From an optimization exercise on the open Yosys and OpenROAD flow, aimed at small area and few clock cycles per item; shortcuts taken in it are not production practice.
RTL that was checked went through simulation tests only; none was proved equivalent to the original.
Not every run is shown, and edits may drop behaviour that the tests do not exercise.
Function not checked in run 4: the RTL went through the layout flow alone.

==> run_1/power_grid.png <==
Drawn at 1 px/um. Pins as bars on the die edge.
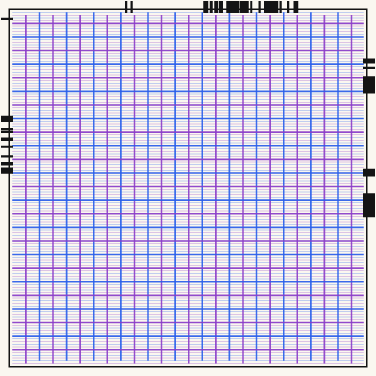
==> run_1/placement_by_type.png <==
Drawn at 1.5 px/um. Fill, decap, tap and diode cells in gray.
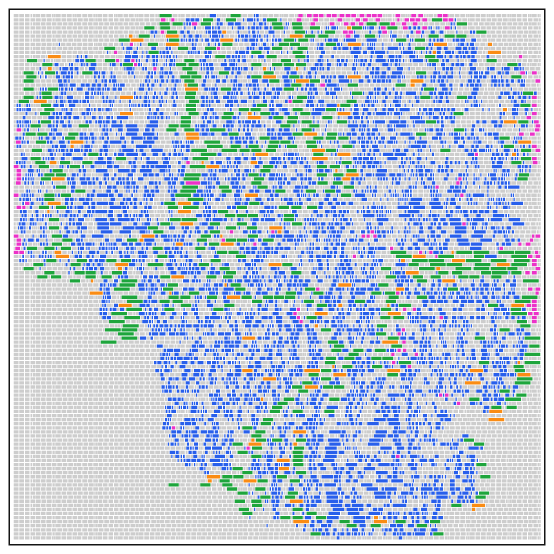
==> run_1/clk_routes.png <==
Drawn at 1 px/um.
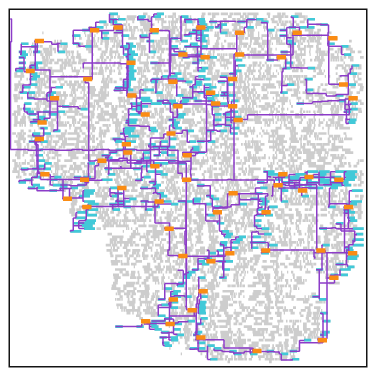
==> run_1/wires.png <==
Drawn at 2 px/um. Two of the layers only.
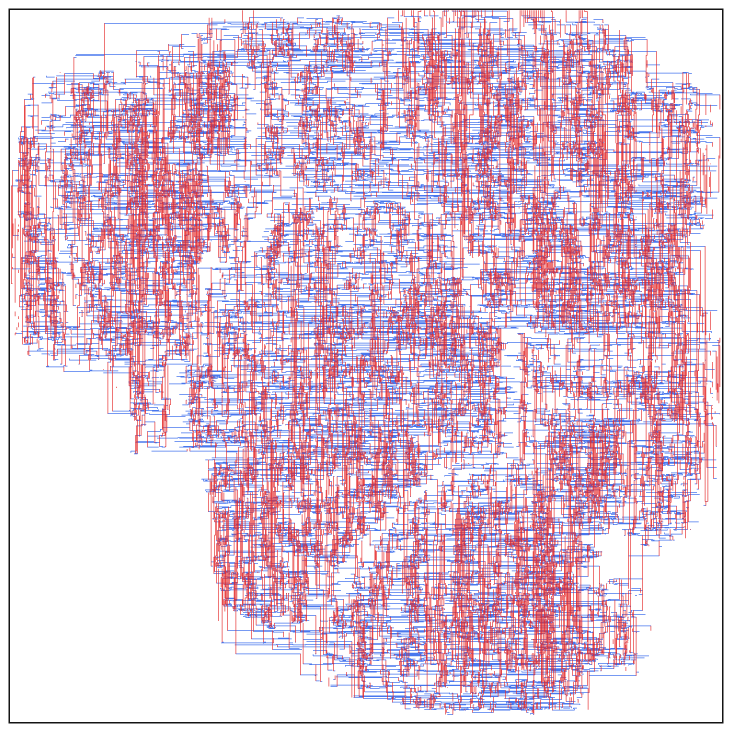
==> design/flow/run.sh <==
#!/bin/bash
# synth_recipe.tcl (not shown) runs the flow's synth.tcl, then flattens the netlist and writes it again
# the make line also repeats each setting of config.mk as NAME=value (left out here)
make -C /OpenROAD-flow-scripts/flow DESIGN_CONFIG=/design/flow/config.mk WORK_HOME=/design/flow/orfs CLKGATE_MAP_FILE= SYNTH_SCRIPT=/design/flow/synth_recipe.tcl finish
==> design/flow/config.mk <==
export PLATFORM = sky130hd
export DESIGN_NAME = dblcordicpll
export DESIGN_NICKNAME = dblcordicpll
export VERILOG_FILES = /design/flow/design.v
export SDC_FILE = /design/flow/constraint.sdc
export NUM_CORES = 4
export LEC_CHECK = 0
export CAP_MARGIN = 20
export CORE_MARGIN = 2
export CORE_UTILIZATION = 40
export PLACE_DENSITY = 0.6
export SLEW_MARGIN = 20
==> design/flow/constraint.sdc <==
create_clock -name core_clock -period 10.0 [get_ports {i_clk}]
set_input_delay 2.0000 -clock core_clock [delete_from_list [all_inputs] [get_ports {i_clk}]]
set_output_delay 2.0000 -clock core_clock [all_outputs]
set_load 0.01 [all_outputs]
==> design/flow/design.v <==
module	seqcordic (
		input	wire				i_clk, i_reset, i_stb,
		input	wire	signed	[15:0]	i_xval, i_yval,
		input	wire		[31:0]	i_phase,
		output	wire				o_busy,
		output	reg				o_done,
		output	reg	signed	[15:0]	o_xval, o_yval
	);
	parameter	IW = 16;	 
	parameter	OW = 16;	 
	parameter	WW = 19;	 
	parameter	PW = 32;	 
	parameter	itercnt = 19; 
	wire	signed [18:0]	e_xval, e_yval;
	assign	e_xval = { {i_xval[15]}, i_xval, 2'b00 };
	assign	e_yval = { {i_yval[15]}, i_yval, 2'b00 };
	reg	signed	[18:0]	xv, prex, yv, prey;
	reg		[31:0]	ph, preph;
	reg				idle, pre_valid;
	reg		[4:0]		state;
	wire [31:0] cordic_angle [0:31];
	assign cordic_angle[ 0] = 32'h12e4051d;  
	assign cordic_angle[ 1] = 32'h09fb385b;  
	assign cordic_angle[ 2] = 32'h051111d4;  
	assign cordic_angle[ 3] = 32'h028b0d43;  
	assign cordic_angle[ 4] = 32'h0145d7e1;  
	assign cordic_angle[ 5] = 32'h00a2f61e;  
	assign cordic_angle[ 6] = 32'h00517c55;  
	assign cordic_angle[ 7] = 32'h0028be53;  
	assign cordic_angle[ 8] = 32'h00145f2e;  
	assign cordic_angle[ 9] = 32'h000a2f98;  
	assign cordic_angle[10] = 32'h000517cc;  
	assign cordic_angle[11] = 32'h00028be6;  
	assign cordic_angle[12] = 32'h000145f3;  
	assign cordic_angle[13] = 32'h0000a2f9;  
	assign cordic_angle[14] = 32'h0000517c;  
	assign cordic_angle[15] = 32'h000028be;  
	assign cordic_angle[16] = 32'h0000145f;  
	assign cordic_angle[17] = 32'h00000a2f;  
	assign cordic_angle[18] = 32'h00000517;  
	assign cordic_angle[19] = 32'h0000028b;  
	assign cordic_angle[20] = 32'h00000145;  
	assign cordic_angle[21] = 32'h000000a2;  
	assign cordic_angle[22] = 32'h00000051;  
	assign cordic_angle[23] = 32'h00000028;  
	assign cordic_angle[24] = 32'h00000014;  
	assign cordic_angle[25] = 32'h0000000a;  
	assign cordic_angle[26] = 32'h00000005;  
	assign cordic_angle[27] = 32'h00000002;  
	assign cordic_angle[28] = 32'h00000001;  
	assign cordic_angle[29] = 32'h00000000;  
	assign cordic_angle[30] = 32'h00000000;  
	assign cordic_angle[31] = 32'h00000000;  
	reg [31:0] cangle;
	always @(posedge i_clk) begin
		case(i_phase[31:29])
		3'b000: begin	 
			prex  <=  e_xval;
			prey  <=  e_yval;
			preph <= i_phase;
			end
		3'b001: begin	 
			prex  <= -e_yval;
			prey  <=  e_xval;
			preph <= i_phase - 32'h40000000;
			end
		3'b010: begin	 
			prex  <= -e_yval;
			prey  <=  e_xval;
			preph <= i_phase - 32'h40000000;
			end
		3'b011: begin	 
			prex  <= -e_xval;
			prey  <= -e_yval;
			preph <= i_phase - 32'h80000000;
			end
		3'b100: begin	 
			prex  <= -e_xval;
			prey  <= -e_yval;
			preph <= i_phase - 32'h80000000;
			end
		3'b101: begin	 
			prex  <=  e_yval;
			prey  <= -e_xval;
			preph <= i_phase - 32'hc0000000;
			end
		3'b110: begin	 
			prex  <=  e_yval;
			prey  <= -e_xval;
			preph <= i_phase - 32'hc0000000;
			end
		3'b111: begin	 
			prex  <=  e_xval;
			prey  <=  e_yval;
			preph <= i_phase;
			end
		endcase
	end
	always @(posedge i_clk) begin
		if (i_reset) begin
			idle <= 1'b1;
		end else if (i_stb) begin
			idle <= 1'b0;
		end else if (state == itercnt - 1) begin
			idle <= 1'b1;
		end
	end
	always @(posedge i_clk) begin
		if (i_reset) begin
			pre_valid <= 1'b0;
		end else begin
			pre_valid <= (i_stb) && (idle);
		end
	end
    always @(posedge i_clk) begin
        case (state)
            5'd0:  cangle <= cordic_angle[0];
            5'd1:  cangle <= cordic_angle[1];
            5'd2:  cangle <= cordic_angle[2];
            5'd3:  cangle <= cordic_angle[3];
            5'd4:  cangle <= cordic_angle[4];
            5'd5:  cangle <= cordic_angle[5];
            5'd6:  cangle <= cordic_angle[6];
            5'd7:  cangle <= cordic_angle[7];
            5'd8:  cangle <= cordic_angle[8];
            5'd9:  cangle <= cordic_angle[9];
            5'd10: cangle <= cordic_angle[10];
            5'd11: cangle <= cordic_angle[11];
            5'd12: cangle <= cordic_angle[12];
            5'd13: cangle <= cordic_angle[13];
            5'd14: cangle <= cordic_angle[14];
            5'd15: cangle <= cordic_angle[15];
            5'd16: cangle <= cordic_angle[16];
            5'd17: cangle <= cordic_angle[17];
            5'd18: cangle <= cordic_angle[18];
            default: cangle <= 32'h00000000;
        endcase
    end
	always @(posedge i_clk) begin
		if (i_reset) begin
			state <= 5'd0;
		end else if (idle) begin
			state <= 5'd0;
		end else if (state == itercnt - 1) begin
			state <= 5'd0;
		end else begin
			state <= state + 5'd1;
		end
	end
	always @(posedge i_clk)
	if (pre_valid)
	begin
		xv <= prex;
		yv <= prey;
		ph <= preph;
	end else if (ph[PW-1])
	begin
		xv <= xv + (yv >>> state);
		yv <= yv - (xv >>> state);
		ph <= ph + (cangle);
	end else begin
		xv <= xv - (yv >>> state);
		yv <= yv + (xv >>> state);
		ph <= ph - (cangle);
	end
	wire	[(WW-1):0]	final_xv, final_yv;
	assign	final_xv = xv + $signed({{(OW){1'b0}},
				xv[(WW-OW)],
				{(WW-OW-1){!xv[WW-OW]}} });
	assign	final_yv = yv + $signed({{(OW){1'b0}},
				yv[(WW-OW)],
				{(WW-OW-1){!yv[WW-OW]}} });
	always @(posedge i_clk) begin
		if (i_reset) begin
			o_done <= 1'b0;
		end else begin
			o_done <= (state >= itercnt - 1);
		end
	end
	always @(posedge i_clk) begin
		if (state >= itercnt - 1) begin
			o_xval <= final_xv[18:3];
			o_yval <= final_yv[18:3];
		end
	end
	assign	o_busy = !idle;
endmodule
module	seqpolar (
		input	wire				i_clk, i_reset, i_stb,
		input	wire	signed	[15:0]	i_xval, i_yval,
		output	wire				o_busy,
		output	reg				o_done,
		output	reg	signed	[15:0]	o_mag,
		output	reg		[31:0]	o_phase
	);
	parameter	IW = 16;	 
	parameter	OW = 16;	 
	parameter	WW = 24;	 
	parameter	PW = 32;	 
	wire	signed [23:0]	e_xval, e_yval;
	assign	e_xval = { {2{i_xval[15]}}, i_xval, 6'b000000 };
	assign	e_yval = { {2{i_yval[15]}}, i_yval, 6'b000000 };
	reg	signed	[23:0]	xv, yv, prex, prey;
	reg		[31:0]	ph, preph;
	reg		idle, pre_valid;
	reg	[4:0]	state;
	wire		last_state;
	always @(posedge i_clk) begin
		case({i_xval[15], i_yval[15]})
		2'b01: begin  
			prex <=  e_xval - e_yval;
			prey <=  e_xval + e_yval;
			preph <= 32'he0000000;
			end
		2'b10: begin  
			prex <= -e_xval + e_yval;
			prey <= -e_xval - e_yval;
			preph <= 32'h60000000;
			end
		2'b11: begin  
			prex <= -e_xval - e_yval;
			prey <=  e_xval - e_yval;
			preph <= 32'ha0000000;
			end
		default: begin  
			prex <=  e_xval + e_yval;
			prey <= -e_xval + e_yval;
			preph <= 32'h20000000;
			end
		endcase
	end
	wire [31:0] cordic_angle [0:31];
	assign cordic_angle[ 0] = 32'h12e4051d;  
	assign cordic_angle[ 1] = 32'h09fb385b;  
	assign cordic_angle[ 2] = 32'h051111d4;  
	assign cordic_angle[ 3] = 32'h028b0d43;  
	assign cordic_angle[ 4] = 32'h0145d7e1;  
	assign cordic_angle[ 5] = 32'h00a2f61e;  
	assign cordic_angle[ 6] = 32'h00517c55;  
	assign cordic_angle[ 7] = 32'h0028be53;  
	assign cordic_angle[ 8] = 32'h00145f2e;  
	assign cordic_angle[ 9] = 32'h000a2f98;  
	assign cordic_angle[10] = 32'h000517cc;  
	assign cordic_angle[11] = 32'h00028be6;  
	assign cordic_angle[12] = 32'h000145f3;  
	assign cordic_angle[13] = 32'h0000a2f9;  
	assign cordic_angle[14] = 32'h0000517c;  
	assign cordic_angle[15] = 32'h000028be;  
	assign cordic_angle[16] = 32'h0000145f;  
	assign cordic_angle[17] = 32'h00000a2f;  
	assign cordic_angle[18] = 32'h00000517;  
	assign cordic_angle[19] = 32'h0000028b;  
	assign cordic_angle[20] = 32'h00000145;  
	assign cordic_angle[21] = 32'h000000a2;  
	assign cordic_angle[22] = 32'h00000051;  
	assign cordic_angle[23] = 32'h00000028;  
	assign cordic_angle[24] = 32'h00000014;  
	assign cordic_angle[25] = 32'h0000000a;  
	assign cordic_angle[26] = 32'h00000005;  
	assign cordic_angle[27] = 32'h00000002;  
	assign cordic_angle[28] = 32'h00000001;  
	assign cordic_angle[29] = 32'h00000000;  
	assign cordic_angle[30] = 32'h00000000;  
	assign cordic_angle[31] = 32'h00000000;  
	reg [31:0] cangle;
	assign	last_state = (state >= 30);
	always @(posedge i_clk) begin
		if (i_reset) begin
			idle <= 1'b1;
		end else if (i_stb) begin
			idle <= 1'b0;
		end else if (last_state) begin
			idle <= 1'b1;
		end
	end
	always @(posedge i_clk) begin
		if (i_reset) begin
			pre_valid <= 1'b0;
		end else begin
			pre_valid <= (i_stb) && (idle);
		end
	end
	always @(posedge i_clk) begin
		if (i_reset) begin
			state <= 5'd0;
		end else if (idle) begin
			state <= 5'd0;
		end else if (last_state) begin
			state <= 5'd0;
		end else begin
			state <= state + 5'd1;
		end
	end
	always @(*) begin
		case (state)
			5'd0:  cangle = cordic_angle[0];
			5'd1:  cangle = cordic_angle[1];
			5'd2:  cangle = cordic_angle[2];
			5'd3:  cangle = cordic_angle[3];
			5'd4:  cangle = cordic_angle[4];
			5'd5:  cangle = cordic_angle[5];
			5'd6:  cangle = cordic_angle[6];
			5'd7:  cangle = cordic_angle[7];
			5'd8:  cangle = cordic_angle[8];
			5'd9:  cangle = cordic_angle[9];
			5'd10: cangle = cordic_angle[10];
			5'd11: cangle = cordic_angle[11];
			5'd12: cangle = cordic_angle[12];
			5'd13: cangle = cordic_angle[13];
			5'd14: cangle = cordic_angle[14];
			5'd15: cangle = cordic_angle[15];
			5'd16: cangle = cordic_angle[16];
			5'd17: cangle = cordic_angle[17];
			5'd18: cangle = cordic_angle[18];
			5'd19: cangle = cordic_angle[19];
			5'd20: cangle = cordic_angle[20];
			5'd21: cangle = cordic_angle[21];
			5'd22: cangle = cordic_angle[22];
			5'd23: cangle = cordic_angle[23];
			5'd24: cangle = cordic_angle[24];
			5'd25: cangle = cordic_angle[25];
			5'd26: cangle = cordic_angle[26];
			5'd27: cangle = cordic_angle[27];
			5'd28: cangle = cordic_angle[28];
			5'd29: cangle = cordic_angle[29];
			5'd30: cangle = cordic_angle[30];
			5'd31: cangle = cordic_angle[31];
			default: cangle = 32'h00000000;
		endcase
	end
	always @(posedge i_clk)
	if (pre_valid)
	begin
		xv <= prex;
		yv <= prey;
		ph <= preph;
	end else if (yv[(WW-1)])  
	begin
		xv <= xv - (yv>>>state);
		yv <= yv + (xv>>>state);
		ph <= ph - cangle;
	end else begin
		xv <= xv + (yv>>>state);
		yv <= yv - (xv>>>state);
		ph <= ph + cangle;
	end
	always @(posedge i_clk) begin
		if (i_reset) begin
			o_done <= 1'b0;
		end else begin
			o_done <= (last_state);
		end
	end
	wire	[(WW-1):0]	final_mag;
	assign	final_mag = xv + $signed({{(OW){1'b0}},
				xv[(WW-OW)],
				{(WW-OW-1){!xv[WW-OW]}} });
	always @(posedge i_clk) begin
		if (last_state) begin
			o_mag   <= final_mag[23:8];
			o_phase <= ph;
		end
	end
	assign	o_busy = !idle;
	/*verilator lint_off UNUSED*/
	wire	 unused_val;
	assign	unused_val = &{ 1'b0,  final_mag[WW-1],
			final_mag[(WW-OW-1):0] };
	/*verilator lint_on UNUSED*/
endmodule
module	dblcordicpll (
		input	wire				i_clk,
		input	wire				i_reset,  
		input	wire				i_ld,
		input	wire		[31:0]	i_step,
		input	wire				i_ce,
		input	wire	signed	[15:0]	i_input,
		input	wire	[4:0]			i_lgcoeff,
		output	wire	[15:0]			o_err,
		output	wire	[31:0]			o_phase,
        output  wire                pd_done
	);
	parameter	IW = 16;  
	parameter	PW = 32;  
	parameter	OW = 16;  
	parameter	OPT_TRACK_FREQUENCY = 1'b1;
	parameter	OPT_FILTER = 1'b1;
	reg	[31:0]		r_phase, r_step;
	wire			pm_busy, pm_done;
	wire	signed	[15:0]	pm_sin, pm_cos;
	wire			fil_ce;
	reg	signed	[15:0]	fil_sin, fil_cos;
	wire			pd_busy;
	wire	[15:0]		pd_mag;
	wire	signed [31:0]	pd_phase;
	reg	[4:0]		log_gamma;
	reg	signed [31:0]	phase_correction;
	wire s_reset = i_reset;
	seqcordic phasemultiply (
		.i_clk(i_clk),
		.i_reset(s_reset),
		.i_stb(i_ce),
		.i_xval(16'd0),
		.i_yval(i_input),
		.i_phase(~r_phase),   
		.o_busy(pm_busy),
		.o_done(pm_done),
		.o_xval(pm_cos),
		.o_yval(pm_sin)
	);
	generate if (OPT_FILTER && OPT_TRACK_FREQUENCY)
	begin : TRACKING_SIN_COS
		reg		[2:0]		shift_ce;
		reg	signed	[15:0]	diff_sin, diff_cos,
						tripl_sin, tripl_cos;
		reg	[5:0]			log_alpha;
		always @(*) begin
			log_alpha = i_lgcoeff - 1;
		end
		always @(posedge i_clk) begin
			if (s_reset) begin
				shift_ce <= 3'b000;
			end else begin
				shift_ce <= { shift_ce[1:0], pm_done };
			end
		end
		always @(posedge i_clk) begin
			if (s_reset) begin
				diff_sin <= 16'd0;
				diff_cos <= 16'd0;
			end else if (pm_done) begin
				diff_sin <= pm_sin - fil_sin;
				diff_cos <= pm_cos - fil_cos;
			end
		end
		always @(posedge i_clk) begin
			if (s_reset) begin
				tripl_sin <= 16'd0;
				tripl_cos <= 16'd0;
			end else if (shift_ce[0]) begin
				tripl_sin <= diff_sin + (diff_sin >>> 1);
				tripl_cos <= diff_cos + (diff_cos >>> 1);
			end
		end
		always @(posedge i_clk) begin
			if (s_reset) begin
				fil_sin <= 16'd0;
				fil_cos <= 16'd0;
			end else if (shift_ce[1]) begin
				fil_sin <= fil_sin + (tripl_sin >>> log_alpha);
				fil_cos <= fil_cos + (tripl_cos >>> log_alpha);
			end
		end
		assign	fil_ce = shift_ce[2];
	end else if (OPT_FILTER)
	begin : FILTER_SIN_COS
		reg		[1:0]		shift_ce;
		reg	signed	[15:0]	diff_sin, diff_cos;
		reg	[5:0]			log_alpha;
		always @(*) begin
			log_alpha = i_lgcoeff - 2;
		end
		always @(posedge i_clk) begin
			if (s_reset) begin
				shift_ce <= 2'b00;
			end else begin
				shift_ce <= { shift_ce[0], pm_done };
			end
		end
		always @(posedge i_clk) begin
			if (s_reset) begin
				diff_sin <= 16'd0;
				diff_cos <= 16'd0;
			end else if (pm_done) begin
				diff_sin <= pm_sin - fil_sin;
				diff_cos <= pm_cos - fil_cos;
			end
		end
		wire signed [16:0] diff_sin_rnd = diff_sin + (1 << (log_alpha - 1));
		wire signed [16:0] diff_cos_rnd = diff_cos + (1 << (log_alpha - 1));
		always @(posedge i_clk) begin
			if (s_reset) begin
				fil_sin <= 16'd0;
				fil_cos <= 16'd0;
			end else if (shift_ce[0]) begin
				fil_sin <= fil_sin + (diff_sin_rnd >>> log_alpha);
				fil_cos <= fil_cos + (diff_cos_rnd >>> log_alpha);
			end
		end
		assign	fil_ce = shift_ce[1];
	end else begin : OTHER
		assign	fil_ce  = pm_done;
		always @(posedge i_clk) begin
			if (s_reset) begin
				fil_sin <= 16'd0;
				fil_cos <= 16'd0;
			end else begin
				fil_sin <= pm_sin;
				fil_cos <= pm_cos;
			end
		end
	end endgenerate
	seqpolar phasedet (
		.i_clk(i_clk),
		.i_reset(s_reset),
		.i_stb(fil_ce),
		.i_xval(fil_cos),
		.i_yval(fil_sin),
		.o_busy(pd_busy),
		.o_done(pd_done),
		.o_mag(pd_mag),
		.o_phase(pd_phase)
	);
	always @(*) begin
		log_gamma = i_lgcoeff;
	end
	generate if (OPT_TRACK_FREQUENCY)
	begin : FREQ_CORRECTION
		reg	[5:0]			log_beta;
		reg	signed [31:0]		freq_correction;
		always @(*) begin
			log_beta = { i_lgcoeff, 1'b0 } + 2;
		end
		always @(*) begin
			freq_correction = pd_phase >>> log_beta;
		end
		always @(posedge i_clk) begin
			if (s_reset) begin
				r_step <= 32'd0;
			end else if (i_ld) begin
				r_step <= i_step;
			end else if (pd_done) begin
				r_step <= r_step - freq_correction;
			end
		end
	end else begin : PHASE_CORRECTION_ONLY
		always @(posedge i_clk) begin
			if (s_reset) begin
				r_step <= 32'd0;
			end else if (i_ld) begin
				r_step <= i_step;
			end
		end
	end endgenerate
	assign	o_err = pd_phase[31:16];
	always @(*) begin
		phase_correction = pd_phase >>> log_gamma;
	end
	always @(posedge i_clk) begin
		if (s_reset) begin
			r_phase <= 32'd0;
		end else if (pd_done) begin
			r_phase <= r_phase + r_step - phase_correction;
		end
	end
	/*verilator lint_off UNUSED*/
	wire	unused;
	assign	unused = &{ 1'b0, pm_busy, pd_busy, pd_mag };
	/*verilator lint_on UNUSED*/
	assign o_phase = r_phase;
endmodule
==> flow_metrics.py, run 1 <==
metrics = {
    "status": {
        "run_status": "no timing/DRC/antenna violations",
    },
    "floorplanning": {
        "start_util_pct": 40.2,
        "core_area_sq_um": 123000,
        "n_tap_cell": 1637,
        "std_cell_rows": 129,
        "die_area_sq_um": 127000,
    },
    "global_routing": {
        "grt_pass1_vias": 42600,
        "grt.met2_usage_pct": 37.9,
        "gr-usage-all-layers_pct": 23.7,
        "antenna_found_initial": 1,
        "grt_remaining_overflow": 0,
        "busiest_layer": "met2",
        "grt_use_met1_pct": 33.1,
        "grt_start_max_net_pins": 76,
    },
    "sta": {
        "timing.final.ws_setup_ns": 2.30,
        "tns_ns": 0,
        "drv_slew": 0,
        "min_period_ns": 7.70,
        "fin_hold_ws_ns": 0.429,
        "max_slew_margin_pct": 28.3,
        "max_freq_ghz": 0.130,
        "final-hold-violation-count": 0,
    },
    "synth": {
        "synth.area.top_cells": "dfxtp_1, ha_1, a21oi_1",
        "synth_common_cells": "nor2_1, nand2_1, a21oi_1",
        "yosys.area.top_type": "dfxtp_1",
        "synth_top_family_by_area": "compound AO/OA/AOI/OAI gates",
        "synth_area_per_cell_sq_um": 7.94,
        "synth_top_cell_area_share_pct": 18.6,
        "synthAdderAreaFrac_pct": 11.9,
        "synth_cells": 6247,
        "ys.flop_type": "dfxtp_1",
        "synth-edff-count": 64,
        "synth.distinct_cells": 103,
        "synth_compound_area_share_pct": 22.2,
        "syn_area_sq_um": 49600,
        "yosys_warnings": 3,
    },
    "setup_path": {
        "cp_num_buf_inv": 4,
        "timing.rr.end": "phasedet.ph[24]$_SDFF_PP0_",
        "r2r-start": "phasedet.state[0]$_SDFF_PP0_",
        "crit_arrival_ns": 8.25,
        "reg2reg_slack_ns": 2.85,
        "path_depth": 18,
        "crit_chain": "clkdlybuf4s50_1 > buf_4 > clkinv_1 > nand3_1 > o21ai_0 > mux4_2 > fa_1 > inv_1 > ha_1 > a21o_1 > a21oi_1 > o21ai_0 > o2111a_1 > a2111oi_0 > o31a_1 > o21ai_0 > mux2i_1 > or4_1",
        "critPathCapture": "r_phase[31]$_SDFFE_PP0P_",
        "crit_path_top_delay_cell": "clkinv_1",
        "crit_top_cell": "o21ai_0",
        "critPathCaptureType": "flip-flop",
        "required_ns": 10.55,
        "crit_start": "i_lgcoeff[2]",
    },
    "cts": {
        "cts_setup_buffers": 0,
        "cts.htree.levels": 3,
        "insertion_delay_ns": 0.68,
        "hold_buffers": 0,
        "cts_root_buf": "clkbuf_16",
        "cts_resized": 0,
        "clock-sinks": 524,
        "cts_tree": "yes",
        "cts_made_buffers": 67,
    },
    "layout": {
        "multi_input_cells": 5013,
        "nNonClkInverters": 348,
        "area_delta_synth_final_pct": 9.01,
        "seq_share_pct": 20.6,
        "dominant_cells": "multi-input combinational cells",
        "n_antenna_cell": 0,
        "multi_input_area_share_pct": 66.0,
        "clkCellAreaFrac_pct": 4.35,
        "final_common_cell": "nor2_1",
        "nets": 6619,
        "multi_input_area_sq_um": 35700,
        "num-nonclk-buffers": 165,
    },
    "route": {
        "drt_wl_total_mm": 156,
        "dr_total_vias": 45500,
        "wl_met3_mm": 9.64,
        "routed_via_density": 5.82,
        "drc_errors": 0,
        "dr.pass1.iters": 6,
        "met1_length_mm": 71.8,
        "dr_wl_met2_mm": 70.1,
    },
    "min_path": {
        "min_path_cells": 2,
    },
    "place": {
        "place_area_sq_um": 51700,
        "dpl_worst_slack_ns": 1.72,
        "io_buffers": 105,
    },
}
Testbench counts for the RTL of run 1, summed over its fixed seeds: cycles 215,040, items 3,840.
Notes on power_grid.png above:
legend:
  VDD:
    color: blue
  VSS:
    color: purple
met5 straps: 25
signal pins: 106
met4 straps: 25
met1 rails: 130

Notes on placement_by_type.png above:
legend:
  combinational and other logic:
    color: blue
    cells: 5,361
    share_of_their_area: 71%
  clock drivers and dummy loads:
    color: orange
    cells: 124
    share_of_their_area: 4.5%
  flops:
    color: green
    cells: 524
    share_of_their_area: 21%
  other buffers and delay cells:
    color: magenta
    cells: 165
    share_of_their_area: 2.9%

Notes on clk_routes.png above:
legend:
  clock drivers:
    color: orange
    count: 67
  clock wires:
    color: purple
    length: 8,400 um
  flip-flops:
    color: cyan
    count: 524
flops lie: widely spread

Notes on wires.png above:
legend:
  metal 1:
    color: blue
    wire_length: 71.8 mm
  metal 2:
    color: red
    wire_length: 70.1 mm

--- run 2 (changed files replaced; the others as in run 1) ---
==> design/flow/design.v <==
module	dblcordicpll (
		input	wire			i_clk,
		input	wire			i_reset,
		input	wire			i_ld,
		input	wire	[31:0]		i_step,
		input	wire			i_ce,
		input	wire	signed	[15:0]	i_input,
		input	wire	[4:0]		i_lgcoeff,
		output	wire	[15:0]		o_err,
		output	wire	[31:0]		o_phase,
		output	wire			pd_done
	);
	reg	[31:0]		r_phase, r_step;
	reg	signed	[15:0]	fil_sin, fil_cos;
	reg	[3:0]		lg;
	reg			st_rot, st_fil, st_vpre, st_vec, st_done, st_post;
	reg	[4:0]		cnt;
	reg	signed	[23:0]	xv, yv;
	reg	signed	[31:0]	ph;
	wire	last_rot = (cnt == 5'd17);
	wire	last_vec = (cnt == 5'd23);
	always @(posedge i_clk)
	if (i_reset)
	begin
		st_rot  <= 1'b0;
		st_fil  <= 1'b0;
		st_vpre <= 1'b0;
		st_vec  <= 1'b0;
		st_done <= 1'b0;
		st_post <= 1'b0;
	end else begin
		st_rot  <= i_ce || (st_rot && !last_rot);
		st_fil  <= st_rot && last_rot;
		st_vpre <= st_fil;
		st_vec  <= st_vpre || (st_vec && !last_vec);
		st_done <= st_vec && last_vec;
		st_post <= st_done;
	end
	always @(posedge i_clk)
	if (i_ce || st_vpre || (st_rot && last_rot))
		cnt <= 5'd1;
	else
		cnt <= cnt + 5'd1;
	always @(posedge i_clk)
	if (i_ce)
		lg <= i_lgcoeff[3:0];
	reg	[31:0]	cangle;
	always @(*)
	case ({ st_rot, cnt })
	6'h21: cangle = 32'h12e4051d;
	6'h22: cangle = 32'h09fb385b;
	6'h23: cangle = 32'h051111d4;
	6'h24: cangle = 32'h028b0d43;
	6'h25: cangle = 32'h0145d7e1;
	6'h26: cangle = 32'h00a2f61e;
	6'h27: cangle = 32'h00517c55;
	6'h28: cangle = 32'h0028be53;
	6'h29: cangle = 32'h00145f2e;
	6'h2a: cangle = 32'h000a2f98;
	6'h2b: cangle = 32'h000517cc;
	6'h2c: cangle = 32'h00028be6;
	6'h2d: cangle = 32'h000145f3;
	6'h2e: cangle = 32'h0000a2f9;
	6'h2f: cangle = 32'h0000517c;
	6'h30: cangle = 32'h000028be;
	6'h31: cangle = 32'h0000145f;
	6'h01: cangle = 32'h09fb385b;
	6'h02: cangle = 32'h051111d4;
	6'h03: cangle = 32'h028b0d43;
	6'h04: cangle = 32'h0145d7e1;
	6'h05: cangle = 32'h00a2f61e;
	6'h06: cangle = 32'h00517c55;
	6'h07: cangle = 32'h0028be53;
	6'h08: cangle = 32'h00145f2e;
	6'h09: cangle = 32'h000a2f98;
	6'h0a: cangle = 32'h000517cc;
	6'h0b: cangle = 32'h00028be6;
	6'h0c: cangle = 32'h000145f3;
	6'h0d: cangle = 32'h0000a2f9;
	6'h0e: cangle = 32'h0000517c;
	6'h0f: cangle = 32'h000028be;
	6'h10: cangle = 32'h0000145f;
	6'h11: cangle = 32'h00000a2f;
	6'h12: cangle = 32'h00000517;
	6'h13: cangle = 32'h0000028b;
	6'h14: cangle = 32'h00000145;
	6'h15: cangle = 32'h000000a2;
	6'h16: cangle = 32'h00000051;
	6'h17: cangle = 32'h0000004e;
	default: cangle = 32'h0;
	endcase
	wire		e = st_rot ? !ph[31] : yv[23];
	wire	signed [23:0]	xshf = xv >>> cnt;
	wire	signed [23:0]	yshf = yv >>> cnt;
	wire	signed [23:0]	xsh = { xshf[23:5], st_rot ? 5'd0 : xshf[4:0] };
	wire	signed [23:0]	ysh = { yshf[23:5], st_rot ? 5'd0 : yshf[4:0] };
	wire	signed [23:0]	cx = e ? (xv - ysh) : (xv + ysh);
	wire	signed [23:0]	cy = e ? (yv + xsh) : (yv - xsh);
	wire	signed [31:0]	cp = e ? (ph - cangle) : (ph + cangle);
	wire	[31:0]	nco = ~r_phase;
	wire	[2:0]	q = nco[31:29];
	wire	[3:0]	q1 = { 1'b0, q } + 4'd1;
	wire	[1:0]	qk = q1[2:1];
	wire	signed [23:0]	ey = { i_input[15], i_input, 7'd0 };
	wire	signed [23:0]	ney = -ey;
	reg	signed [23:0]	rx, ry;
	always @(*)
	case (q)
	3'b001, 3'b010: begin rx = ney; ry = 24'd0; end
	3'b011, 3'b100: begin rx = 24'd0; ry = ney; end
	3'b101, 3'b110: begin rx = ey; ry = 24'd0; end
	default:        begin rx = 24'd0; ry = ey; end
	endcase
	wire	[31:0]	rp = { nco[31:30] - qk, nco[29:0] };
	wire	[18:0]	x19 = xv[23:5];
	wire	[18:0]	y19 = yv[23:5];
	wire	[18:0]	rnd_x = x19 + { 16'd0, x19[3], {2{!x19[3]}} };
	wire	[18:0]	rnd_y = y19 + { 16'd0, y19[3], {2{!y19[3]}} };
	wire	signed [15:0]	diff_cos = rnd_x[18:3] - fil_cos;
	wire	signed [15:0]	diff_sin = rnd_y[18:3] - fil_sin;
	wire	signed [15:0]	tripl_cos = diff_cos + (diff_cos >>> 1);
	wire	signed [15:0]	tripl_sin = diff_sin + (diff_sin >>> 1);
	wire	[3:0]		lg_alpha = lg - 4'd1;
	wire	signed [15:0]	nfil_cos = fil_cos + (tripl_cos >>> lg_alpha);
	wire	signed [15:0]	nfil_sin = fil_sin + (tripl_sin >>> lg_alpha);
	always @(posedge i_clk)
	if (i_reset)
	begin
		fil_cos <= 16'd0;
		fil_sin <= 16'd0;
	end else if (st_fil)
	begin
		fil_cos <= nfil_cos;
		fil_sin <= nfil_sin;
	end
	wire	signed [23:0]	fx = { {2{fil_cos[15]}}, fil_cos, 6'd0 };
	wire	signed [23:0]	fy = { {2{fil_sin[15]}}, fil_sin, 6'd0 };
	reg	signed [23:0]	vx, vy;
	reg	[2:0]		vp;
	always @(*)
	case ({ fil_cos[15], fil_sin[15] })
	2'b01: begin vx =  fx - fy; vy =  fx + fy; vp = 3'h7; end
	2'b10: begin vx = -fx + fy; vy = -fx - fy; vp = 3'h3; end
	2'b11: begin vx = -fx - fy; vy =  fx - fy; vp = 3'h5; end
	default: begin vx = fx + fy; vy = -fx + fy; vp = 3'h1; end
	endcase
	wire	signed [31:0]	pcorr = ph >>> lg;
	always @(posedge i_clk)
	if (i_ce)
	begin
		xv <= rx;
		yv <= ry;
		ph <= rp;
	end else if (st_vpre)
	begin
		xv <= vx;
		yv <= vy;
		ph <= { vp, 29'd0 };
	end else if (st_done)
		ph <= pcorr >>> 2;
	else begin
		xv <= cx;
		yv <= cy;
		ph <= cp;
	end
	always @(posedge i_clk)
	if (i_reset)
		r_phase <= 32'd0;
	else if (st_done)
		r_phase <= r_phase + r_step - pcorr;
	always @(posedge i_clk)
	if (i_reset)
		r_step <= 32'd0;
	else if (i_ld)
		r_step <= i_step;
	else if (st_post)
		r_step <= r_step - pcorr;
	assign	pd_done = st_done;
	assign	o_err   = ph[31:16];
	assign	o_phase = r_phase;
endmodule
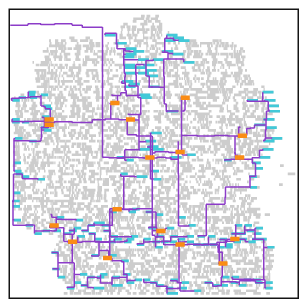
(run_2/clk_routes.png)
Drawn at 1 px/um.
legend:
  flip-flops:
    color: cyan
    count: 191
  clock drivers:
    color: orange
    count: 17
  clock wires:
    color: purple
    length: 3,630 um
routed clock nets: 18
flops lie: widely spread

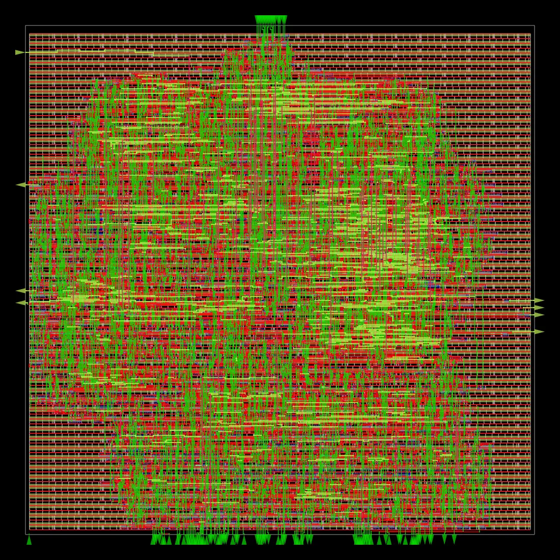
(run_2/routing.png)
routed via count: 31,900
WL final: 114 mm
Post-Route M1 WL: 52.5 mm

==> run 2 against run 1 <==
Flip-flop and latch count down 333; cell count down 33%; synthesized area down 35%; count of clock-buffer cells in the layout down 63; maximum frequency down 17%; clock skew down 0.027 ns.
==> flow_metrics.py, run 2 <==
metrics = {
    "global_routing": {
        "grt_pass1_wl_mm": 175,
        "grt.met2_usage_pct": 41.3,
        "grt_start_max_net_pins": 82,
        "gr-usage-all-layers_pct": 27.1,
        "busiest_layer": "met2",
        "grt_use_met1_pct": 38.3,
        "grt_remaining_overflow": 0,
        "antenna_found_initial": 1,
        "grt_pass1_vias": 29100,
        "use_met3_pct": 5.12,
    },
    "synth": {
        "synth.distinct_cells": 89,
        "synth_top_cell_area_share_pct": 12.4,
        "yosys_warnings": 1,
        "syn_nets": 4650,
        "synth-edff-count": 53,
        "synthArstFlopShare_pct": 0,
        "synth.area.top_cells": "ha_1, dfxtp_1, xnor2_1",
        "synth_cells": 4228,
        "syn_area_sq_um": 32200,
        "synthAdderAreaFrac_pct": 15.2,
        "yosys.area_share.simple_pct": 17.6,
        "yosys.area.top_type": "ha_1",
        "synth.area.mux_share_pct": 10.7,
        "synthXorXnorAreaFrac_pct": 10.2,
        "ys_ff_latch": 191,
        "synth_seq_area_share_pct": 13.5,
        "synth_compound_area_share_pct": 26.9,
        "synth_area_per_cell_sq_um": 7.61,
        "synth_common_cells": "nor2_1, a21oi_1, nand2_1",
        "synth_most_common_cell": "nor2_1",
        "synth_top_family_by_area": "compound AO/OA/AOI/OAI gates",
        "ys.flop_type": "dfxtp_1",
    },
    "setup_path": {
        "critPathKind": "flip-flop to flip-flop",
        "crit_arrival_ns": 9.60,
        "critPathCapture": "fil_cos[15]$_SDFFE_PP0P_",
        "crit_path_top_delay_cell": "edfxtp_1",
        "rr_worst_depth": 37,
        "critPathMaxStageDelay_ns": 0.66,
        "critPathTopFamily": "compound AO/OA/AOI/OAI gates",
        "crit_top_cell": "o21ai_0",
        "required_ns": 10.37,
        "cp_max_fo": 12,
        "cp_num_buf_inv": 1,
        "critPathCaptureType": "flip-flop",
        "critPathLaunchType": "flip-flop",
        "timing.rr.end": "fil_cos[15]$_SDFFE_PP0P_",
        "reg2reg_slack_ns": 0.77,
        "path_depth": 37,
        "crit_start": "xv[8]$_DFFE_PP_",
        "r2r-start": "xv[8]$_DFFE_PP_",
    },
    "layout": {
        "nClkBuffers": 18,
        "top_regs": "ph (32), r_phase (32), r_step (32)",
        "layout.nonclk_buf_share_pct": 4.14,
        "multi_input_area_sq_um": 26000,
        "clkCellAreaFrac_pct": 1.67,
        "final_cell_mix": "nor2_1, a21oi_1, nand2_1",
        "design.seq.count": 191,
        "multi_input_area_share_pct": 75.6,
        "drive_gt1_share_pct": 5.89,
        "fillers": 8062,
        "fin_area_sq_um": 34400,
        "dominant_cells": "multi-input combinational cells",
        "fin_util_pct": 43.4,
        "seq_share_pct": 12.7,
        "nets": 4567,
        "multi_input_cells": 3583,
        "num-nonclk-buffers": 157,
        "instances_no_fill": 5208,
        "final_common_cell": "nor2_1",
        "n_antenna_cell": 0,
        "seqCellArea_sq_um": 4370,
        "area_delta_synth_final_pct": 7.02,
        "nNonClkInverters": 195,
    },
    "sta": {
        "max_slew_margin_pct": 25.0,
        "fin_crit_sh_pct": 92.3,
        "timing.final.ws_setup_ns": 0.768,
        "finClkSkew_ns": 0.0199,
        "fin_hold_ws_ns": 0.473,
        "final-hold-violation-count": 0,
        "drv_slew": 0,
        "setup_violations": 0,
        "min_period_ns": 9.23,
        "rsz0062_at_grt": "false",
        "max_freq_ghz": 0.108,
        "tns_ns": 0,
        "worst_slew_pin_slew_ns": 1.13,
    },
    "route": {
        "routed_via_density": 6.13,
        "dr.pass1.iters": 8,
        "drc_errors": 0,
        "drt_iter0_markers": 3548,
        "drtAntennaViolNets": 0,
        "avgRoutedWirePerCell_um": 21.9,
        "wl_met3_mm": 9.12,
        "top_layer_used": "met4",
        "dr_wl_met2_mm": 49.3,
    },
    "floorplanning": {
        "start_util_pct": 40.6,
        "n_tap_cell": 1050,
        "core_area_sq_um": 79300,
        "fp.dieH_um": 288,
        "die_w_um": 288,
        "std_cell_rows": 103,
        "die_area_sq_um": 82700,
        "pin_count": 106,
    },
    "min_path": {
        "worstHoldEndpoint": "st_done$_SDFF_PP0_",
        "min_path_cells": 1,
        "min_path_type": "flip-flop to flip-flop",
        "worstHoldStart": "st_vec$_SDFF_PP0_",
    },
    "cts": {
        "cts_made_buffers": 17,
        "hold_buffers": 0,
        "cts.reportedPaths.clkPinSlew_ns": 0.09,
        "clock-sinks": 191,
        "clock_path_buffers": 2,
        "insertion_delay_ns": 0.52,
        "cts_tree": "yes",
        "cts_root_buf": "clkbuf_16",
        "cts_resized": 0,
        "cts_setup_buffers": 0,
        "cts.htree.levels": 4,
    },
    "place": {
        "dpl_worst_slack_ns": 0.829,
        "gp_congestion": 0.953,
        "dpl.hpwl_mm": 87.8,
        "place_area_sq_um": 33800,
        "placed_cells": 5173,
        "io_buffers": 104,
    },
    "status": {
        "run_status": "no timing/DRC/antenna violations",
    },
    "job": {
        "maxCapViolations": 0,
    },
}
Testbench counts for the RTL of run 2, summed over its fixed seeds: cycles 168,960, items 3,840.
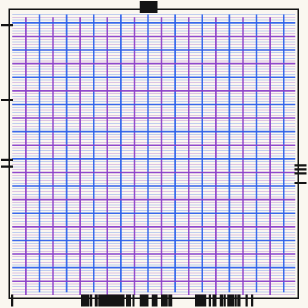
(run_2/power_grid.png)
Drawn at 1 px/um. Pins as bars on the die edge.
legend:
  VSS:
    color: purple
  VDD:
    color: blue
signal pins: 106
met4 straps: 20
rows: 103
met5 straps: 20

==> run 3: a larger rewrite; changed files in full <==
==> design/flow/design.v <==
module	dblcordicpll (
		input	wire			i_clk,
		input	wire			i_reset,
		input	wire			i_ld,
		input	wire	[31:0]		i_step,
		input	wire			i_ce,
		input	wire	signed	[15:0]	i_input,
		input	wire	[4:0]		i_lgcoeff,
		output	wire	[15:0]		o_err,
		output	wire	[31:0]		o_phase,
		output	wire			pd_done
	);
	reg	[31:0]		r_phase, r_step;
	reg	signed	[15:0]	fil_sin, fil_cos;
	reg	[3:0]		lg;
	reg			st_rot, st_f1, st_f2, st_vld, st_vec, st_done, st_post;
	reg	[4:0]		cnt;
	reg	signed	[23:0]	xv, yv;
	reg	signed	[31:0]	ph;
	wire	last_rot = (cnt == 5'd17);
	wire	last_vec = (cnt == 5'd23);
	always @(posedge i_clk)
	if (i_reset)
	begin
		st_rot  <= 1'b0;
		st_f1   <= 1'b0;
		st_f2   <= 1'b0;
		st_vld  <= 1'b0;
		st_vec  <= 1'b0;
		st_done <= 1'b0;
		st_post <= 1'b0;
	end else begin
		st_rot  <= i_ce || (st_rot && !last_rot);
		st_f1   <= st_rot && last_rot;
		st_f2   <= st_f1;
		st_vld  <= st_f2;
		st_vec  <= st_vld || (st_vec && !last_vec);
		st_done <= st_vec && last_vec;
		st_post <= st_done;
	end
	always @(posedge i_clk)
	if (i_ce)
		cnt <= 5'd1;
	else if (st_f1)
		cnt <= { 1'b0, lg - 4'd1 };
	else if (st_vld)
		cnt <= 5'd0;
	else
		cnt <= cnt + 5'd1;
	always @(posedge i_clk)
	if (i_ce)
		lg <= i_lgcoeff[3:0];
	wire	[4:0]	aidx = cnt - { 4'd0, st_rot };
	reg	[29:0]	cangle;
	always @(*)
	case (aidx)
	5'd0:  cangle = st_rot ? 30'h12e4051d : 30'h0;
	5'd1:  cangle = 30'h09fb385b;
	5'd2:  cangle = 30'h051111d4;
	5'd3:  cangle = 30'h028b0d43;
	5'd4:  cangle = 30'h0145d7e1;
	5'd5:  cangle = 30'h00a2f61e;
	5'd6:  cangle = 30'h00517c55;
	5'd7:  cangle = 30'h0028be53;
	5'd8:  cangle = 30'h00145f2e;
	5'd9:  cangle = 30'h000a2f98;
	5'd10: cangle = 30'h000517cc;
	5'd11: cangle = 30'h00028be6;
	5'd12: cangle = 30'h000145f3;
	5'd13: cangle = 30'h0000a2f9;
	5'd14: cangle = 30'h0000517c;
	5'd15: cangle = 30'h000028be;
	5'd16: cangle = 30'h0000145f;
	5'd17: cangle = 30'h00000a2f;
	5'd18: cangle = 30'h00000517;
	5'd19: cangle = 30'h0000028b;
	5'd20: cangle = 30'h00000145;
	5'd21: cangle = 30'h000000a2;
	5'd22: cangle = 30'h00000051;
	5'd23: cangle = 30'h0000004e;
	default: cangle = 30'h0;
	endcase
	wire		e = st_rot ? !ph[31] : yv[23];
	wire	signed [23:0]	xshf = xv >>> cnt;
	wire	signed [23:0]	yshf = yv >>> cnt;
	wire	[23:0]	xsh = { xshf[23:4], st_rot ? 4'd0 : xshf[3:0] };
	wire	[23:0]	ysh = { yshf[23:4], st_rot ? 4'd0 : yshf[3:0] };
	wire	[23:0]	cx, cy;
	wire	[31:0]	cp;
	csadd #(.W(24), .S(12)) addx (.a(xv), .b(ysh ^ {24{e}}),  .ci(e),  .s(cx));
	csadd #(.W(24), .S(12)) addy (.a(yv), .b(xsh ^ {24{!e}}), .ci(!e), .s(cy));
	csadd #(.W(32), .S(11)) addp (.a(ph), .b({ 2'b00, cangle } ^ {32{e}}), .ci(e), .s(cp));
	wire	[31:0]	nco = ~r_phase;
	wire	[2:0]	q = nco[31:29];
	wire	[3:0]	q1 = { 1'b0, q } + 4'd1;
	wire	[31:0]	rp = { nco[31:30] - q1[2:1], nco[29:0] };
	wire	[1:0]	vq = { fil_cos[15], fil_sin[15] };
	wire	signed [15:0]	nsrc = i_ce ? i_input : (vq == 2'b10) ? fil_cos : fil_sin;
	wire	signed [17:0]	nval = -{ {2{nsrc[15]}}, nsrc };
	wire	signed [23:0]	nv = { nval, 6'd0 };
	wire	signed [23:0]	ey = { {2{i_input[15]}}, i_input, 6'd0 };
	wire	signed [23:0]	fx = { {2{fil_cos[15]}}, fil_cos, 6'd0 };
	wire	signed [23:0]	fy = { {2{fil_sin[15]}}, fil_sin, 6'd0 };
	reg	signed [23:0]	lx, ly;
	always @(*)
	if (i_ce)
		case (q)
		3'b001, 3'b010: begin lx = nv;    ly = 24'd0; end
		3'b011, 3'b100: begin lx = 24'd0; ly = nv; end
		3'b101, 3'b110: begin lx = ey;    ly = 24'd0; end
		default:        begin lx = 24'd0; ly = ey; end
		endcase
	else
		case (vq)
		2'b10:   begin lx = fy; ly = nv; end
		2'b11:   begin lx = nv; ly = fx; end
		default: begin lx = fx; ly = fy; end
		endcase
	reg	[2:0]	vp;
	always @(*)
	case (vq)
	2'b01: vp = 3'h7;
	2'b10: vp = 3'h3;
	2'b11: vp = 3'h5;
	default: vp = 3'h1;
	endcase
	wire	[15:0]	tr_cos, tr_sin;
	filt1 fc (.v(xv), .f(fil_cos), .t(tr_cos));
	filt1 fs (.v(yv), .f(fil_sin), .t(tr_sin));
	wire	[15:0]	nfil_cos, nfil_sin;
	rcadd #(.W(16)) afc (.a(fil_cos), .b(xshf[23:8]), .ci(1'b0), .s(nfil_cos));
	rcadd #(.W(16)) afs (.a(fil_sin), .b(yshf[23:8]), .ci(1'b0), .s(nfil_sin));
	always @(posedge i_clk)
	if (i_reset)
	begin
		fil_cos <= 16'd0;
		fil_sin <= 16'd0;
	end else if (st_f2)
	begin
		fil_cos <= nfil_cos;
		fil_sin <= nfil_sin;
	end
	wire	signed [31:0]	pcorr = ph >>> lg;
	always @(posedge i_clk)
	if (i_ce || st_vld)
	begin
		xv <= lx;
		yv <= ly;
	end else if (st_f1)
	begin
		xv <= { tr_cos, 8'd0 };
		yv <= { tr_sin, 8'd0 };
	end else begin
		xv <= cx;
		yv <= cy;
	end
	always @(posedge i_clk)
	if (i_ce)
		ph <= rp;
	else if (st_vld)
		ph <= { vp, 29'd0 };
	else if (st_done)
		ph <= pcorr >>> 2;
	else
		ph <= cp;
	wire		lsub = st_done || st_post;
	wire	[31:0]	la = st_post ? r_step : r_phase;
	wire	[31:0]	lb = lsub ? ~pcorr : r_step;
	wire	[31:0]	lsum;
	csadd #(.W(32), .S(11)) aloop (.a(la), .b(lb), .ci(lsub), .s(lsum));
	always @(posedge i_clk)
	if (i_reset)
		r_phase <= 32'd0;
	else if (st_done || st_f1)
		r_phase <= lsum;
	always @(posedge i_clk)
	if (i_reset)
		r_step <= 32'd0;
	else if (i_ld)
		r_step <= i_step;
	else if (st_post)
		r_step <= lsum;
	assign	pd_done = st_done;
	assign	o_err   = ph[31:16];
	assign	o_phase = r_phase;
endmodule
module	filt1 (
		input	wire	[23:0]	v,
		input	wire	[15:0]	f,
		output	wire	[15:0]	t
	);
	wire		c = v[6] & (v[7] | v[5] | v[4]);
	wire	[15:0]	pm, d;
	rcadd #(.W(16)) ar (.a(v[22:7]), .b(16'd0), .ci(c), .s(pm));
	rcadd #(.W(16)) ad (.a(pm), .b(~f), .ci(1'b1), .s(d));
	rcadd #(.W(16)) at (.a(d), .b({ d[15], d[15:1] }), .ci(1'b0), .s(t));
endmodule
module rcadd #(parameter W = 16) (input [W-1:0] a, b, input ci, output [W-1:0] s, output co);
	wire [W:0] c; assign c[0] = ci;
	genvar i;
	generate for (i = 0; i < W; i = i + 1) begin : BIT
		assign s[i] = a[i] ^ b[i] ^ c[i];
		assign c[i+1] = (a[i] & b[i]) | (c[i] & (a[i] ^ b[i]));
	end endgenerate
	assign co = c[W];
endmodule
module rcaddn #(parameter W = 16) (input [W-1:0] a, b, input ci, output [W-1:0] s, output co);
	wire [W:0] cn; assign cn[0] = !ci;
	genvar i;
	generate for (i = 0; i < W; i = i + 1) begin : BIT
		assign s[i] = ~(a[i] ^ b[i] ^ cn[i]);
		assign cn[i+1] = (~a[i] & ~b[i]) | (cn[i] & ~(a[i] & b[i]));
	end endgenerate
	assign co = !cn[W];
endmodule
module csadd #(parameter W = 24, parameter S = 8) (input [W-1:0] a, b, input ci, output [W-1:0] s);
	localparam N = (W + S - 1) / S;
	wire [N:0] c; assign c[0] = ci;
	genvar k;
	generate for (k = 0; k < N; k = k + 1) begin : BLK
		localparam LO = k * S;
		localparam WB = (W - LO < S) ? (W - LO) : S;
		if (k == 0) begin : FIRST
			rcadd #(.W(WB)) a0 (.a(a[LO +: WB]), .b(b[LO +: WB]), .ci(c[0]), .s(s[LO +: WB]), .co(c[1]));
		end else begin : SEL
			wire [WB-1:0] r0, r1; wire c0, c1;
			rcadd  #(.W(WB)) a0 (.a(a[LO +: WB]), .b(b[LO +: WB]), .ci(1'b0), .s(r0), .co(c0));
			rcaddn #(.W(WB)) a1 (.a(a[LO +: WB]), .b(b[LO +: WB]), .ci(1'b1), .s(r1), .co(c1));
			assign s[LO +: WB] = c[k] ? r1 : r0;
			assign c[k+1] = c[k] ? c1 : c0;
		end
	end endgenerate
endmodule
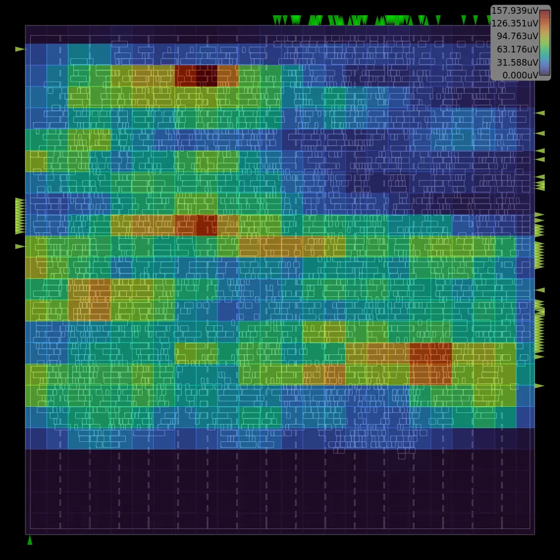
(run_3/ir_drop.png)

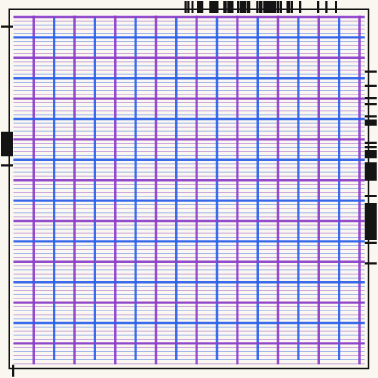
(run_3/power_grid.png)
Drawn at 1.5 px/um. Pins as bars on the die edge.
legend:
  VDD:
    color: blue
  VSS:
    color: purple
met4 straps: 17
rows: 85
signal pins: 106
met1 rails: 86
met5 straps: 17

==> run 3 against run 2 <==
Register-to-register slack got worse by 0.05 ns; critical path type unchanged; sequential share of layout area increased by 3.4 points; utilization increased by 1.3 points; maximum frequency decreased by 0.54%; flip-flop and latch count increased by 1; largest cell class unchanged; highest routed layer unchanged; via count decreased by 42%.
==> flow_metrics.py, run 3 <==
metrics = {
    "sta": {
        "setup_violations": 0,
        "fin_hold_ws_ns": 0.494,
        "rsz0062_at_grt": "false",
        "worst_slew_pin_slew_ns": 1.11,
        "min_period_ns": 9.28,
        "fin_crit_sh_pct": 92.8,
        "drv_slew": 0,
        "finClkSkew_ns": 0.0141,
    },
    "layout": {
        "nNonClkInverters": 172,
        "multi_input_area_sq_um": 16700,
        "nets": 2766,
        "seq_share_pct": 16.1,
        "top_regs": "ph (32), r_phase (32), r_step (32)",
        "drive_gt1_share_pct": 11.7,
        "multi_input_area_share_pct": 69.0,
        "layout.nonclk_buf_share_pct": 6.22,
        "multi_input_cells": 1856,
        "seqCellArea_sq_um": 3910,
        "num-nonclk-buffers": 167,
        "instances_no_fill": 3116,
        "fillers": 5250,
    },
    "global_routing": {
        "grt_pass1_wl_mm": 113,
        "use_met3_pct": 3.07,
        "grt.met2_usage_pct": 45.9,
    },
    "cts": {
        "cts.htree.levels": 4,
        "insertion_delay_ns": 0.48,
        "hold_buffers": 0,
        "cts_made_buffers": 17,
    },
    "status": {
        "run_status": "no timing/DRC/antenna violations",
    },
    "floorplanning": {
        "die_w_um": 239,
        "pin_count": 106,
        "core_area_sq_um": 54100,
    },
    "setup_path": {
        "cp_max_fo": 22,
        "path_depth": 25,
        "required_ns": 10.33,
        "rr_worst_depth": 25,
        "critPathCaptureType": "flip-flop",
        "r2r-start": "cnt[0]$_SDFF_PP1_",
        "crit_path_top_delay_cell": "dfxtp_2",
        "critPathMaxStageDelay_ns": 0.78,
    },
    "synth": {
        "synth-edff-count": 5,
        "yosys.area.top_type": "fa_1",
        "synth_cells": 2411,
        "ys.flop_type": "dfxtp_1",
        "synth.distinct_cells": 76,
        "synth_common_cells": "nor2_1, fa_1, dfxtp_1",
        "synth_compound_area_share_pct": 15.2,
    },
    "route": {
        "met1_length_mm": 27.9,
        "drtAntennaViolNets": 0,
        "dr.pass1.iters": 7,
        "drc_errors": 0,
        "routed_via_density": 5.93,
    },
    "place": {
        "placed_cells": 3083,
        "io_buffers": 104,
    },
}
Testbench counts for the RTL of run 3, summed over its fixed seeds: cycles 176,640, items 3,840.
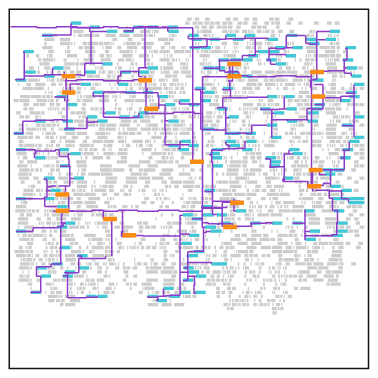
(run_3/clk_routes.png)
Drawn at 1.5 px/um.
legend:
  flip-flops:
    color: cyan
    count: 192
  clock wires:
    color: purple
    length: 3,200 um
  clock drivers:
    color: orange
    count: 17
routed clock nets: 18
flops lie: widely spread

--- run 4 (changed files replaced; the others as in run 3) ---
==> design/flow/design.v <==
module	dblcordicpll (
		input	wire			i_clk,
		input	wire			i_reset,
		input	wire			i_ld,
		input	wire	[31:0]		i_step,
		input	wire			i_ce,
		input	wire	signed	[15:0]	i_input,
		input	wire	[4:0]		i_lgcoeff,
		output	wire	[15:0]		o_err,
		output	wire	[31:0]		o_phase,
		output	wire			pd_done
	);
	reg	[31:0]		r_phase, r_step;
	reg	signed	[15:0]	fil_sin, fil_cos;
	reg	[3:0]		lg;
	reg			st_rot, st_f1, st_f2, st_vld, st_vec, st_done, st_post;
	reg	[3:0]		cm;	 
	reg	signed	[23:0]	xv, yv;
	reg	signed	[31:0]	ph;
	wire	idle = !(st_rot || st_f1 || st_f2 || st_vld || st_vec || st_done);
	wire	last_rot = (cm == 4'd8);
	wire	last_vec = (cm == 4'd11);
	wire	[3:0]	lga = lg - 4'd1;	 
	always @(posedge i_clk)
	if (i_reset)
	begin
		st_rot  <= 1'b0;
		st_f1   <= 1'b0;
		st_f2   <= 1'b0;
		st_vld  <= 1'b0;
		st_vec  <= 1'b0;
		st_done <= 1'b0;
		st_post <= 1'b0;
	end else begin
		st_rot  <= i_ce || (st_rot && !last_rot);
		st_f1   <= st_rot && last_rot;
		st_f2   <= st_f1;
		st_vld  <= st_f2;
		st_vec  <= st_vld || (st_vec && !last_vec);
		st_done <= st_vec && last_vec;
		st_post <= st_done;
	end
	always @(posedge i_clk)
	if (i_ce)
		cm <= 4'd1;
	else if (st_f1)
		cm <= { 1'b0, lga[3:1] };
	else if (st_vld)
		cm <= 4'd0;
	else
		cm <= cm + 4'd1;
	always @(posedge i_clk)
	if (i_ce)
		lg <= i_lgcoeff[3:0];
	reg	[29:0]	ca, cb;
	always @(*)
	case ({ idle, st_rot, cm })
	6'h20, 6'h21, 6'h22, 6'h23, 6'h24, 6'h25, 6'h26, 6'h27, 6'h28, 6'h29,
	6'h2a, 6'h2b, 6'h2c, 6'h2d, 6'h2e, 6'h2f,
	6'h30, 6'h31, 6'h32, 6'h33, 6'h34, 6'h35, 6'h36, 6'h37, 6'h38, 6'h39,
	6'h3a, 6'h3b, 6'h3c, 6'h3d, 6'h3e, 6'h3f: ca = 30'h12e4051d;
	6'h11: ca = 30'h09fb385b;
	6'h12: ca = 30'h028b0d43;
	6'h13: ca = 30'h00a2f61e;
	6'h14: ca = 30'h0028be53;
	6'h15: ca = 30'h000a2f98;
	6'h16: ca = 30'h00028be6;
	6'h17: ca = 30'h0000a2f9;
	6'h18: ca = 30'h000028be;
	6'h01: ca = 30'h051111d4;
	6'h02: ca = 30'h0145d7e1;
	6'h03: ca = 30'h00517c55;
	6'h04: ca = 30'h00145f2e;
	6'h05: ca = 30'h000517cc;
	6'h06: ca = 30'h000145f3;
	6'h07: ca = 30'h0000517c;
	6'h08: ca = 30'h0000145f;
	6'h09: ca = 30'h00000517;
	6'h0a: ca = 30'h00000145;
	6'h0b: ca = 30'h00000051;
	default: ca = 30'h0;
	endcase
	always @(*)
	case ({ st_rot, cm })
	5'h11: cb = 30'h051111d4;
	5'h12: cb = 30'h0145d7e1;
	5'h13: cb = 30'h00517c55;
	5'h14: cb = 30'h00145f2e;
	5'h15: cb = 30'h000517cc;
	5'h16: cb = 30'h000145f3;
	5'h17: cb = 30'h0000517c;
	5'h18: cb = 30'h0000145f;
	5'h00: cb = 30'h09fb385b;
	5'h01: cb = 30'h028b0d43;
	5'h02: cb = 30'h00a2f61e;
	5'h03: cb = 30'h0028be53;
	5'h04: cb = 30'h000a2f98;
	5'h05: cb = 30'h00028be6;
	5'h06: cb = 30'h0000a2f9;
	5'h07: cb = 30'h000028be;
	5'h08: cb = 30'h00000a2f;
	5'h09: cb = 30'h0000028b;
	5'h0a: cb = 30'h000000a2;
	5'h0b: cb = 30'h0000004e;
	default: cb = 30'h0;
	endcase
	wire	[31:0]	nco = ~r_phase;
	wire	[2:0]	q = nco[31:29];
	wire	[3:0]	q1 = { 1'b0, q } + 4'd1;
	wire	[31:0]	rp = { nco[31:30] - q1[2:1], nco[29:0] };
	wire		re = !rp[31];	 
	wire	[1:0]	vq = { fil_cos[15], fil_sin[15] };
	wire	signed [15:0]	nsrc = idle ? i_input : (vq == 2'b10) ? fil_cos : fil_sin;
	wire	signed [17:0]	nval = -{ {2{nsrc[15]}}, nsrc };
	wire	signed [23:0]	n4 = { nval, 6'd0 };
	wire	signed [23:0]	n2 = { nval[17], nval, 5'd0 };
	wire	signed [23:0]	p4 = { {2{i_input[15]}}, i_input, 6'd0 };
	wire	signed [23:0]	p2 = { {3{i_input[15]}}, i_input, 5'd0 };
	wire	signed [23:0]	fx = { {2{fil_cos[15]}}, fil_cos, 6'd0 };
	wire	signed [23:0]	fy = { {2{fil_sin[15]}}, fil_sin, 6'd0 };
	reg	signed [23:0]	lx, ly;
	always @(*)
	if (idle)
		case (q)
		3'b001, 3'b010: begin lx = n4; ly = re ? n2 : p2; end
		3'b011, 3'b100: begin lx = re ? p2 : n2; ly = n4; end
		3'b101, 3'b110: begin lx = p4; ly = re ? p2 : n2; end
		default:        begin lx = re ? n2 : p2; ly = p4; end
		endcase
	else
		case (vq)
		2'b10:   begin lx = fy; ly = n4; end
		2'b11:   begin lx = n4; ly = fx; end
		default: begin lx = fx; ly = fy; end
		endcase
	reg	[2:0]	vp;
	always @(*)
	case (vq)
	2'b01: vp = 3'h7;
	2'b10: vp = 3'h3;
	2'b11: vp = 3'h5;
	default: vp = 3'h1;
	endcase
	wire	[4:0]	sa = { cm, 1'b0 };
	wire	[4:0]	sb = { cm, 1'b1 };
	wire		ea = idle ? re : st_rot ? !ph[31] : yv[23];
	wire	signed [23:0]	xsfa = xv >>> sa;
	wire	signed [23:0]	ysfa = yv >>> sa;
	wire	[23:0]	xsa = { xsfa[23:4], st_rot ? 4'd0 : xsfa[3:0] };
	wire	[23:0]	ysa = { ysfa[23:4], st_rot ? 4'd0 : ysfa[3:0] };
	wire	[23:0]	xa, ya;
	wire	[31:0]	pa;
	fadd #(.W(24)) axa (.a(xv), .b(ysa ^ {24{ea}}),  .ci(ea),  .s(xa));
	fadd #(.W(24)) aya (.a(yv), .b(xsa ^ {24{!ea}}), .ci(!ea), .s(ya));
	fadd #(.W(32)) apa (.a(idle ? rp : ph), .b({ 2'b00, ca } ^ {32{ea}}), .ci(ea), .s(pa));
	wire		eb = st_rot ? !pa[31] : ya[23];
	wire	signed [23:0]	xsfb = $signed(xa) >>> sb;
	wire	signed [23:0]	ysfb = $signed(ya) >>> sb;
	wire	[23:0]	xsb = { xsfb[23:4], st_rot ? 4'd0 : xsfb[3:0] };
	wire	[23:0]	ysb = { ysfb[23:4], st_rot ? 4'd0 : ysfb[3:0] };
	wire	[23:0]	xb, yb;
	wire	[31:0]	pb;
	csadd #(.W(24), .S(8)) axb (.a(xa), .b(ysb ^ {24{eb}}),  .ci(eb),  .s(xb));
	csadd #(.W(24), .S(8)) ayb (.a(ya), .b(xsb ^ {24{!eb}}), .ci(!eb), .s(yb));
	csadd #(.W(32), .S(8)) apb (.a(pa), .b({ 2'b00, cb } ^ {32{eb}}), .ci(eb), .s(pb));
	wire	[15:0]	tr_cos, tr_sin;
	filt1 fc (.v(xv), .f(fil_cos), .t(tr_cos));
	filt1 fs (.v(yv), .f(fil_sin), .t(tr_sin));
	wire	[15:0]	nfil_cos, nfil_sin;
	rcadd #(.W(16)) afc (.a(fil_cos), .b(xsfa[23:8]), .ci(1'b0), .s(nfil_cos));
	rcadd #(.W(16)) afs (.a(fil_sin), .b(ysfa[23:8]), .ci(1'b0), .s(nfil_sin));
	always @(posedge i_clk)
	if (i_reset)
	begin
		fil_cos <= 16'd0;
		fil_sin <= 16'd0;
	end else if (st_f2)
	begin
		fil_cos <= nfil_cos;
		fil_sin <= nfil_sin;
	end
	wire	signed [31:0]	pcorr = ph >>> lg;
	always @(posedge i_clk)
	if (i_ce || st_vld)
	begin
		xv <= lx;
		yv <= ly;
	end else if (st_f1)
	begin
		xv <= lga[0] ? { tr_cos[15], tr_cos, 7'd0 } : { tr_cos, 8'd0 };
		yv <= lga[0] ? { tr_sin[15], tr_sin, 7'd0 } : { tr_sin, 8'd0 };
	end else begin
		xv <= xb;
		yv <= yb;
	end
	always @(posedge i_clk)
	if (i_ce)
		ph <= pa;
	else if (st_vld)
		ph <= { vp, 29'd0 };
	else if (st_done)
		ph <= pcorr >>> 2;
	else
		ph <= pb;
	wire		lsub = st_done || st_post;
	wire	[31:0]	la = st_post ? r_step : r_phase;
	wire	[31:0]	lb = lsub ? ~pcorr : r_step;
	wire	[31:0]	lsum;
	csadd #(.W(32), .S(11)) aloop (.a(la), .b(lb), .ci(lsub), .s(lsum));
	always @(posedge i_clk)
	if (i_reset)
		r_phase <= 32'd0;
	else if (st_done || st_f1)
		r_phase <= lsum;
	always @(posedge i_clk)
	if (i_reset)
		r_step <= 32'd0;
	else if (i_ld)
		r_step <= i_step;
	else if (st_post)
		r_step <= lsum;
	assign	pd_done = st_done;
	assign	o_err   = ph[31:16];
	assign	o_phase = r_phase;
endmodule
module	fadd #(parameter W = 24) (
		input	wire	[W-1:0]	a, b,
		input	wire		ci,
		output	wire	[W-1:0]	s
	);
	assign	s = a + b + { {(W-1){1'b0}}, ci };
endmodule
module	filt1 (
		input	wire	[23:0]	v,
		input	wire	[15:0]	f,
		output	wire	[15:0]	t
	);
	wire		c = v[6] & (v[7] | v[5] | v[4]);
	wire	[15:0]	pm, d;
	rcadd #(.W(16)) ar (.a(v[22:7]), .b(16'd0), .ci(c), .s(pm));
	rcadd #(.W(16)) ad (.a(pm), .b(~f), .ci(1'b1), .s(d));
	rcadd #(.W(16)) at (.a(d), .b({ d[15], d[15:1] }), .ci(1'b0), .s(t));
endmodule
module rcadd #(parameter W = 16) (input [W-1:0] a, b, input ci, output [W-1:0] s, output co);
	wire [W:0] c; assign c[0] = ci;
	genvar i;
	generate for (i = 0; i < W; i = i + 1) begin : BIT
		assign s[i] = a[i] ^ b[i] ^ c[i];
		assign c[i+1] = (a[i] & b[i]) | (c[i] & (a[i] ^ b[i]));
	end endgenerate
	assign co = c[W];
endmodule
module rcaddn #(parameter W = 16) (input [W-1:0] a, b, input ci, output [W-1:0] s, output co);
	wire [W:0] cn; assign cn[0] = !ci;
	genvar i;
	generate for (i = 0; i < W; i = i + 1) begin : BIT
		assign s[i] = ~(a[i] ^ b[i] ^ cn[i]);
		assign cn[i+1] = (~a[i] & ~b[i]) | (cn[i] & ~(a[i] & b[i]));
	end endgenerate
	assign co = !cn[W];
endmodule
module csadd #(parameter W = 24, parameter S = 8) (input [W-1:0] a, b, input ci, output [W-1:0] s);
	localparam N = (W + S - 1) / S;
	wire [N:0] c; assign c[0] = ci;
	genvar k;
	generate for (k = 0; k < N; k = k + 1) begin : BLK
		localparam LO = k * S;
		localparam WB = (W - LO < S) ? (W - LO) : S;
		if (k == 0) begin : FIRST
			rcadd #(.W(WB)) a0 (.a(a[LO +: WB]), .b(b[LO +: WB]), .ci(c[0]), .s(s[LO +: WB]), .co(c[1]));
		end else begin : SEL
			wire [WB-1:0] r0, r1; wire c0, c1;
			rcadd  #(.W(WB)) a0 (.a(a[LO +: WB]), .b(b[LO +: WB]), .ci(1'b0), .s(r0), .co(c0));
			rcaddn #(.W(WB)) a1 (.a(a[LO +: WB]), .b(b[LO +: WB]), .ci(1'b1), .s(r1), .co(c1));
			assign s[LO +: WB] = c[k] ? r1 : r0;
			assign c[k+1] = c[k] ? c1 : c0;
		end
	end endgenerate
endmodule
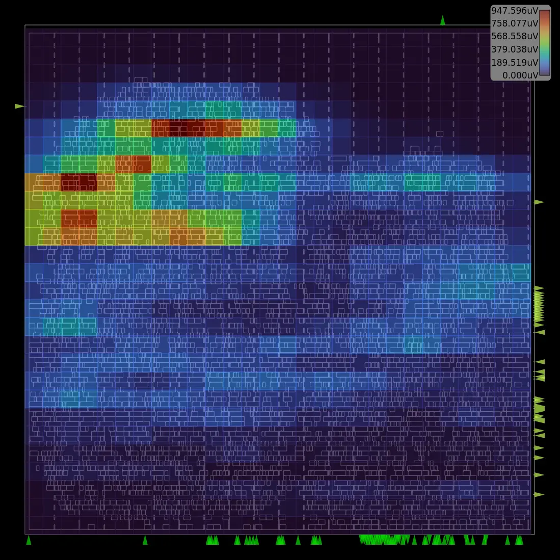
(run_4/ir_drop.png)

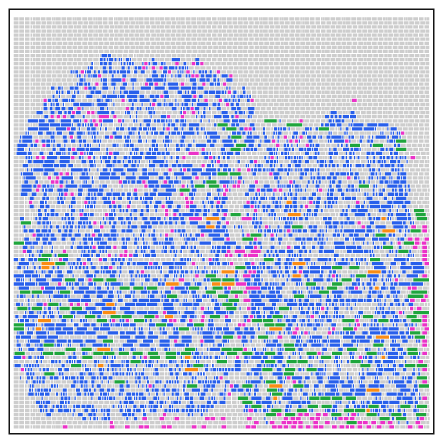
(run_4/placement_by_type.png)
Drawn at 1.5 px/um. Fill, decap, tap and diode cells in gray.
legend:
  flops:
    color: green
    cells: 191
    share_of_their_area: 12%
  other buffers and delay cells:
    color: magenta
    cells: 366
    share_of_their_area: 9.3%
  combinational and other logic:
    color: blue
    cells: 3,415
    share_of_their_area: 77%
  clock drivers and dummy loads:
    color: orange
    cells: 32
    share_of_their_area: 1.8%

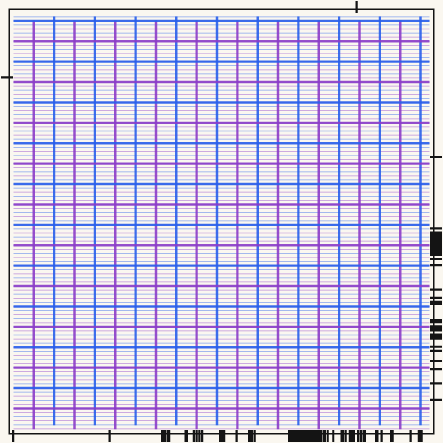
(run_4/power_grid.png)
Drawn at 1.5 px/um. Pins as bars on the die edge.
legend:
  VSS:
    color: purple
  VDD:
    color: blue
rows: 101
met5 straps: 20
met4 straps: 20
met1 rails: 102

==> run 4 against run 3 <==
Cell count is 62% higher; synthesized cell count is 62% higher; worst hold slack better by 0.0072 ns; count of clock-buffer cells in the layout is 2 lower; routed wire length is 68% higher; critical path depth is 8 higher; register-to-register slack worse by 0.35 ns; largest cell class unchanged; still clean on timing, DRC and antenna; clock skew is 0.0050 ns higher; flip-flop and latch count is 1 lower; critical path type unchanged; non-clock buffer count is 199 higher; worst setup slack worse by 0.35 ns.
==> flow_metrics.py, run 4 <==
metrics = {
    "place": {
        "placed_cells": 4987,
        "io_buffers": 104,
        "dpl_worst_slack_ns": -0.191,
        "gp_congestion": 1.01,
    },
    "cts": {
        "cts_made_buffers": 17,
        "cts.reportedPaths.clkPinSlew_ns": 0.09,
        "cts_root_buf": "clkbuf_16",
        "hold_buffers": 0,
        "clock_path_buffers": 2,
    },
    "layout": {
        "seqCellArea_sq_um": 3890,
        "dominant_cells": "multi-input combinational cells",
        "multi_input_area_sq_um": 25300,
        "top_regs": "ph (32), r_phase (32), r_step (32)",
        "drive_gt1_share_pct": 12.2,
        "seq_share_pct": 11.1,
        "nNonClkInverters": 207,
        "fillers": 7611,
        "final_common_cell": "nor2_1",
        "final_cell_mix": "nor2_1, nand2_1, a21oi_1",
    },
    "setup_path": {
        "path_depth": 33,
        "cp_max_fo": 42,
        "r2r-start": "cm[0]$_SDFF_PP1_",
        "timing.rr.end": "yv[19]$_DFF_P_",
        "rr_worst_depth": 33,
        "critPathLaunchType": "flip-flop",
        "critPathKind": "flip-flop to flip-flop",
        "reg2reg_slack_ns": 0.37,
        "critPathCaptureType": "flip-flop",
    },
    "synth": {
        "ys.flop_type": "dfxtp_1",
        "yosys.area_share.simple_pct": 15.0,
        "synthXorXnorAreaFrac_pct": 7.58,
        "yosys.area.top_type": "fa_1",
        "synth_most_common_cell": "nor2_1",
        "synth_compound_area_share_pct": 24.3,
        "synth_common_cells": "nor2_1, nand2_1, a21oi_1",
        "synth.area.top_cells": "fa_1, dfxtp_1, mux2i_1",
        "synth.area.mux_share_pct": 12.1,
        "synth-edff-count": 5,
    },
    "sta": {
        "drv_slew": 0,
        "fin_hold_ws_ns": 0.502,
        "setup_violations": 0,
        "timing.final.ws_setup_ns": 0.366,
        "min_period_ns": 9.63,
        "tns_ns": 0,
    },
    "route": {
        "dr_total_vias": 30400,
        "drtAntennaViolNets": 0,
        "drc_errors": 0,
        "wl_met3_mm": 9.24,
        "drt_wl_total_mm": 123,
        "avgRoutedWirePerCell_um": 24.4,
    },
    "status": {
        "run_status": "no timing/DRC/antenna violations",
    },
    "global_routing": {
        "grt_pass1_wl_mm": 183,
        "grt_start_max_net_pins": 84,
        "antenna_found_initial": 0,
    },
    "floorplanning": {
        "n_tap_cell": 1030,
        "std_cell_rows": 101,
    },
    "job": {
        "maxCapViolations": 0,
    },
}
## Run 5: what changed since run 4
--- a/design/flow/design.v
+++ b/design/flow/design.v
@@ -108,5 +108,4 @@
 	wire	[2:0]	q = nco[31:29];
-	wire	[3:0]	q1 = { 1'b0, q } + 4'd1;
-	wire	[31:0]	rp = { nco[31:30] - q1[2:1], nco[29:0] };
-	wire		re = !rp[31];	 
+	wire	[31:0]	rp = { {2{nco[29]}}, nco[29:0] };
+	wire		re = !nco[29];	 
 	wire	[1:0]	vq = { fil_cos[15], fil_sin[15] };
--- a/design/flow/config.mk
+++ b/design/flow/config.mk
@@ -7,2 +7,3 @@
 export LEC_CHECK = 0
+export ABC_AREA = 1
 export CAP_MARGIN = 20
==> run 5 against run 4 <==
Flip-flop and latch count unchanged; routed wire length up 0.24%; first-iteration DRC count down 11%; synthesized cell count grew 18%; via count up 3.9%; critical path type unchanged.
==> flow_metrics.py, run 5 <==
metrics = {
    "status": {
        "run_status": "no timing/DRC/antenna violations",
    },
    "place": {
        "placed_cells": 5508,
        "place_area_sq_um": 31700,
        "dpl.hpwl_mm": 99.5,
        "dpl_worst_slack_ns": 0.510,
        "gp_congestion": 1.01,
    },
    "layout": {
        "design.seq.count": 191,
        "layout.nonclk_buf_share_pct": 5.63,
        "nets": 5008,
        "multi_input_area_sq_um": 22900,
        "seq_share_pct": 12.0,
        "clkCellAreaFrac_pct": 1.98,
        "seqCellArea_sq_um": 3880,
        "final_common_cell": "nand2_1",
        "drive_gt1_share_pct": 5.34,
        "area_delta_synth_final_pct": 8.74,
        "num-nonclk-buffers": 205,
        "nNonClkInverters": 519,
        "nClkBuffers": 17,
        "multi_input_area_share_pct": 70.7,
        "multi_input_cells": 3624,
        "instances_no_fill": 5540,
        "fin_util_pct": 43.7,
    },
    "global_routing": {
        "grt_pass1_wl_mm": 186,
        "gr-usage-all-layers_pct": 31.9,
        "use_met3_pct": 3.37,
        "grt_use_met1_pct": 39.3,
        "grt_start_max_net_pins": 82,
        "busiest_layer": "met2",
        "grt_pass1_vias": 30000,
        "grt_remaining_overflow": 0,
        "antenna_found_initial": 0,
    },
    "route": {
        "drt_iter0_markers": 2987,
        "top_layer_used": "met4",
        "drt_wl_total_mm": 123,
        "dr.pass1.iters": 6,
        "met1_length_mm": 49.3,
        "wl_met3_mm": 7.02,
        "drtAntennaViolNets": 0,
        "drc_errors": 0,
        "avgRoutedWirePerCell_um": 22.2,
        "routed_via_density": 5.69,
    },
    "synth": {
        "synth_most_common_cell": "nand2_1",
        "yosys.area_share.simple_pct": 25.5,
        "ys_ff_latch": 191,
        "syn_nets": 5039,
        "synth.area.mux_share_pct": 1.24,
        "yosys.area.top_type": "fa_1",
        "synth_top_cell_area_share_pct": 16.3,
        "synth_top_family_by_area": "simple AND/OR/NAND/NOR gates",
        "synth.distinct_cells": 68,
        "synth.area.top_cells": "fa_1, nand2_1, dfxtp_1",
        "synthXorXnorAreaFrac_pct": 5.34,
        "yosys_warnings": 1,
        "synth_seq_area_share_pct": 13.0,
        "ys.flop_type": "dfxtp_1",
        "synthArstFlopShare_pct": 0,
        "syn_area_sq_um": 29800,
    },
    "setup_path": {
        "critPathMaxStageDelay_ns": 0.51,
        "crit_arrival_ns": 9.88,
        "crit_path_top_delay_cell": "fa_1",
        "critPathTopFamily": "adder cells",
        "rr_worst_depth": 41,
        "cp_max_fo": 21,
        "required_ns": 10.45,
        "cp_num_buf_inv": 10,
        "critPathCaptureType": "flip-flop",
        "r2r-start": "cm[0]$_SDFF_PP1_",
        "reg2reg_slack_ns": 0.56,
        "path_depth": 41,
        "crit_top_cell": "fa_1",
    },
    "sta": {
        "worst_slew_pin_slew_ns": 1.16,
        "fin_hold_ws_ns": 0.453,
        "finClkSkew_ns": 0.0178,
        "max_freq_ghz": 0.106,
        "tns_ns": 0,
        "drv_slew": 0,
        "fin_crit_sh_pct": 94.4,
        "rsz0062_at_grt": "false",
        "max_slew_margin_pct": 21.7,
        "setup_violations": 0,
    },
    "cts": {
        "clock_path_buffers": 2,
        "clock-sinks": 191,
        "hold_buffers": 0,
        "cts.htree.levels": 4,
        "insertion_delay_ns": 0.53,
        "cts_setup_buffers": 0,
        "cts_made_buffers": 17,
        "cts.reportedPaths.clkPinSlew_ns": 0.09,
        "cts_root_buf": "clkbuf_16",
    },
    "floorplanning": {
        "die_w_um": 277,
        "start_util_pct": 40.2,
        "core_area_sq_um": 74100,
        "fp.dieH_um": 277,
        "pin_count": 106,
        "std_cell_rows": 100,
    },
    "min_path": {
        "min_path_type": "flip-flop to flip-flop",
        "worstHoldStart": "st_vec$_SDFF_PP0_",
    },
    "job": {
        "maxCapViolations": 0,
    },
}
Testbench counts for the RTL of run 5, summed over its fixed seeds: cycles 96,000, items 3,840.
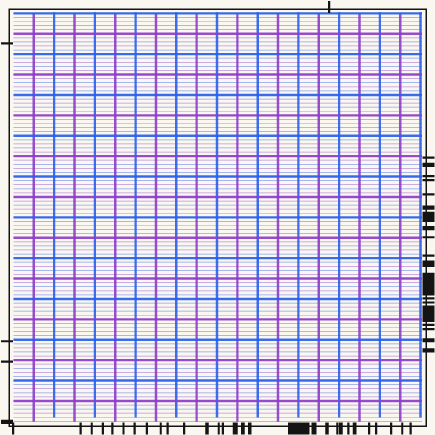
(run_5/power_grid.png)
Drawn at 1.5 px/um. Pins as bars on the die edge.
legend:
  VDD:
    color: blue
  VSS:
    color: purple
met4 straps: 20
met5 straps: 20
signal pins: 106

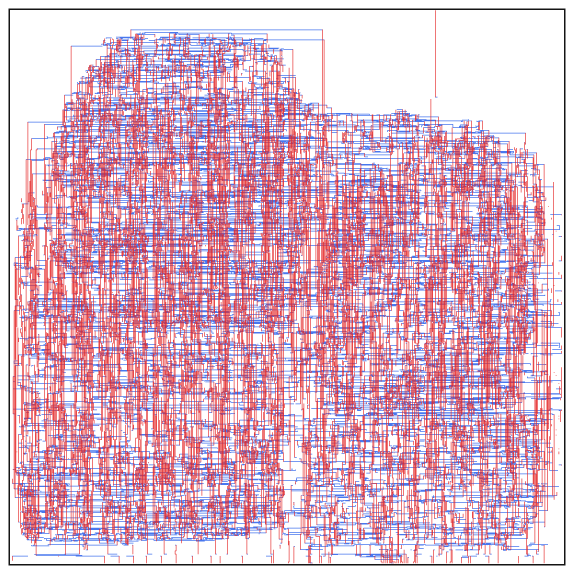
(run_5/wires.png)
Drawn at 2 px/um. Two of the layers only.
legend:
  metal 1:
    color: blue
    wire_length: 49.3 mm
  metal 2:
    color: red
    wire_length: 58.5 mm

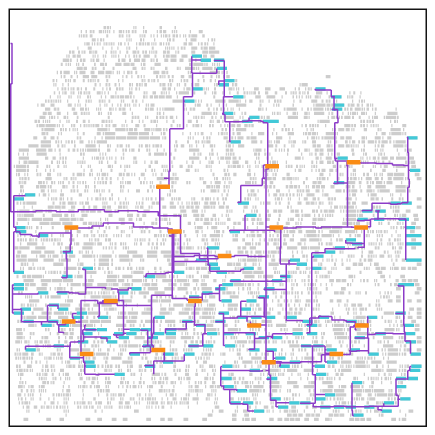
(run_5/clk_routes.png)
Drawn at 1.5 px/um.
legend:
  clock wires:
    color: purple
    length: 3,630 um
  clock drivers:
    color: orange
    count: 17
  flip-flops:
    color: cyan
    count: 191
routed clock nets: 18

## Run 6: what changed since run 5
--- a/design/flow/config.mk
+++ b/design/flow/config.mk
@@ -7,3 +7,2 @@
 export LEC_CHECK = 0
-export ABC_AREA = 1
 export CAP_MARGIN = 20
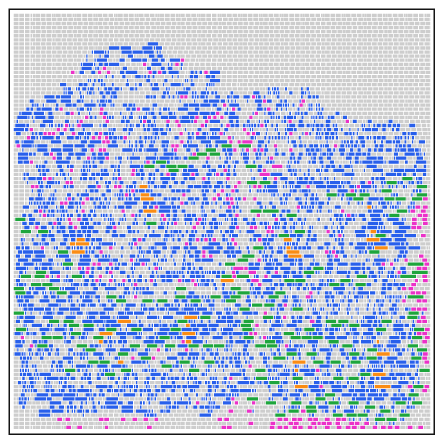
(run_6/placement_by_type.png)
Drawn at 1.5 px/um. Fill, decap, tap and diode cells in gray.
legend:
  flops:
    color: green
    cells: 191
    share_of_their_area: 12%
  clock drivers and dummy loads:
    color: orange
    cells: 32
    share_of_their_area: 1.8%
  combinational and other logic:
    color: blue
    cells: 3,343
    share_of_their_area: 77%
  other buffers and delay cells:
    color: magenta
    cells: 368
    share_of_their_area: 9.2%

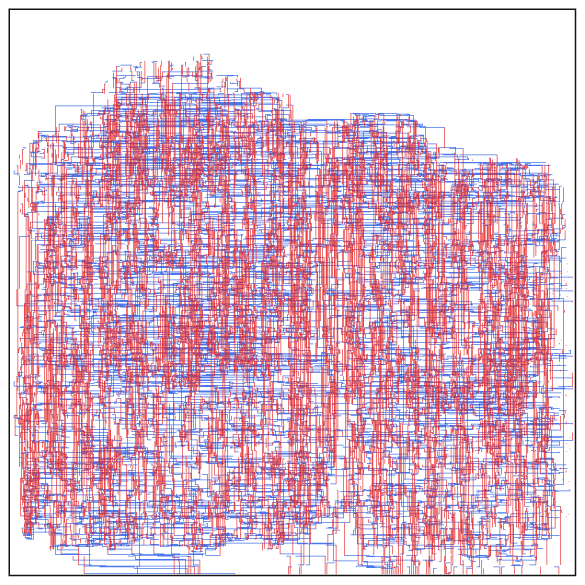
(run_6/wires.png)
Drawn at 2 px/um. Two of the layers only.
legend:
  metal 1:
    color: blue
    wire_length: 48.2 mm
  metal 2:
    color: red
    wire_length: 56.2 mm

==> run 6 against run 5 <==
Critical path depth fell by 4; critical path type unchanged; global-route usage fell by 1.7 points; first-iteration DRC count rose by 11%; flip-flop and latch count did not move; synthesized area rose by 4.0%; sequential share of layout area fell by 0.82 points; register-to-register slack got worse by 0.19 ns; via count fell by 5.9%; clock skew barely moved; maximum frequency fell by 2.0%; still clean; largest cell class unchanged; worst setup slack got worse by 0.19 ns.
==> flow_metrics.py, run 6 <==
metrics = {
    "status": {
        "run_status": "no timing/DRC/antenna violations",
    },
    "place": {
        "dpl.hpwl_mm": 95.9,
        "placed_cells": 4930,
        "dpl_worst_slack_ns": 0.0481,
        "io_buffers": 104,
        "gp_congestion": 1.01,
        "place_area_sq_um": 34100,
    },
    "sta": {
        "max_freq_ghz": 0.104,
        "min_period_ns": 9.62,
        "drv_slew": 0,
        "finClkSkew_ns": 0.0177,
        "rsz0062_at_grt": "true",
        "timing.final.ws_setup_ns": 0.376,
        "fin_crit_sh_pct": 96.2,
        "max_slew_margin_pct": 32.7,
        "setup_violations": 0,
        "tns_ns": 0,
    },
    "setup_path": {
        "critPathCapture": "xv[16]$_DFF_P_",
        "critPathKind": "flip-flop to flip-flop",
        "crit_path_top_delay_cell": "mux4_2",
        "rr_worst_depth": 37,
        "timing.rr.end": "xv[16]$_DFF_P_",
        "critPathCaptureType": "flip-flop",
        "crit_top_cell": "fa_1",
        "critPathMaxStageDelay_ns": 0.60,
        "path_depth": 37,
        "crit_arrival_ns": 10.03,
        "critPathLaunchType": "flip-flop",
        "crit_start": "cm[1]$_SDFF_PP0_",
        "required_ns": 10.41,
        "r2r-start": "cm[1]$_SDFF_PP0_",
        "cp_max_fo": 9,
    },
    "synth": {
        "synth_common_cells": "nor2_1, a21oi_1, nand2_1",
        "synthXorXnorAreaFrac_pct": 7.58,
        "syn_nets": 4288,
        "synth.distinct_cells": 113,
        "synth_seq_area_share_pct": 12.5,
        "synth_most_common_cell": "nor2_1",
        "synth.area.top_cells": "fa_1, dfxtp_1, mux2i_1",
        "yosys.area.top_type": "fa_1",
        "synth_cells": 3838,
        "synth.area.mux_share_pct": 13.9,
        "ys_ff_latch": 191,
        "syn_area_sq_um": 31000,
        "synth_area_per_cell_sq_um": 8.08,
        "synthArstFlopShare_pct": 0,
        "ys.flop_type": "dfxtp_1",
        "synth-edff-count": 5,
    },
    "global_routing": {
        "busiest_layer": "met2",
        "gr-usage-all-layers_pct": 30.2,
        "grt.met2_usage_pct": 49.2,
        "antenna_found_initial": 0,
        "use_met3_pct": 3.62,
        "grt_pass1_wl_mm": 181,
        "grt_use_met1_pct": 38.5,
        "grt_start_max_net_pins": 84,
        "grt_remaining_overflow": 0,
    },
    "layout": {
        "num-nonclk-buffers": 368,
        "nNonClkInverters": 217,
        "n_antenna_cell": 0,
        "multi_input_area_sq_um": 25200,
        "design.seq.count": 191,
        "multi_input_area_share_pct": 72.2,
        "fin_area_sq_um": 34900,
        "drive_gt1_share_pct": 13.9,
        "seq_share_pct": 11.2,
        "area_delta_synth_final_pct": 12.7,
        "dominant_cells": "multi-input combinational cells",
        "clkCellAreaFrac_pct": 1.75,
        "nClkBuffers": 17,
        "final_cell_mix": "nor2_1, a21oi_1, nand2_1",
        "fillers": 7839,
        "layout.nonclk_buf_share_pct": 8.82,
        "multi_input_cells": 3126,
    },
    "floorplanning": {
        "die_area_sq_um": 79700,
        "core_area_sq_um": 77100,
        "pin_count": 106,
        "die_w_um": 282,
        "std_cell_rows": 102,
        "fp.dieH_um": 282,
    },
    "min_path": {
        "min_path_cells": 2,
        "worstHoldEndpoint": "r_phase[0]$_SDFFE_PP0P_",
        "worstHoldStart": "r_phase[0]$_SDFFE_PP0P_",
    },
    "cts": {
        "cts_resized": 1,
        "clock_path_buffers": 2,
        "cts.htree.levels": 4,
        "cts_made_buffers": 17,
        "hold_buffers": 0,
        "cts_setup_buffers": 0,
        "clock-sinks": 191,
        "cts_root_buf": "clkbuf_16",
        "cts.reportedPaths.clkPinSlew_ns": 0.08,
        "cts_tree": "yes",
        "insertion_delay_ns": 0.49,
    },
    "route": {
        "dr.pass1.iters": 6,
        "met1_length_mm": 48.2,
        "drtAntennaViolNets": 0,
        "wl_met3_mm": 8.07,
        "dr_wl_met2_mm": 56.2,
        "drt_iter0_markers": 3326,
        "top_layer_used": "met4",
        "dr_total_vias": 29700,
        "drc_errors": 0,
    },
    "job": {
        "maxCapViolations": 0,
    },
}
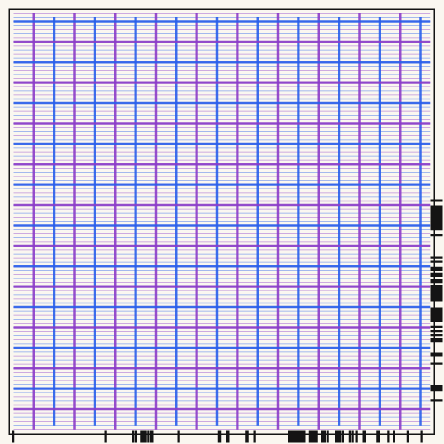
(run_6/power_grid.png)
Drawn at 1.5 px/um. Pins as bars on the die edge.
legend:
  VSS:
    color: purple
  VDD:
    color: blue
met4 straps: 20
signal pins: 106
met5 straps: 20

## Run 7: what changed since run 6
--- a/design/flow/config.mk
+++ b/design/flow/config.mk
@@ -7,6 +7,7 @@
 export LEC_CHECK = 0
+export ABC_AREA = 1
 export CAP_MARGIN = 20
 export CORE_MARGIN = 2
-export CORE_UTILIZATION = 40
-export PLACE_DENSITY = 0.6
+export CORE_UTILIZATION = 60
+export PLACE_DENSITY = 0.75
 export SLEW_MARGIN = 20
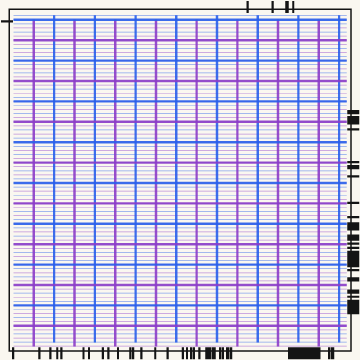
(run_7/power_grid.png)
Drawn at 1.5 px/um. Pins as bars on the die edge.
legend:
  VDD:
    color: blue
  VSS:
    color: purple
signal pins: 106
met1 rails: 82

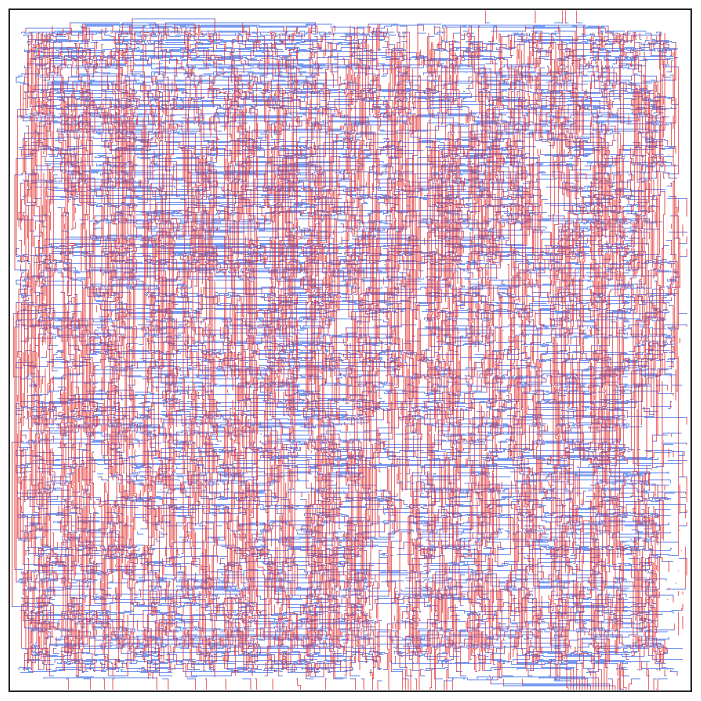
(run_7/wires.png)
Drawn at 3 px/um. Two of the layers only.
legend:
  metal 2:
    color: red
    wire_length: 51.2 mm
  metal 1:
    color: blue
    wire_length: 42.1 mm

==> run 7 against run 6 <==
Critical path depth down 9; highest routed layer unchanged; cell count grew 5.3%; maximum frequency increased by 0.83%; count of clock-buffer cells in the layout grew 1; worst setup slack better by 0.079 ns; first-iteration DRC count increased by 24%; sequential share of layout area up 0.94 points; still clean on timing, DRC and antenna.
==> flow_metrics.py, run 7 <==
metrics = {
    "layout": {
        "nClkBuffers": 18,
        "fillers": 4720,
        "n_antenna_cell": 0,
        "instances_no_fill": 5238,
        "fin_area_sq_um": 32100,
        "final_cell_mix": "nand2_1, o21ai_0, inv_1",
        "area_delta_synth_final_pct": 7.61,
        "num-nonclk-buffers": 208,
        "multi_input_cells": 3624,
        "multi_input_area_sq_um": 22900,
        "clkCellAreaFrac_pct": 1.89,
        "top_regs": "ph (32), r_phase (32), r_step (32)",
    },
    "place": {
        "place_area_sq_um": 31400,
        "dpl.hpwl_mm": 93.0,
        "dpl_worst_slack_ns": 0.283,
        "io_buffers": 104,
    },
    "status": {
        "run_status": "no timing/DRC/antenna violations",
    },
    "job": {
        "maxCapViolations": 0,
    },
    "synth": {
        "yosys_warnings": 1,
        "synth_seq_area_share_pct": 13.0,
        "yosys.area_share.simple_pct": 25.5,
        "synth_most_common_cell": "nand2_1",
        "yosys.area.top_type": "fa_1",
        "synth_top_cell_area_share_pct": 16.3,
        "synth.distinct_cells": 68,
        "synth.area.top_cells": "fa_1, nand2_1, dfxtp_1",
        "synthArstFlopShare_pct": 0,
        "synthXorXnorAreaFrac_pct": 5.34,
        "syn_area_sq_um": 29800,
        "synth_common_cells": "nand2_1, o21ai_0, inv_1",
        "synth_top_family_by_area": "simple AND/OR/NAND/NOR gates",
    },
    "global_routing": {
        "busiest_layer": "met2",
        "gr-usage-all-layers_pct": 46.0,
        "grt_pass1_wl_mm": 177,
        "grt_start_max_net_pins": 86,
        "grt.met2_usage_pct": 70.7,
    },
    "route": {
        "routed_via_density": 6.18,
        "drc_errors": 0,
        "dr_wl_met2_mm": 51.2,
    },
    "sta": {
        "worst_slew_pin_slew_ns": 1.11,
        "tns_ns": 0,
        "finClkSkew_ns": 0.0222,
        "max_slew_margin_pct": 25.2,
        "timing.final.ws_setup_ns": 0.456,
        "setup_violations": 0,
        "fin_hold_ws_ns": 0.454,
    },
    "floorplanning": {
        "n_tap_cell": 664,
        "start_util_pct": 60.9,
        "std_cell_rows": 81,
        "fp.dieH_um": 227,
        "die_w_um": 227,
    },
    "setup_path": {
        "crit_path_top_delay_cell": "fa_1",
        "crit_arrival_ns": 9.92,
        "critPathTopFamily": "adder cells",
        "r2r-start": "yv[4]$_SDFF_PP0_",
        "reg2reg_slack_ns": 0.46,
        "cp_num_buf_inv": 3,
        "path_depth": 28,
        "required_ns": 10.38,
    },
    "cts": {
        "hold_buffers": 0,
        "cts_root_buf": "clkbuf_16",
        "cts.htree.levels": 4,
        "clock-sinks": 191,
        "insertion_delay_ns": 0.54,
    },
    "min_path": {
        "worstHoldEndpoint": "st_done$_SDFF_PP0_",
        "min_path_type": "flip-flop to flip-flop",
    },
}
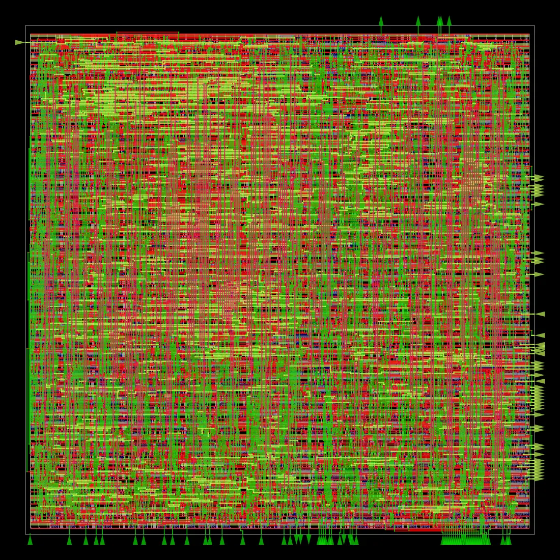
(run_7/routing.png)
WL final: 118 mm
Avg WL per Cell: 22.4 um

--- run 8 (changed files replaced; the others as in run 7) ---
==> design/flow/design.v <==
module	dblcordicpll (
		input	wire			i_clk,
		input	wire			i_reset,
		input	wire			i_ld,
		input	wire	[31:0]		i_step,
		input	wire			i_ce,
		input	wire	signed	[15:0]	i_input,
		input	wire	[4:0]		i_lgcoeff,
		output	wire	[15:0]		o_err,
		output	wire	[31:0]		o_phase,
		output	wire			pd_done
	);
	reg	[31:0]		r_phase, r_step;
	reg	signed	[15:0]	fil_sin, fil_cos;
	reg	[3:0]		lg;
	reg			st_rot, st_f1, st_f2, st_vld, st_vec, st_done, st_post;
	reg	[3:0]		cm;	 
	reg	signed	[23:0]	xv, yv;
	reg	signed	[31:0]	ph;
	wire	idle = !(st_rot || st_f1 || st_f2 || st_vld || st_vec || st_done);
	wire	last_rot = (cm == 4'd8);
	wire	last_vec = (cm == 4'd10);
	wire	[3:0]	lga = lg - 4'd1;	 
	always @(posedge i_clk)
	if (i_reset)
	begin
		st_rot  <= 1'b0;
		st_f1   <= 1'b0;
		st_f2   <= 1'b0;
		st_vld  <= 1'b0;
		st_vec  <= 1'b0;
		st_done <= 1'b0;
		st_post <= 1'b0;
	end else begin
		st_rot  <= i_ce || (st_rot && !last_rot);
		st_f1   <= st_rot && last_rot;
		st_f2   <= st_f1;
		st_vld  <= st_f2;
		st_vec  <= st_vld || (st_vec && !last_vec);
		st_done <= st_vec && last_vec;
		st_post <= st_done;
	end
	always @(posedge i_clk)
	if (i_ce)
		cm <= 4'd1;
	else if (st_f1)
		cm <= { 1'b0, lga[3:1] };
	else if (st_vld)
		cm <= 4'd0;
	else
		cm <= cm + 4'd1;
	always @(posedge i_clk)
	if (i_ce)
		lg <= i_lgcoeff[3:0];
	wire	e23 = yv[23] ? !((&yv) && xv[22]) : ((~|yv) && xv[22]);
	wire	same = st_done && (yv[23] == e23);
	wire	[29:0]	ca = ctab | { 22'd0, same, 2'b00, {3{same}}, {2{st_done}} };
	reg	[29:0]	cb, ctab;
	always @(*)
	case ({ idle, st_rot, cm })
	6'h20, 6'h21, 6'h22, 6'h23, 6'h24, 6'h25, 6'h26, 6'h27, 6'h28, 6'h29,
	6'h2a, 6'h2b, 6'h2c, 6'h2d, 6'h2e, 6'h2f,
	6'h30, 6'h31, 6'h32, 6'h33, 6'h34, 6'h35, 6'h36, 6'h37, 6'h38, 6'h39,
	6'h3a, 6'h3b, 6'h3c, 6'h3d, 6'h3e, 6'h3f: ctab = 30'h12e4051d;
	6'h11: ctab = 30'h09fb385b;
	6'h12: ctab = 30'h028b0d43;
	6'h13: ctab = 30'h00a2f61e;
	6'h14: ctab = 30'h0028be53;
	6'h15: ctab = 30'h000a2f98;
	6'h16: ctab = 30'h00028be6;
	6'h17: ctab = 30'h0000a2f9;
	6'h18: ctab = 30'h000028be;
	6'h01: ctab = 30'h051111d4;
	6'h02: ctab = 30'h0145d7e1;
	6'h03: ctab = 30'h00517c55;
	6'h04: ctab = 30'h00145f2e;
	6'h05: ctab = 30'h000517cc;
	6'h06: ctab = 30'h000145f3;
	6'h07: ctab = 30'h0000517c;
	6'h08: ctab = 30'h0000145f;
	6'h09: ctab = 30'h00000517;
	6'h0a: ctab = 30'h00000145;
		default: ctab = 30'h0;
	endcase
	always @(*)
	case ({ st_rot, cm })
	5'h11: cb = 30'h051111d4;
	5'h12: cb = 30'h0145d7e1;
	5'h13: cb = 30'h00517c55;
	5'h14: cb = 30'h00145f2e;
	5'h15: cb = 30'h000517cc;
	5'h16: cb = 30'h000145f3;
	5'h17: cb = 30'h0000517c;
	5'h18: cb = 30'h0000145f;
	5'h00: cb = 30'h09fb385b;
	5'h01: cb = 30'h028b0d43;
	5'h02: cb = 30'h00a2f61e;
	5'h03: cb = 30'h0028be53;
	5'h04: cb = 30'h000a2f98;
	5'h05: cb = 30'h00028be6;
	5'h06: cb = 30'h0000a2f9;
	5'h07: cb = 30'h000028be;
	5'h08: cb = 30'h00000a2f;
	5'h09: cb = 30'h0000028b;
	5'h0a: cb = 30'h000000a2;
	5'h0b: cb = 30'h0000004e;
	default: cb = 30'h0;
	endcase
	wire	[31:0]	nco = ~r_phase;
	wire	[2:0]	q = nco[31:29];
	wire	[31:0]	rp = { {2{nco[29]}}, nco[29:0] };
	wire		re = !nco[29];	 
	wire	[1:0]	vq = { fil_cos[15], fil_sin[15] };
	wire	signed [15:0]	nsrc = idle ? i_input : (vq == 2'b10) ? fil_cos : fil_sin;
	wire	signed [17:0]	nval = -{ {2{nsrc[15]}}, nsrc };
	wire	signed [23:0]	n4 = { nval, 6'd0 };
	wire	signed [23:0]	n2 = { nval[17], nval, 5'd0 };
	wire	signed [23:0]	p4 = { {2{i_input[15]}}, i_input, 6'd0 };
	wire	signed [23:0]	p2 = { {3{i_input[15]}}, i_input, 5'd0 };
	wire	signed [23:0]	fx = { {2{fil_cos[15]}}, fil_cos, 6'd0 };
	wire	signed [23:0]	fy = { {2{fil_sin[15]}}, fil_sin, 6'd0 };
	reg	signed [23:0]	lx, ly;
	always @(*)
	if (idle)
		case (q)
		3'b001, 3'b010: begin lx = n4; ly = re ? n2 : p2; end
		3'b011, 3'b100: begin lx = re ? p2 : n2; ly = n4; end
		3'b101, 3'b110: begin lx = p4; ly = re ? p2 : n2; end
		default:        begin lx = re ? n2 : p2; ly = p4; end
		endcase
	else
		case (vq)
		2'b10:   begin lx = fy; ly = n4; end
		2'b11:   begin lx = n4; ly = fx; end
		default: begin lx = fx; ly = fy; end
		endcase
	reg	[2:0]	vp;
	always @(*)
	case (vq)
	2'b01: vp = 3'h7;
	2'b10: vp = 3'h3;
	2'b11: vp = 3'h5;
	default: vp = 3'h1;
	endcase
	wire	[4:0]	sa = { cm, 1'b0 };
	wire	[4:0]	sb = { cm, 1'b1 };
	wire		ea = idle ? re : st_rot ? !ph[31] : yv[23];
	wire	signed [23:0]	xsfa = xv >>> sa;
	wire	signed [23:0]	ysfa = yv >>> sa;
	wire	[23:0]	xsa = { xsfa[23:4], st_rot ? 4'd0 : xsfa[3:0] };
	wire	[23:0]	ysa = { ysfa[23:4], st_rot ? 4'd0 : ysfa[3:0] };
	wire	[23:0]	xa, ya;
	wire	[31:0]	pa;
	bkadd #(.W(24)) axa (.a(xv), .b(ysa ^ {24{ea}}),  .ci(ea),  .s(xa));
	bkadd #(.W(24)) aya (.a(yv), .b(xsa ^ {24{!ea}}), .ci(!ea), .s(ya));
	bkadd #(.W(32)) apa (.a(idle ? rp : ph), .b({ 2'b00, ca } ^ {32{ea}}), .ci(ea), .s(pa));
	wire		eb = st_rot ? !pa[31] : ya[23];
	wire	signed [23:0]	xsfb = $signed(xa) >>> sb;
	wire	signed [23:0]	ysfb = $signed(ya) >>> sb;
	wire	[23:0]	xsb = { xsfb[23:4], st_rot ? 4'd0 : xsfb[3:0] };
	wire	[23:0]	ysb = { ysfb[23:4], st_rot ? 4'd0 : ysfb[3:0] };
	wire	[23:0]	xb, yb;
	wire	[31:0]	pb;
	bkadd #(.W(24)) axb (.a(xa), .b(ysb ^ {24{eb}}),  .ci(eb),  .s(xb));
	bkadd #(.W(24)) ayb (.a(ya), .b(xsb ^ {24{!eb}}), .ci(!eb), .s(yb));
	bkadd #(.W(32)) apb (.a(pa), .b({ 2'b00, cb } ^ {32{eb}}), .ci(eb), .s(pb));
	wire	[15:0]	tr_cos, tr_sin;
	filt1 fc (.v(xv), .f(fil_cos), .t(tr_cos));
	filt1 fs (.v(yv), .f(fil_sin), .t(tr_sin));
	wire	[15:0]	nfil_cos, nfil_sin;
	rcadd #(.W(16)) afc (.a(fil_cos), .b(xsfa[23:8]), .ci(1'b0), .s(nfil_cos));
	rcadd #(.W(16)) afs (.a(fil_sin), .b(ysfa[23:8]), .ci(1'b0), .s(nfil_sin));
	always @(posedge i_clk)
	if (i_reset)
	begin
		fil_cos <= 16'd0;
		fil_sin <= 16'd0;
	end else if (st_f2)
	begin
		fil_cos <= nfil_cos;
		fil_sin <= nfil_sin;
	end
	wire	signed [31:0]	pfin = st_post ? ph : pa;
	wire	signed [31:0]	pcorr = pfin >>> lg;
	always @(posedge i_clk)
	if (i_ce || st_vld)
	begin
		xv <= lx;
		yv <= ly;
	end else if (st_f1)
	begin
		xv <= lga[0] ? { tr_cos[15], tr_cos, 7'd0 } : { tr_cos, 8'd0 };
		yv <= lga[0] ? { tr_sin[15], tr_sin, 7'd0 } : { tr_sin, 8'd0 };
	end else begin
		xv <= xb;
		yv <= yb;
	end
	always @(posedge i_clk)
	if (i_ce)
		ph <= pa;
	else if (st_vld)
		ph <= { vp, 29'd0 };
	else if (st_done)
		ph <= pcorr >>> 2;
	else
		ph <= pb;
	wire		lsub = st_done || st_post;
	wire	[31:0]	la = st_post ? r_step : r_phase;
	wire	[31:0]	lb = lsub ? ~pcorr : r_step;
	wire	[31:0]	lsum;
	bkadd #(.W(32)) aloop (.a(la), .b(lb), .ci(lsub), .s(lsum));
	always @(posedge i_clk)
	if (i_reset)
		r_phase <= 32'd0;
	else if (st_done || st_f1)
		r_phase <= lsum;
	always @(posedge i_clk)
	if (i_reset)
		r_step <= 32'd0;
	else if (i_ld)
		r_step <= i_step;
	else if (st_post)
		r_step <= lsum;
	assign	pd_done = st_done;
	assign	o_err   = pa[31:16];
	assign	o_phase = r_phase;
endmodule
module	bkadd #(parameter W = 24) (
		input	wire	[W-1:0]	a, b,
		input	wire		ci,
		output	wire	[W-1:0]	s
	);
	localparam N = W + 1;			 
	localparam L = (N > 32) ? 6 : (N > 16) ? 5 : (N > 8) ? 4 : (N > 4) ? 3 : (N > 2) ? 2 : 1;
	wire [N-1:0] g [0:2*L];
	wire [N-1:0] p [0:2*L];
	assign g[0] = { a & b, ci };
	assign p[0] = { a ^ b, 1'b0 };
	genvar i, j;
	generate
	for (i = 0; i < L; i = i + 1) begin : UP
		for (j = 0; j < N; j = j + 1) begin : N_
			if ((j % (2 << i)) == (2 << i) - 1) begin : OP
				assign g[i+1][j] = g[i][j] | (p[i][j] & g[i][j - (1 << i)]);
				assign p[i+1][j] = p[i][j] & p[i][j - (1 << i)];
			end else begin : PASS
				assign g[i+1][j] = g[i][j];
				assign p[i+1][j] = p[i][j];
			end
		end
	end
	for (i = L - 2; i >= 0; i = i - 1) begin : DN
		for (j = 0; j < N; j = j + 1) begin : N_
			if ((j >= (3 << i) - 1) && ((j - ((3 << i) - 1)) % (2 << i) == 0)) begin : OP
				assign g[2*L-1-i][j] = g[2*L-2-i][j] | (p[2*L-2-i][j] & g[2*L-2-i][j - (1 << i)]);
				assign p[2*L-1-i][j] = p[2*L-2-i][j] & p[2*L-2-i][j - (1 << i)];
			end else begin : PASS
				assign g[2*L-1-i][j] = g[2*L-2-i][j];
				assign p[2*L-1-i][j] = p[2*L-2-i][j];
			end
		end
	end
	endgenerate
	assign s = p[0][N-1:1] ^ g[2*L-1][N-2:0];
endmodule
module	filt1 (
		input	wire	[23:0]	v,
		input	wire	[15:0]	f,
		output	wire	[15:0]	t
	);
	wire		c = v[6] & (v[7] | v[5] | v[4]);
	wire	[15:0]	pm, d;
	rcadd #(.W(16)) ar (.a(v[22:7]), .b(16'd0), .ci(c), .s(pm));
	rcadd #(.W(16)) ad (.a(pm), .b(~f), .ci(1'b1), .s(d));
	rcadd #(.W(16)) at (.a(d), .b({ d[15], d[15:1] }), .ci(1'b0), .s(t));
endmodule
module rcadd #(parameter W = 16) (input [W-1:0] a, b, input ci, output [W-1:0] s, output co);
	wire [W:0] c; assign c[0] = ci;
	genvar i;
	generate for (i = 0; i < W; i = i + 1) begin : BIT
		assign s[i] = a[i] ^ b[i] ^ c[i];
		assign c[i+1] = (a[i] & b[i]) | (c[i] & (a[i] ^ b[i]));
	end endgenerate
	assign co = c[W];
endmodule
==> design/flow/config.mk <==
export PLATFORM = sky130hd
export DESIGN_NAME = dblcordicpll
export DESIGN_NICKNAME = dblcordicpll
export VERILOG_FILES = /design/flow/design.v
export SDC_FILE = /design/flow/constraint.sdc
export NUM_CORES = 4
export LEC_CHECK = 0
export ABC_AREA = 1
export CAP_MARGIN = 0
export CORE_MARGIN = 2
export CORE_UTILIZATION = 40
export PLACE_DENSITY = 0.6
export SLEW_MARGIN = 0
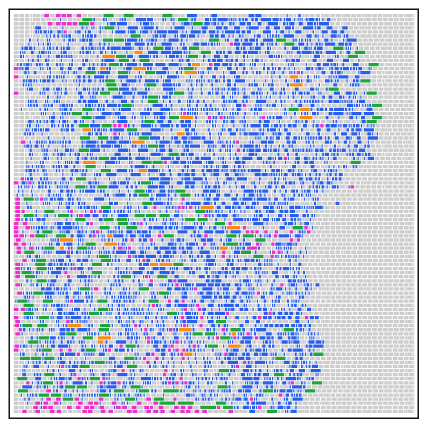
(run_8/placement_by_type.png)
Drawn at 1.5 px/um. Fill, decap, tap and diode cells in gray.
legend:
  clock drivers and dummy loads:
    color: orange
    cells: 32
    share_of_their_area: 2.1%
  combinational and other logic:
    color: blue
    cells: 3,908
    share_of_their_area: 78%
  other buffers and delay cells:
    color: magenta
    cells: 249
    share_of_their_area: 7.0%
  flops:
    color: green
    cells: 191
    share_of_their_area: 13%

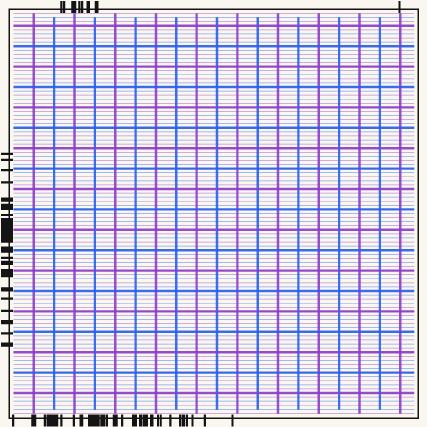
(run_8/power_grid.png)
Drawn at 1.5 px/um. Pins as bars on the die edge.
legend:
  VSS:
    color: purple
  VDD:
    color: blue
met5 straps: 19
signal pins: 106
met4 straps: 19
rows: 98

==> run 8 against run 7 <==
Count of clock-buffer cells in the layout is 1 lower; synthesized cell count fell by 5.5%; global-route usage fell by 15 points.
==> flow_metrics.py, run 8 <==
metrics = {
    "setup_path": {
        "critPathKind": "flip-flop to flip-flop",
        "critPathMaxStageDelay_ns": 0.52,
        "path_depth": 52,
        "critPathTopFamily": "compound AO/OA/AOI/OAI gates",
        "crit_top_cell": "o21ai_0",
        "cp_num_buf_inv": 7,
        "timing.rr.end": "r_step[30]$_SDFFE_PP0P_",
        "crit_path_top_delay_cell": "fa_1",
        "reg2reg_slack_ns": 0.86,
        "cp_max_fo": 5,
        "required_ns": 10.46,
    },
    "min_path": {
        "min_path_type": "flip-flop to flip-flop",
        "worstHoldEndpoint": "st_done$_SDFF_PP0_",
    },
    "route": {
        "wl_met3_mm": 12.9,
        "drt_iter0_markers": 3416,
        "drtAntennaViolNets": 0,
        "routed_via_density": 5.73,
    },
    "layout": {
        "nNonClkInverters": 504,
        "seq_share_pct": 12.2,
        "area_delta_synth_final_pct": 10.7,
        "multi_input_area_share_pct": 69.2,
        "multi_input_cells": 3404,
        "multi_input_area_sq_um": 22000,
        "nClkBuffers": 17,
        "n_antenna_cell": 3,
        "final_common_cell": "nand2_1",
        "seqCellArea_sq_um": 3870,
        "top_regs": "ph (32), r_phase (32), r_step (32)",
        "design.seq.count": 191,
        "dominant_cells": "multi-input combinational cells",
    },
    "synth": {
        "synth-edff-count": 4,
        "synth_area_per_cell_sq_um": 6.61,
        "yosys.area_share.simple_pct": 23.0,
        "synth_most_common_cell": "nand2_1",
        "synth_top_family_by_area": "compound AO/OA/AOI/OAI gates",
        "ys.flop_type": "dfxtp_1",
        "synth_cells": 4338,
        "syn_area_sq_um": 28700,
        "synth_seq_area_share_pct": 13.5,
        "syn_nets": 4797,
        "ys_ff_latch": 191,
        "yosys.area.top_type": "nand2_1",
    },
    "sta": {
        "worst_slew_pin_slew_ns": 1.17,
        "max_slew_margin_pct": 22.0,
        "max_freq_ghz": 0.109,
        "tns_ns": 0,
        "finClkSkew_ns": 0.0239,
        "min_period_ns": 9.14,
        "fin_hold_ws_ns": 0.441,
        "fin_crit_sh_pct": 91.4,
    },
    "place": {
        "io_buffers": 104,
        "place_area_sq_um": 31000,
        "dpl_worst_slack_ns": 0.577,
    },
    "cts": {
        "clock-sinks": 191,
        "cts.reportedPaths.clkPinSlew_ns": 0.09,
        "clock_path_buffers": 2,
        "insertion_delay_ns": 0.53,
        "hold_buffers": 0,
        "cts_root_buf": "clkbuf_16",
    },
    "global_routing": {
        "grt_remaining_overflow": 0,
        "grt_use_met1_pct": 44.7,
    },
    "floorplanning": {
        "die_w_um": 272,
        "n_tap_cell": 950,
    },
    "job": {
        "maxCapViolations": 0,
    },
    "status": {
        "run_status": "no timing/DRC/antenna violations",
    },
}
Testbench counts for the RTL of run 8, summed over its fixed seeds: cycles 92,160, items 3,840.
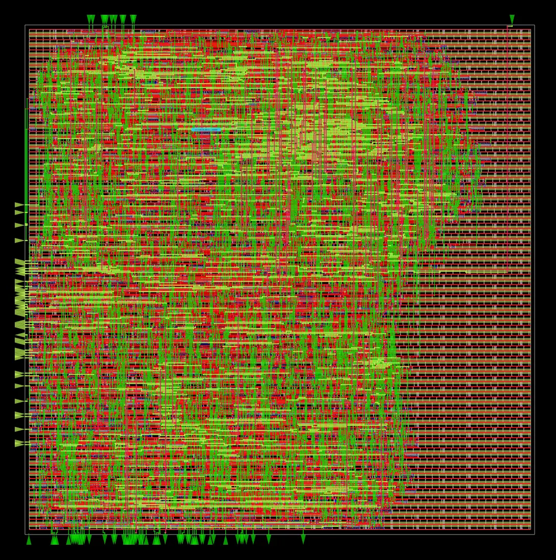
(run_8/routing.png)
routed via count: 30,500
WL final: 114 mm
met2 WL: 46.7 mm

## Run 9: what changed since run 8
--- a/design/flow/config.mk
+++ b/design/flow/config.mk
@@ -8,3 +8,3 @@
 export ABC_AREA = 1
-export CAP_MARGIN = 0
+export CAP_MARGIN = 20
 export CORE_MARGIN = 2
@@ -12,2 +12,2 @@
 export PLACE_DENSITY = 0.6
-export SLEW_MARGIN = 0
+export SLEW_MARGIN = 20
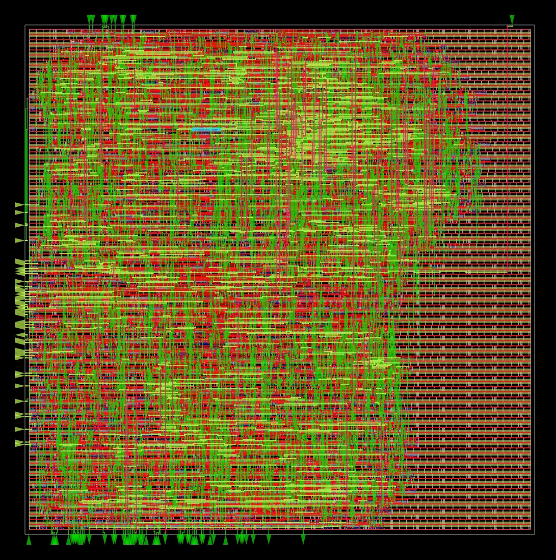
(run_9/routing.png)
WL final: 114 mm
met2 WL: 46.7 mm

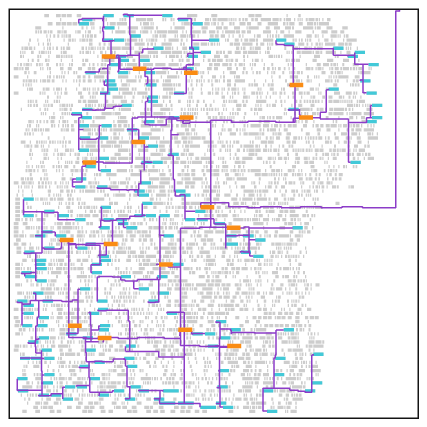
(run_9/clk_routes.png)
Drawn at 1.5 px/um.
legend:
  clock wires:
    color: purple
    length: 3,550 um
  flip-flops:
    color: cyan
    count: 191
  clock drivers:
    color: orange
    count: 17
routed clock nets: 18

==> run 9 against run 8 <==
Worst hold slack gained 0.0025 ns; routed wire length is essentially flat; flip-flop and latch count is the same; sequential share of layout area is essentially flat; synthesized cell count is the same; worst setup slack lost 0.013 ns; cell count is the same; utilization is essentially flat; highest routed layer unchanged.
==> flow_metrics.py, run 9 <==
metrics = {
    "layout": {
        "area_delta_synth_final_pct": 10.7,
        "final_common_cell": "nand2_1",
        "fin_area_sq_um": 31700,
        "dominant_cells": "multi-input combinational cells",
        "multi_input_area_sq_um": 22000,
        "clkCellAreaFrac_pct": 2.03,
        "n_antenna_cell": 3,
        "layout.nonclk_buf_share_pct": 6.75,
        "multi_input_area_share_pct": 69.2,
        "fin_util_pct": 44.5,
        "nets": 4826,
        "seqCellArea_sq_um": 3870,
        "drive_gt1_share_pct": 6.89,
        "design.seq.count": 191,
        "nClkBuffers": 17,
        "num-nonclk-buffers": 249,
        "top_regs": "ph (32), r_phase (32), r_step (32)",
        "nNonClkInverters": 504,
        "seq_share_pct": 12.2,
        "final_cell_mix": "nand2_1, o21ai_0, inv_1",
    },
    "place": {
        "gp_congestion": 1.00,
        "dpl_worst_slack_ns": 0.577,
        "placed_cells": 5298,
        "io_buffers": 104,
    },
    "cts": {
        "cts_made_buffers": 17,
        "clock-sinks": 191,
        "clock_path_buffers": 2,
        "hold_buffers": 0,
        "cts_setup_buffers": 0,
        "cts_tree": "yes",
        "cts.htree.levels": 4,
        "insertion_delay_ns": 0.53,
        "cts_root_buf": "clkbuf_16",
        "cts.reportedPaths.clkPinSlew_ns": 0.09,
    },
    "global_routing": {
        "grt_start_max_net_pins": 117,
        "grt_pass1_vias": 27800,
        "grt.met2_usage_pct": 44.1,
        "busiest_layer": "met1",
        "use_met3_pct": 6.78,
        "gr-usage-all-layers_pct": 30.5,
        "grt_remaining_overflow": 0,
        "grt_use_met1_pct": 44.7,
        "antenna_found_initial": 6,
        "grt_pass1_wl_mm": 172,
    },
    "floorplanning": {
        "pin_count": 106,
        "core_area_sq_um": 71200,
        "std_cell_rows": 98,
        "die_area_sq_um": 73800,
        "start_util_pct": 40.2,
        "fp.dieH_um": 272,
    },
    "setup_path": {
        "crit_start": "cm[1]$_SDFF_PP0_",
        "r2r-start": "cm[1]$_SDFF_PP0_",
        "required_ns": 10.41,
        "critPathCaptureType": "flip-flop",
        "critPathMaxStageDelay_ns": 0.54,
        "critPathTopFamily": "compound AO/OA/AOI/OAI gates",
        "rr_worst_depth": 42,
        "cp_max_fo": 59,
        "critPathLaunchType": "flip-flop",
        "path_depth": 42,
        "cp_num_buf_inv": 7,
        "critPathKind": "flip-flop to flip-flop",
        "reg2reg_slack_ns": 0.85,
        "critPathCapture": "yv[22]$_DFF_P_",
        "timing.rr.end": "yv[22]$_DFF_P_",
        "crit_path_top_delay_cell": "buf_4",
    },
    "synth": {
        "synth-edff-count": 4,
        "synth.area.top_cells": "nand2_1, dfxtp_1, fa_1",
        "synth_top_family_by_area": "compound AO/OA/AOI/OAI gates",
        "yosys_warnings": 3,
        "yosys.area.top_type": "nand2_1",
        "synth_common_cells": "nand2_1, o21ai_0, inv_1",
        "synth_seq_area_share_pct": 13.5,
        "ys_ff_latch": 191,
        "synth.distinct_cells": 79,
        "synth_most_common_cell": "nand2_1",
        "synth_area_per_cell_sq_um": 6.61,
        "synth_top_cell_area_share_pct": 13.3,
        "syn_nets": 4797,
        "synth_cells": 4338,
        "yosys.area_share.simple_pct": 23.0,
        "synth.area.mux_share_pct": 0.768,
        "synthArstFlopShare_pct": 0,
        "ys.flop_type": "dfxtp_1",
        "synthXorXnorAreaFrac_pct": 7.18,
    },
    "sta": {
        "max_freq_ghz": 0.109,
        "worst_slew_pin_slew_ns": 1.11,
        "min_period_ns": 9.15,
        "finClkSkew_ns": 0.0248,
        "timing.final.ws_setup_ns": 0.851,
        "max_slew_margin_pct": 25.6,
        "setup_violations": 0,
        "drv_slew": 0,
        "final-hold-violation-count": 0,
    },
    "min_path": {
        "worstHoldStart": "st_vec$_SDFF_PP0_",
        "min_path_cells": 2,
        "min_path_type": "flip-flop to flip-flop",
        "worstHoldEndpoint": "st_done$_SDFF_PP0_",
    },
    "status": {
        "run_status": "no timing/DRC/antenna violations",
    },
    "route": {
        "met1_length_mm": 50.9,
        "wl_met3_mm": 13.1,
        "dr.pass1.iters": 6,
        "dr_total_vias": 30600,
        "routed_via_density": 5.74,
        "avgRoutedWirePerCell_um": 21.5,
        "drc_errors": 0,
        "top_layer_used": "met5",
        "drtAntennaViolNets": 0,
    },
    "job": {
        "maxCapViolations": 0,
    },
}
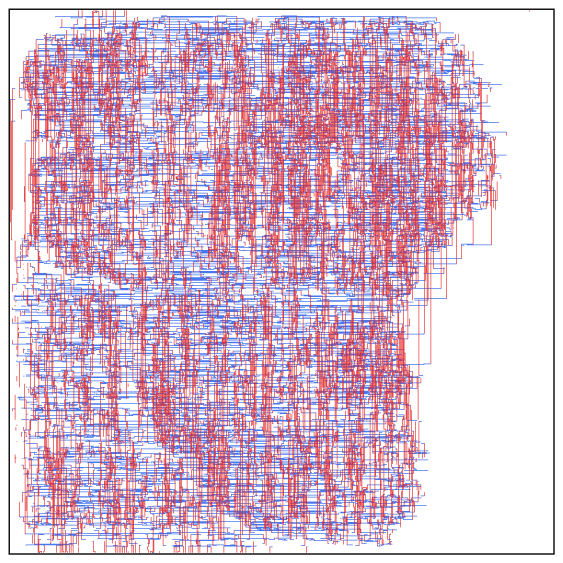
(run_9/wires.png)
Drawn at 2 px/um. Two of the layers only.
legend:
  metal 1:
    color: blue
    wire_length: 50.9 mm
  metal 2:
    color: red
    wire_length: 46.7 mm


==> screenshots <==
Metal layers overlaid.
shot_01.png
Drawn at 2 px/um. Two of the layers only.
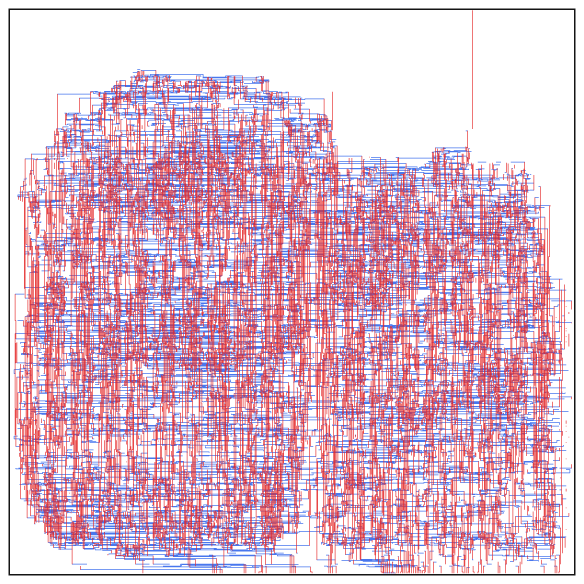
shot_02.png
Drawn at 2 px/um. Two of the layers only.
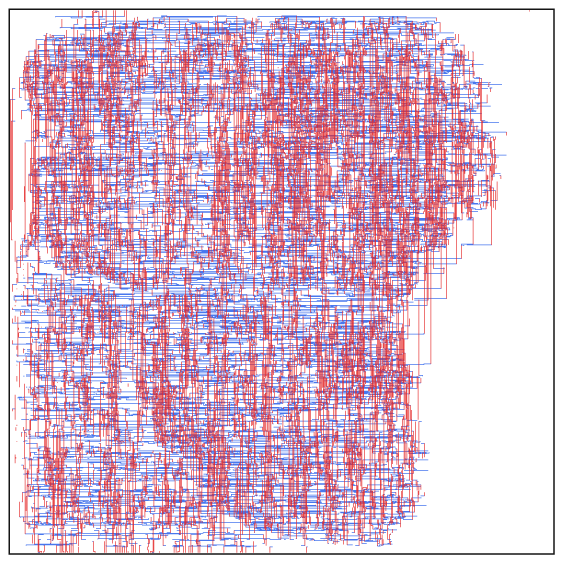
shot_03.png
Drawn at 2 px/um. Two of the layers only.
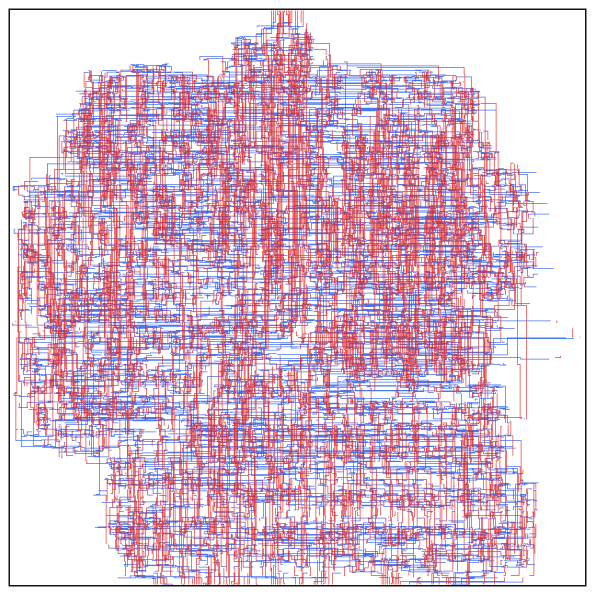
shot_04.png
Drawn at 3 px/um. Two of the layers only.
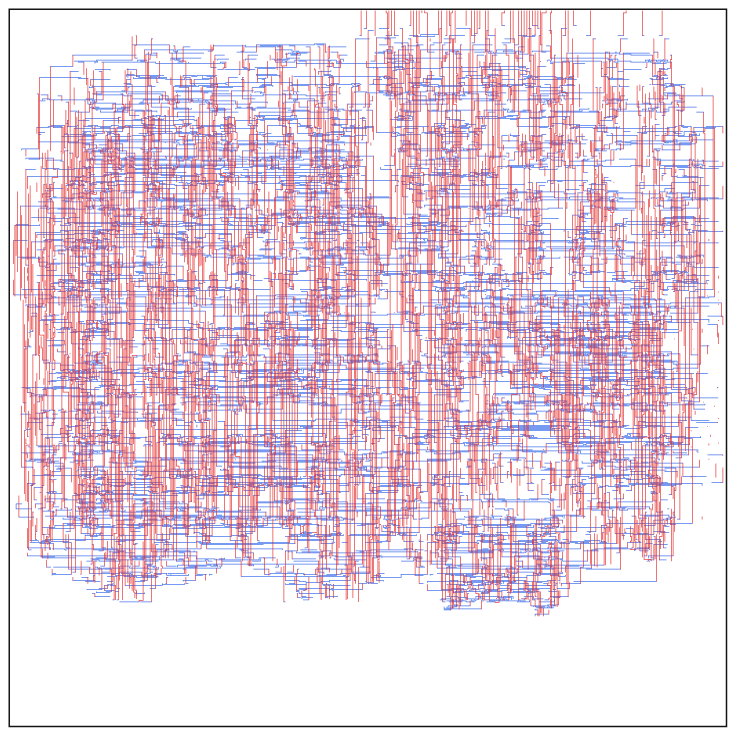
Run 3 is shot_04.png.
Run 8 is shot_02.png.
Run 4 is shot_01.png.
Run 2 is shot_03.png.
The one with the least wire is shot_04.png.


==> gallery <==
Supply voltage drop heat map.
picture 1
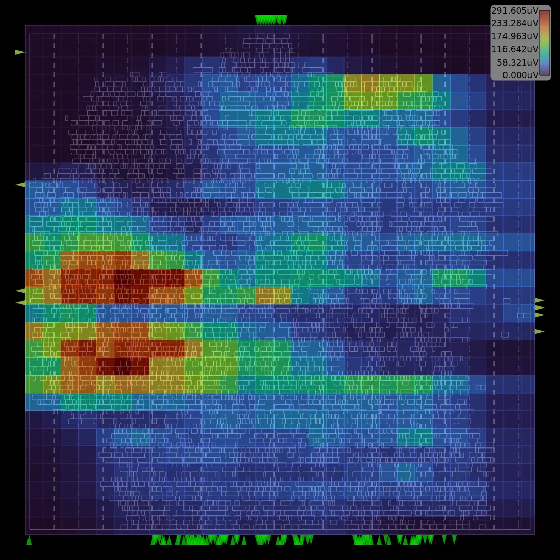
picture 2
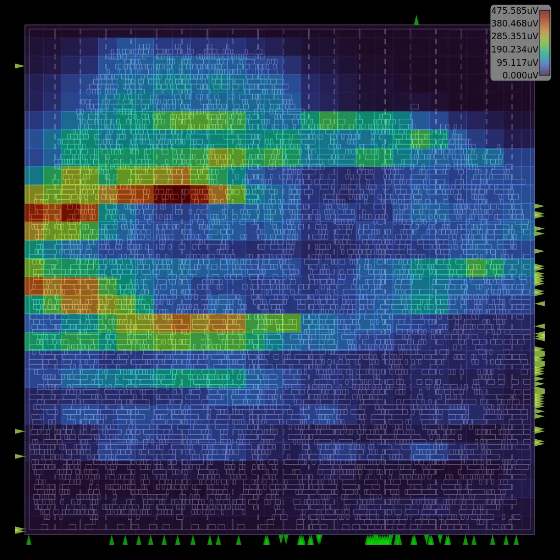
picture 3
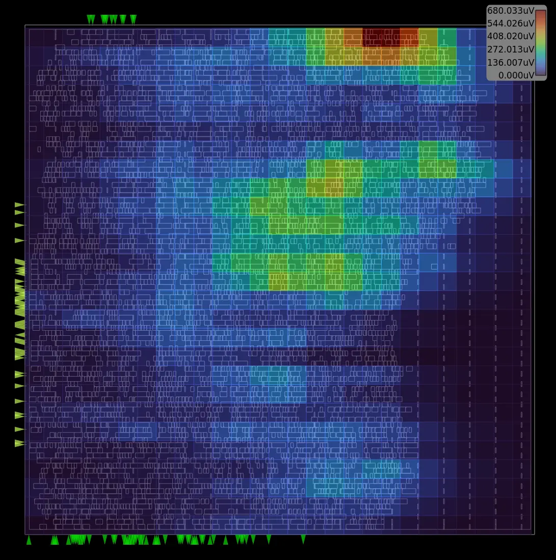
picture 4
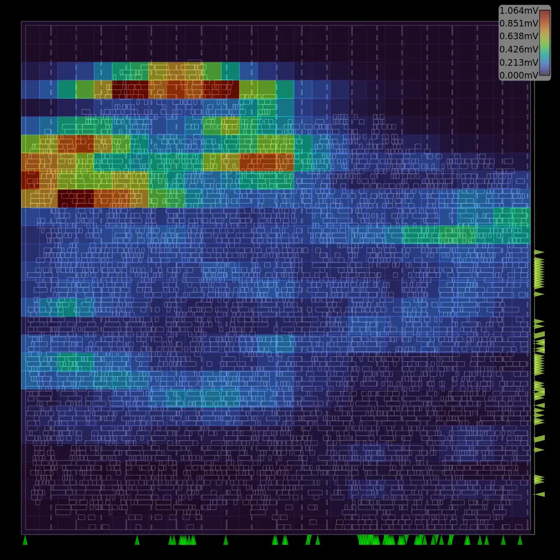
picture 5
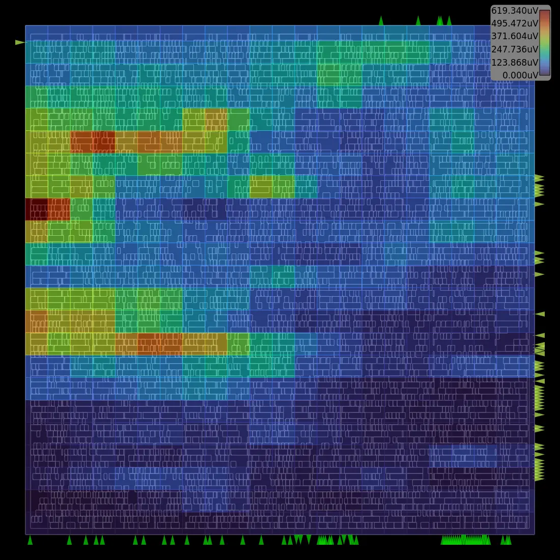
picture 1: run 2
picture 2: run 5
picture 5: run 7
picture 3: run 8
picture 4: run 6

-- afterwards: timing with drivers on the ports --
No port has a modelled driver above. Below, the same layouts with a new extraction and two added sets of constraints. Step 1, drivers: a clkbuf_16 drives i_clk and a buf_2 each remaining input, both assumed. Step 2 moves the port delays by t, midway between the first and last clock arrival at a register: inputs arrive t later, outputs are due t later. That takes back most of the time a late clock gives input paths. a / b / c = ideal ports / drivers / drivers and shift; a / b = the first two.
| run | t (ns) | setup WS [ns] | latest minus earliest clock arrival (ns) |
|---|---|---|---|
| run 1 | 0.730 | 2.303 / 2.343 / 1.613 | 0.047 / 0.046 |
| run 2 | 0.572 | 0.768 / 0.768 / 0.768 | 0.019 / 0.020 |
| run 3 | 0.530 | 0.718 / 0.718 / 0.718 | 0.014 / 0.014 |
| run 4 | 0.570 | 0.366 / 0.366 / 0.366 | 0.019 / 0.019 |
| run 5 | 0.584 | 0.565 / 0.565 / 0.565 | 0.017 / 0.018 |
| run 6 | 0.545 | 0.376 / 0.376 / 0.376 | 0.018 / 0.018 |
| run 7 | 0.591 | 0.456 / 0.456 / 0.456 | 0.022 / 0.022 |
| run 8 | 0.583 | 0.864 / 0.864 / 0.864 | 0.024 / 0.024 |
| run 9 | 0.581 | 0.851 / 0.851 / 0.851 | 0.025 / 0.025 |
After both steps every run listed still meets setup and hold. For run 1, which loses most, drivers alone change the setup slack by +0.040 ns; drivers and shift together by -0.690 ns.
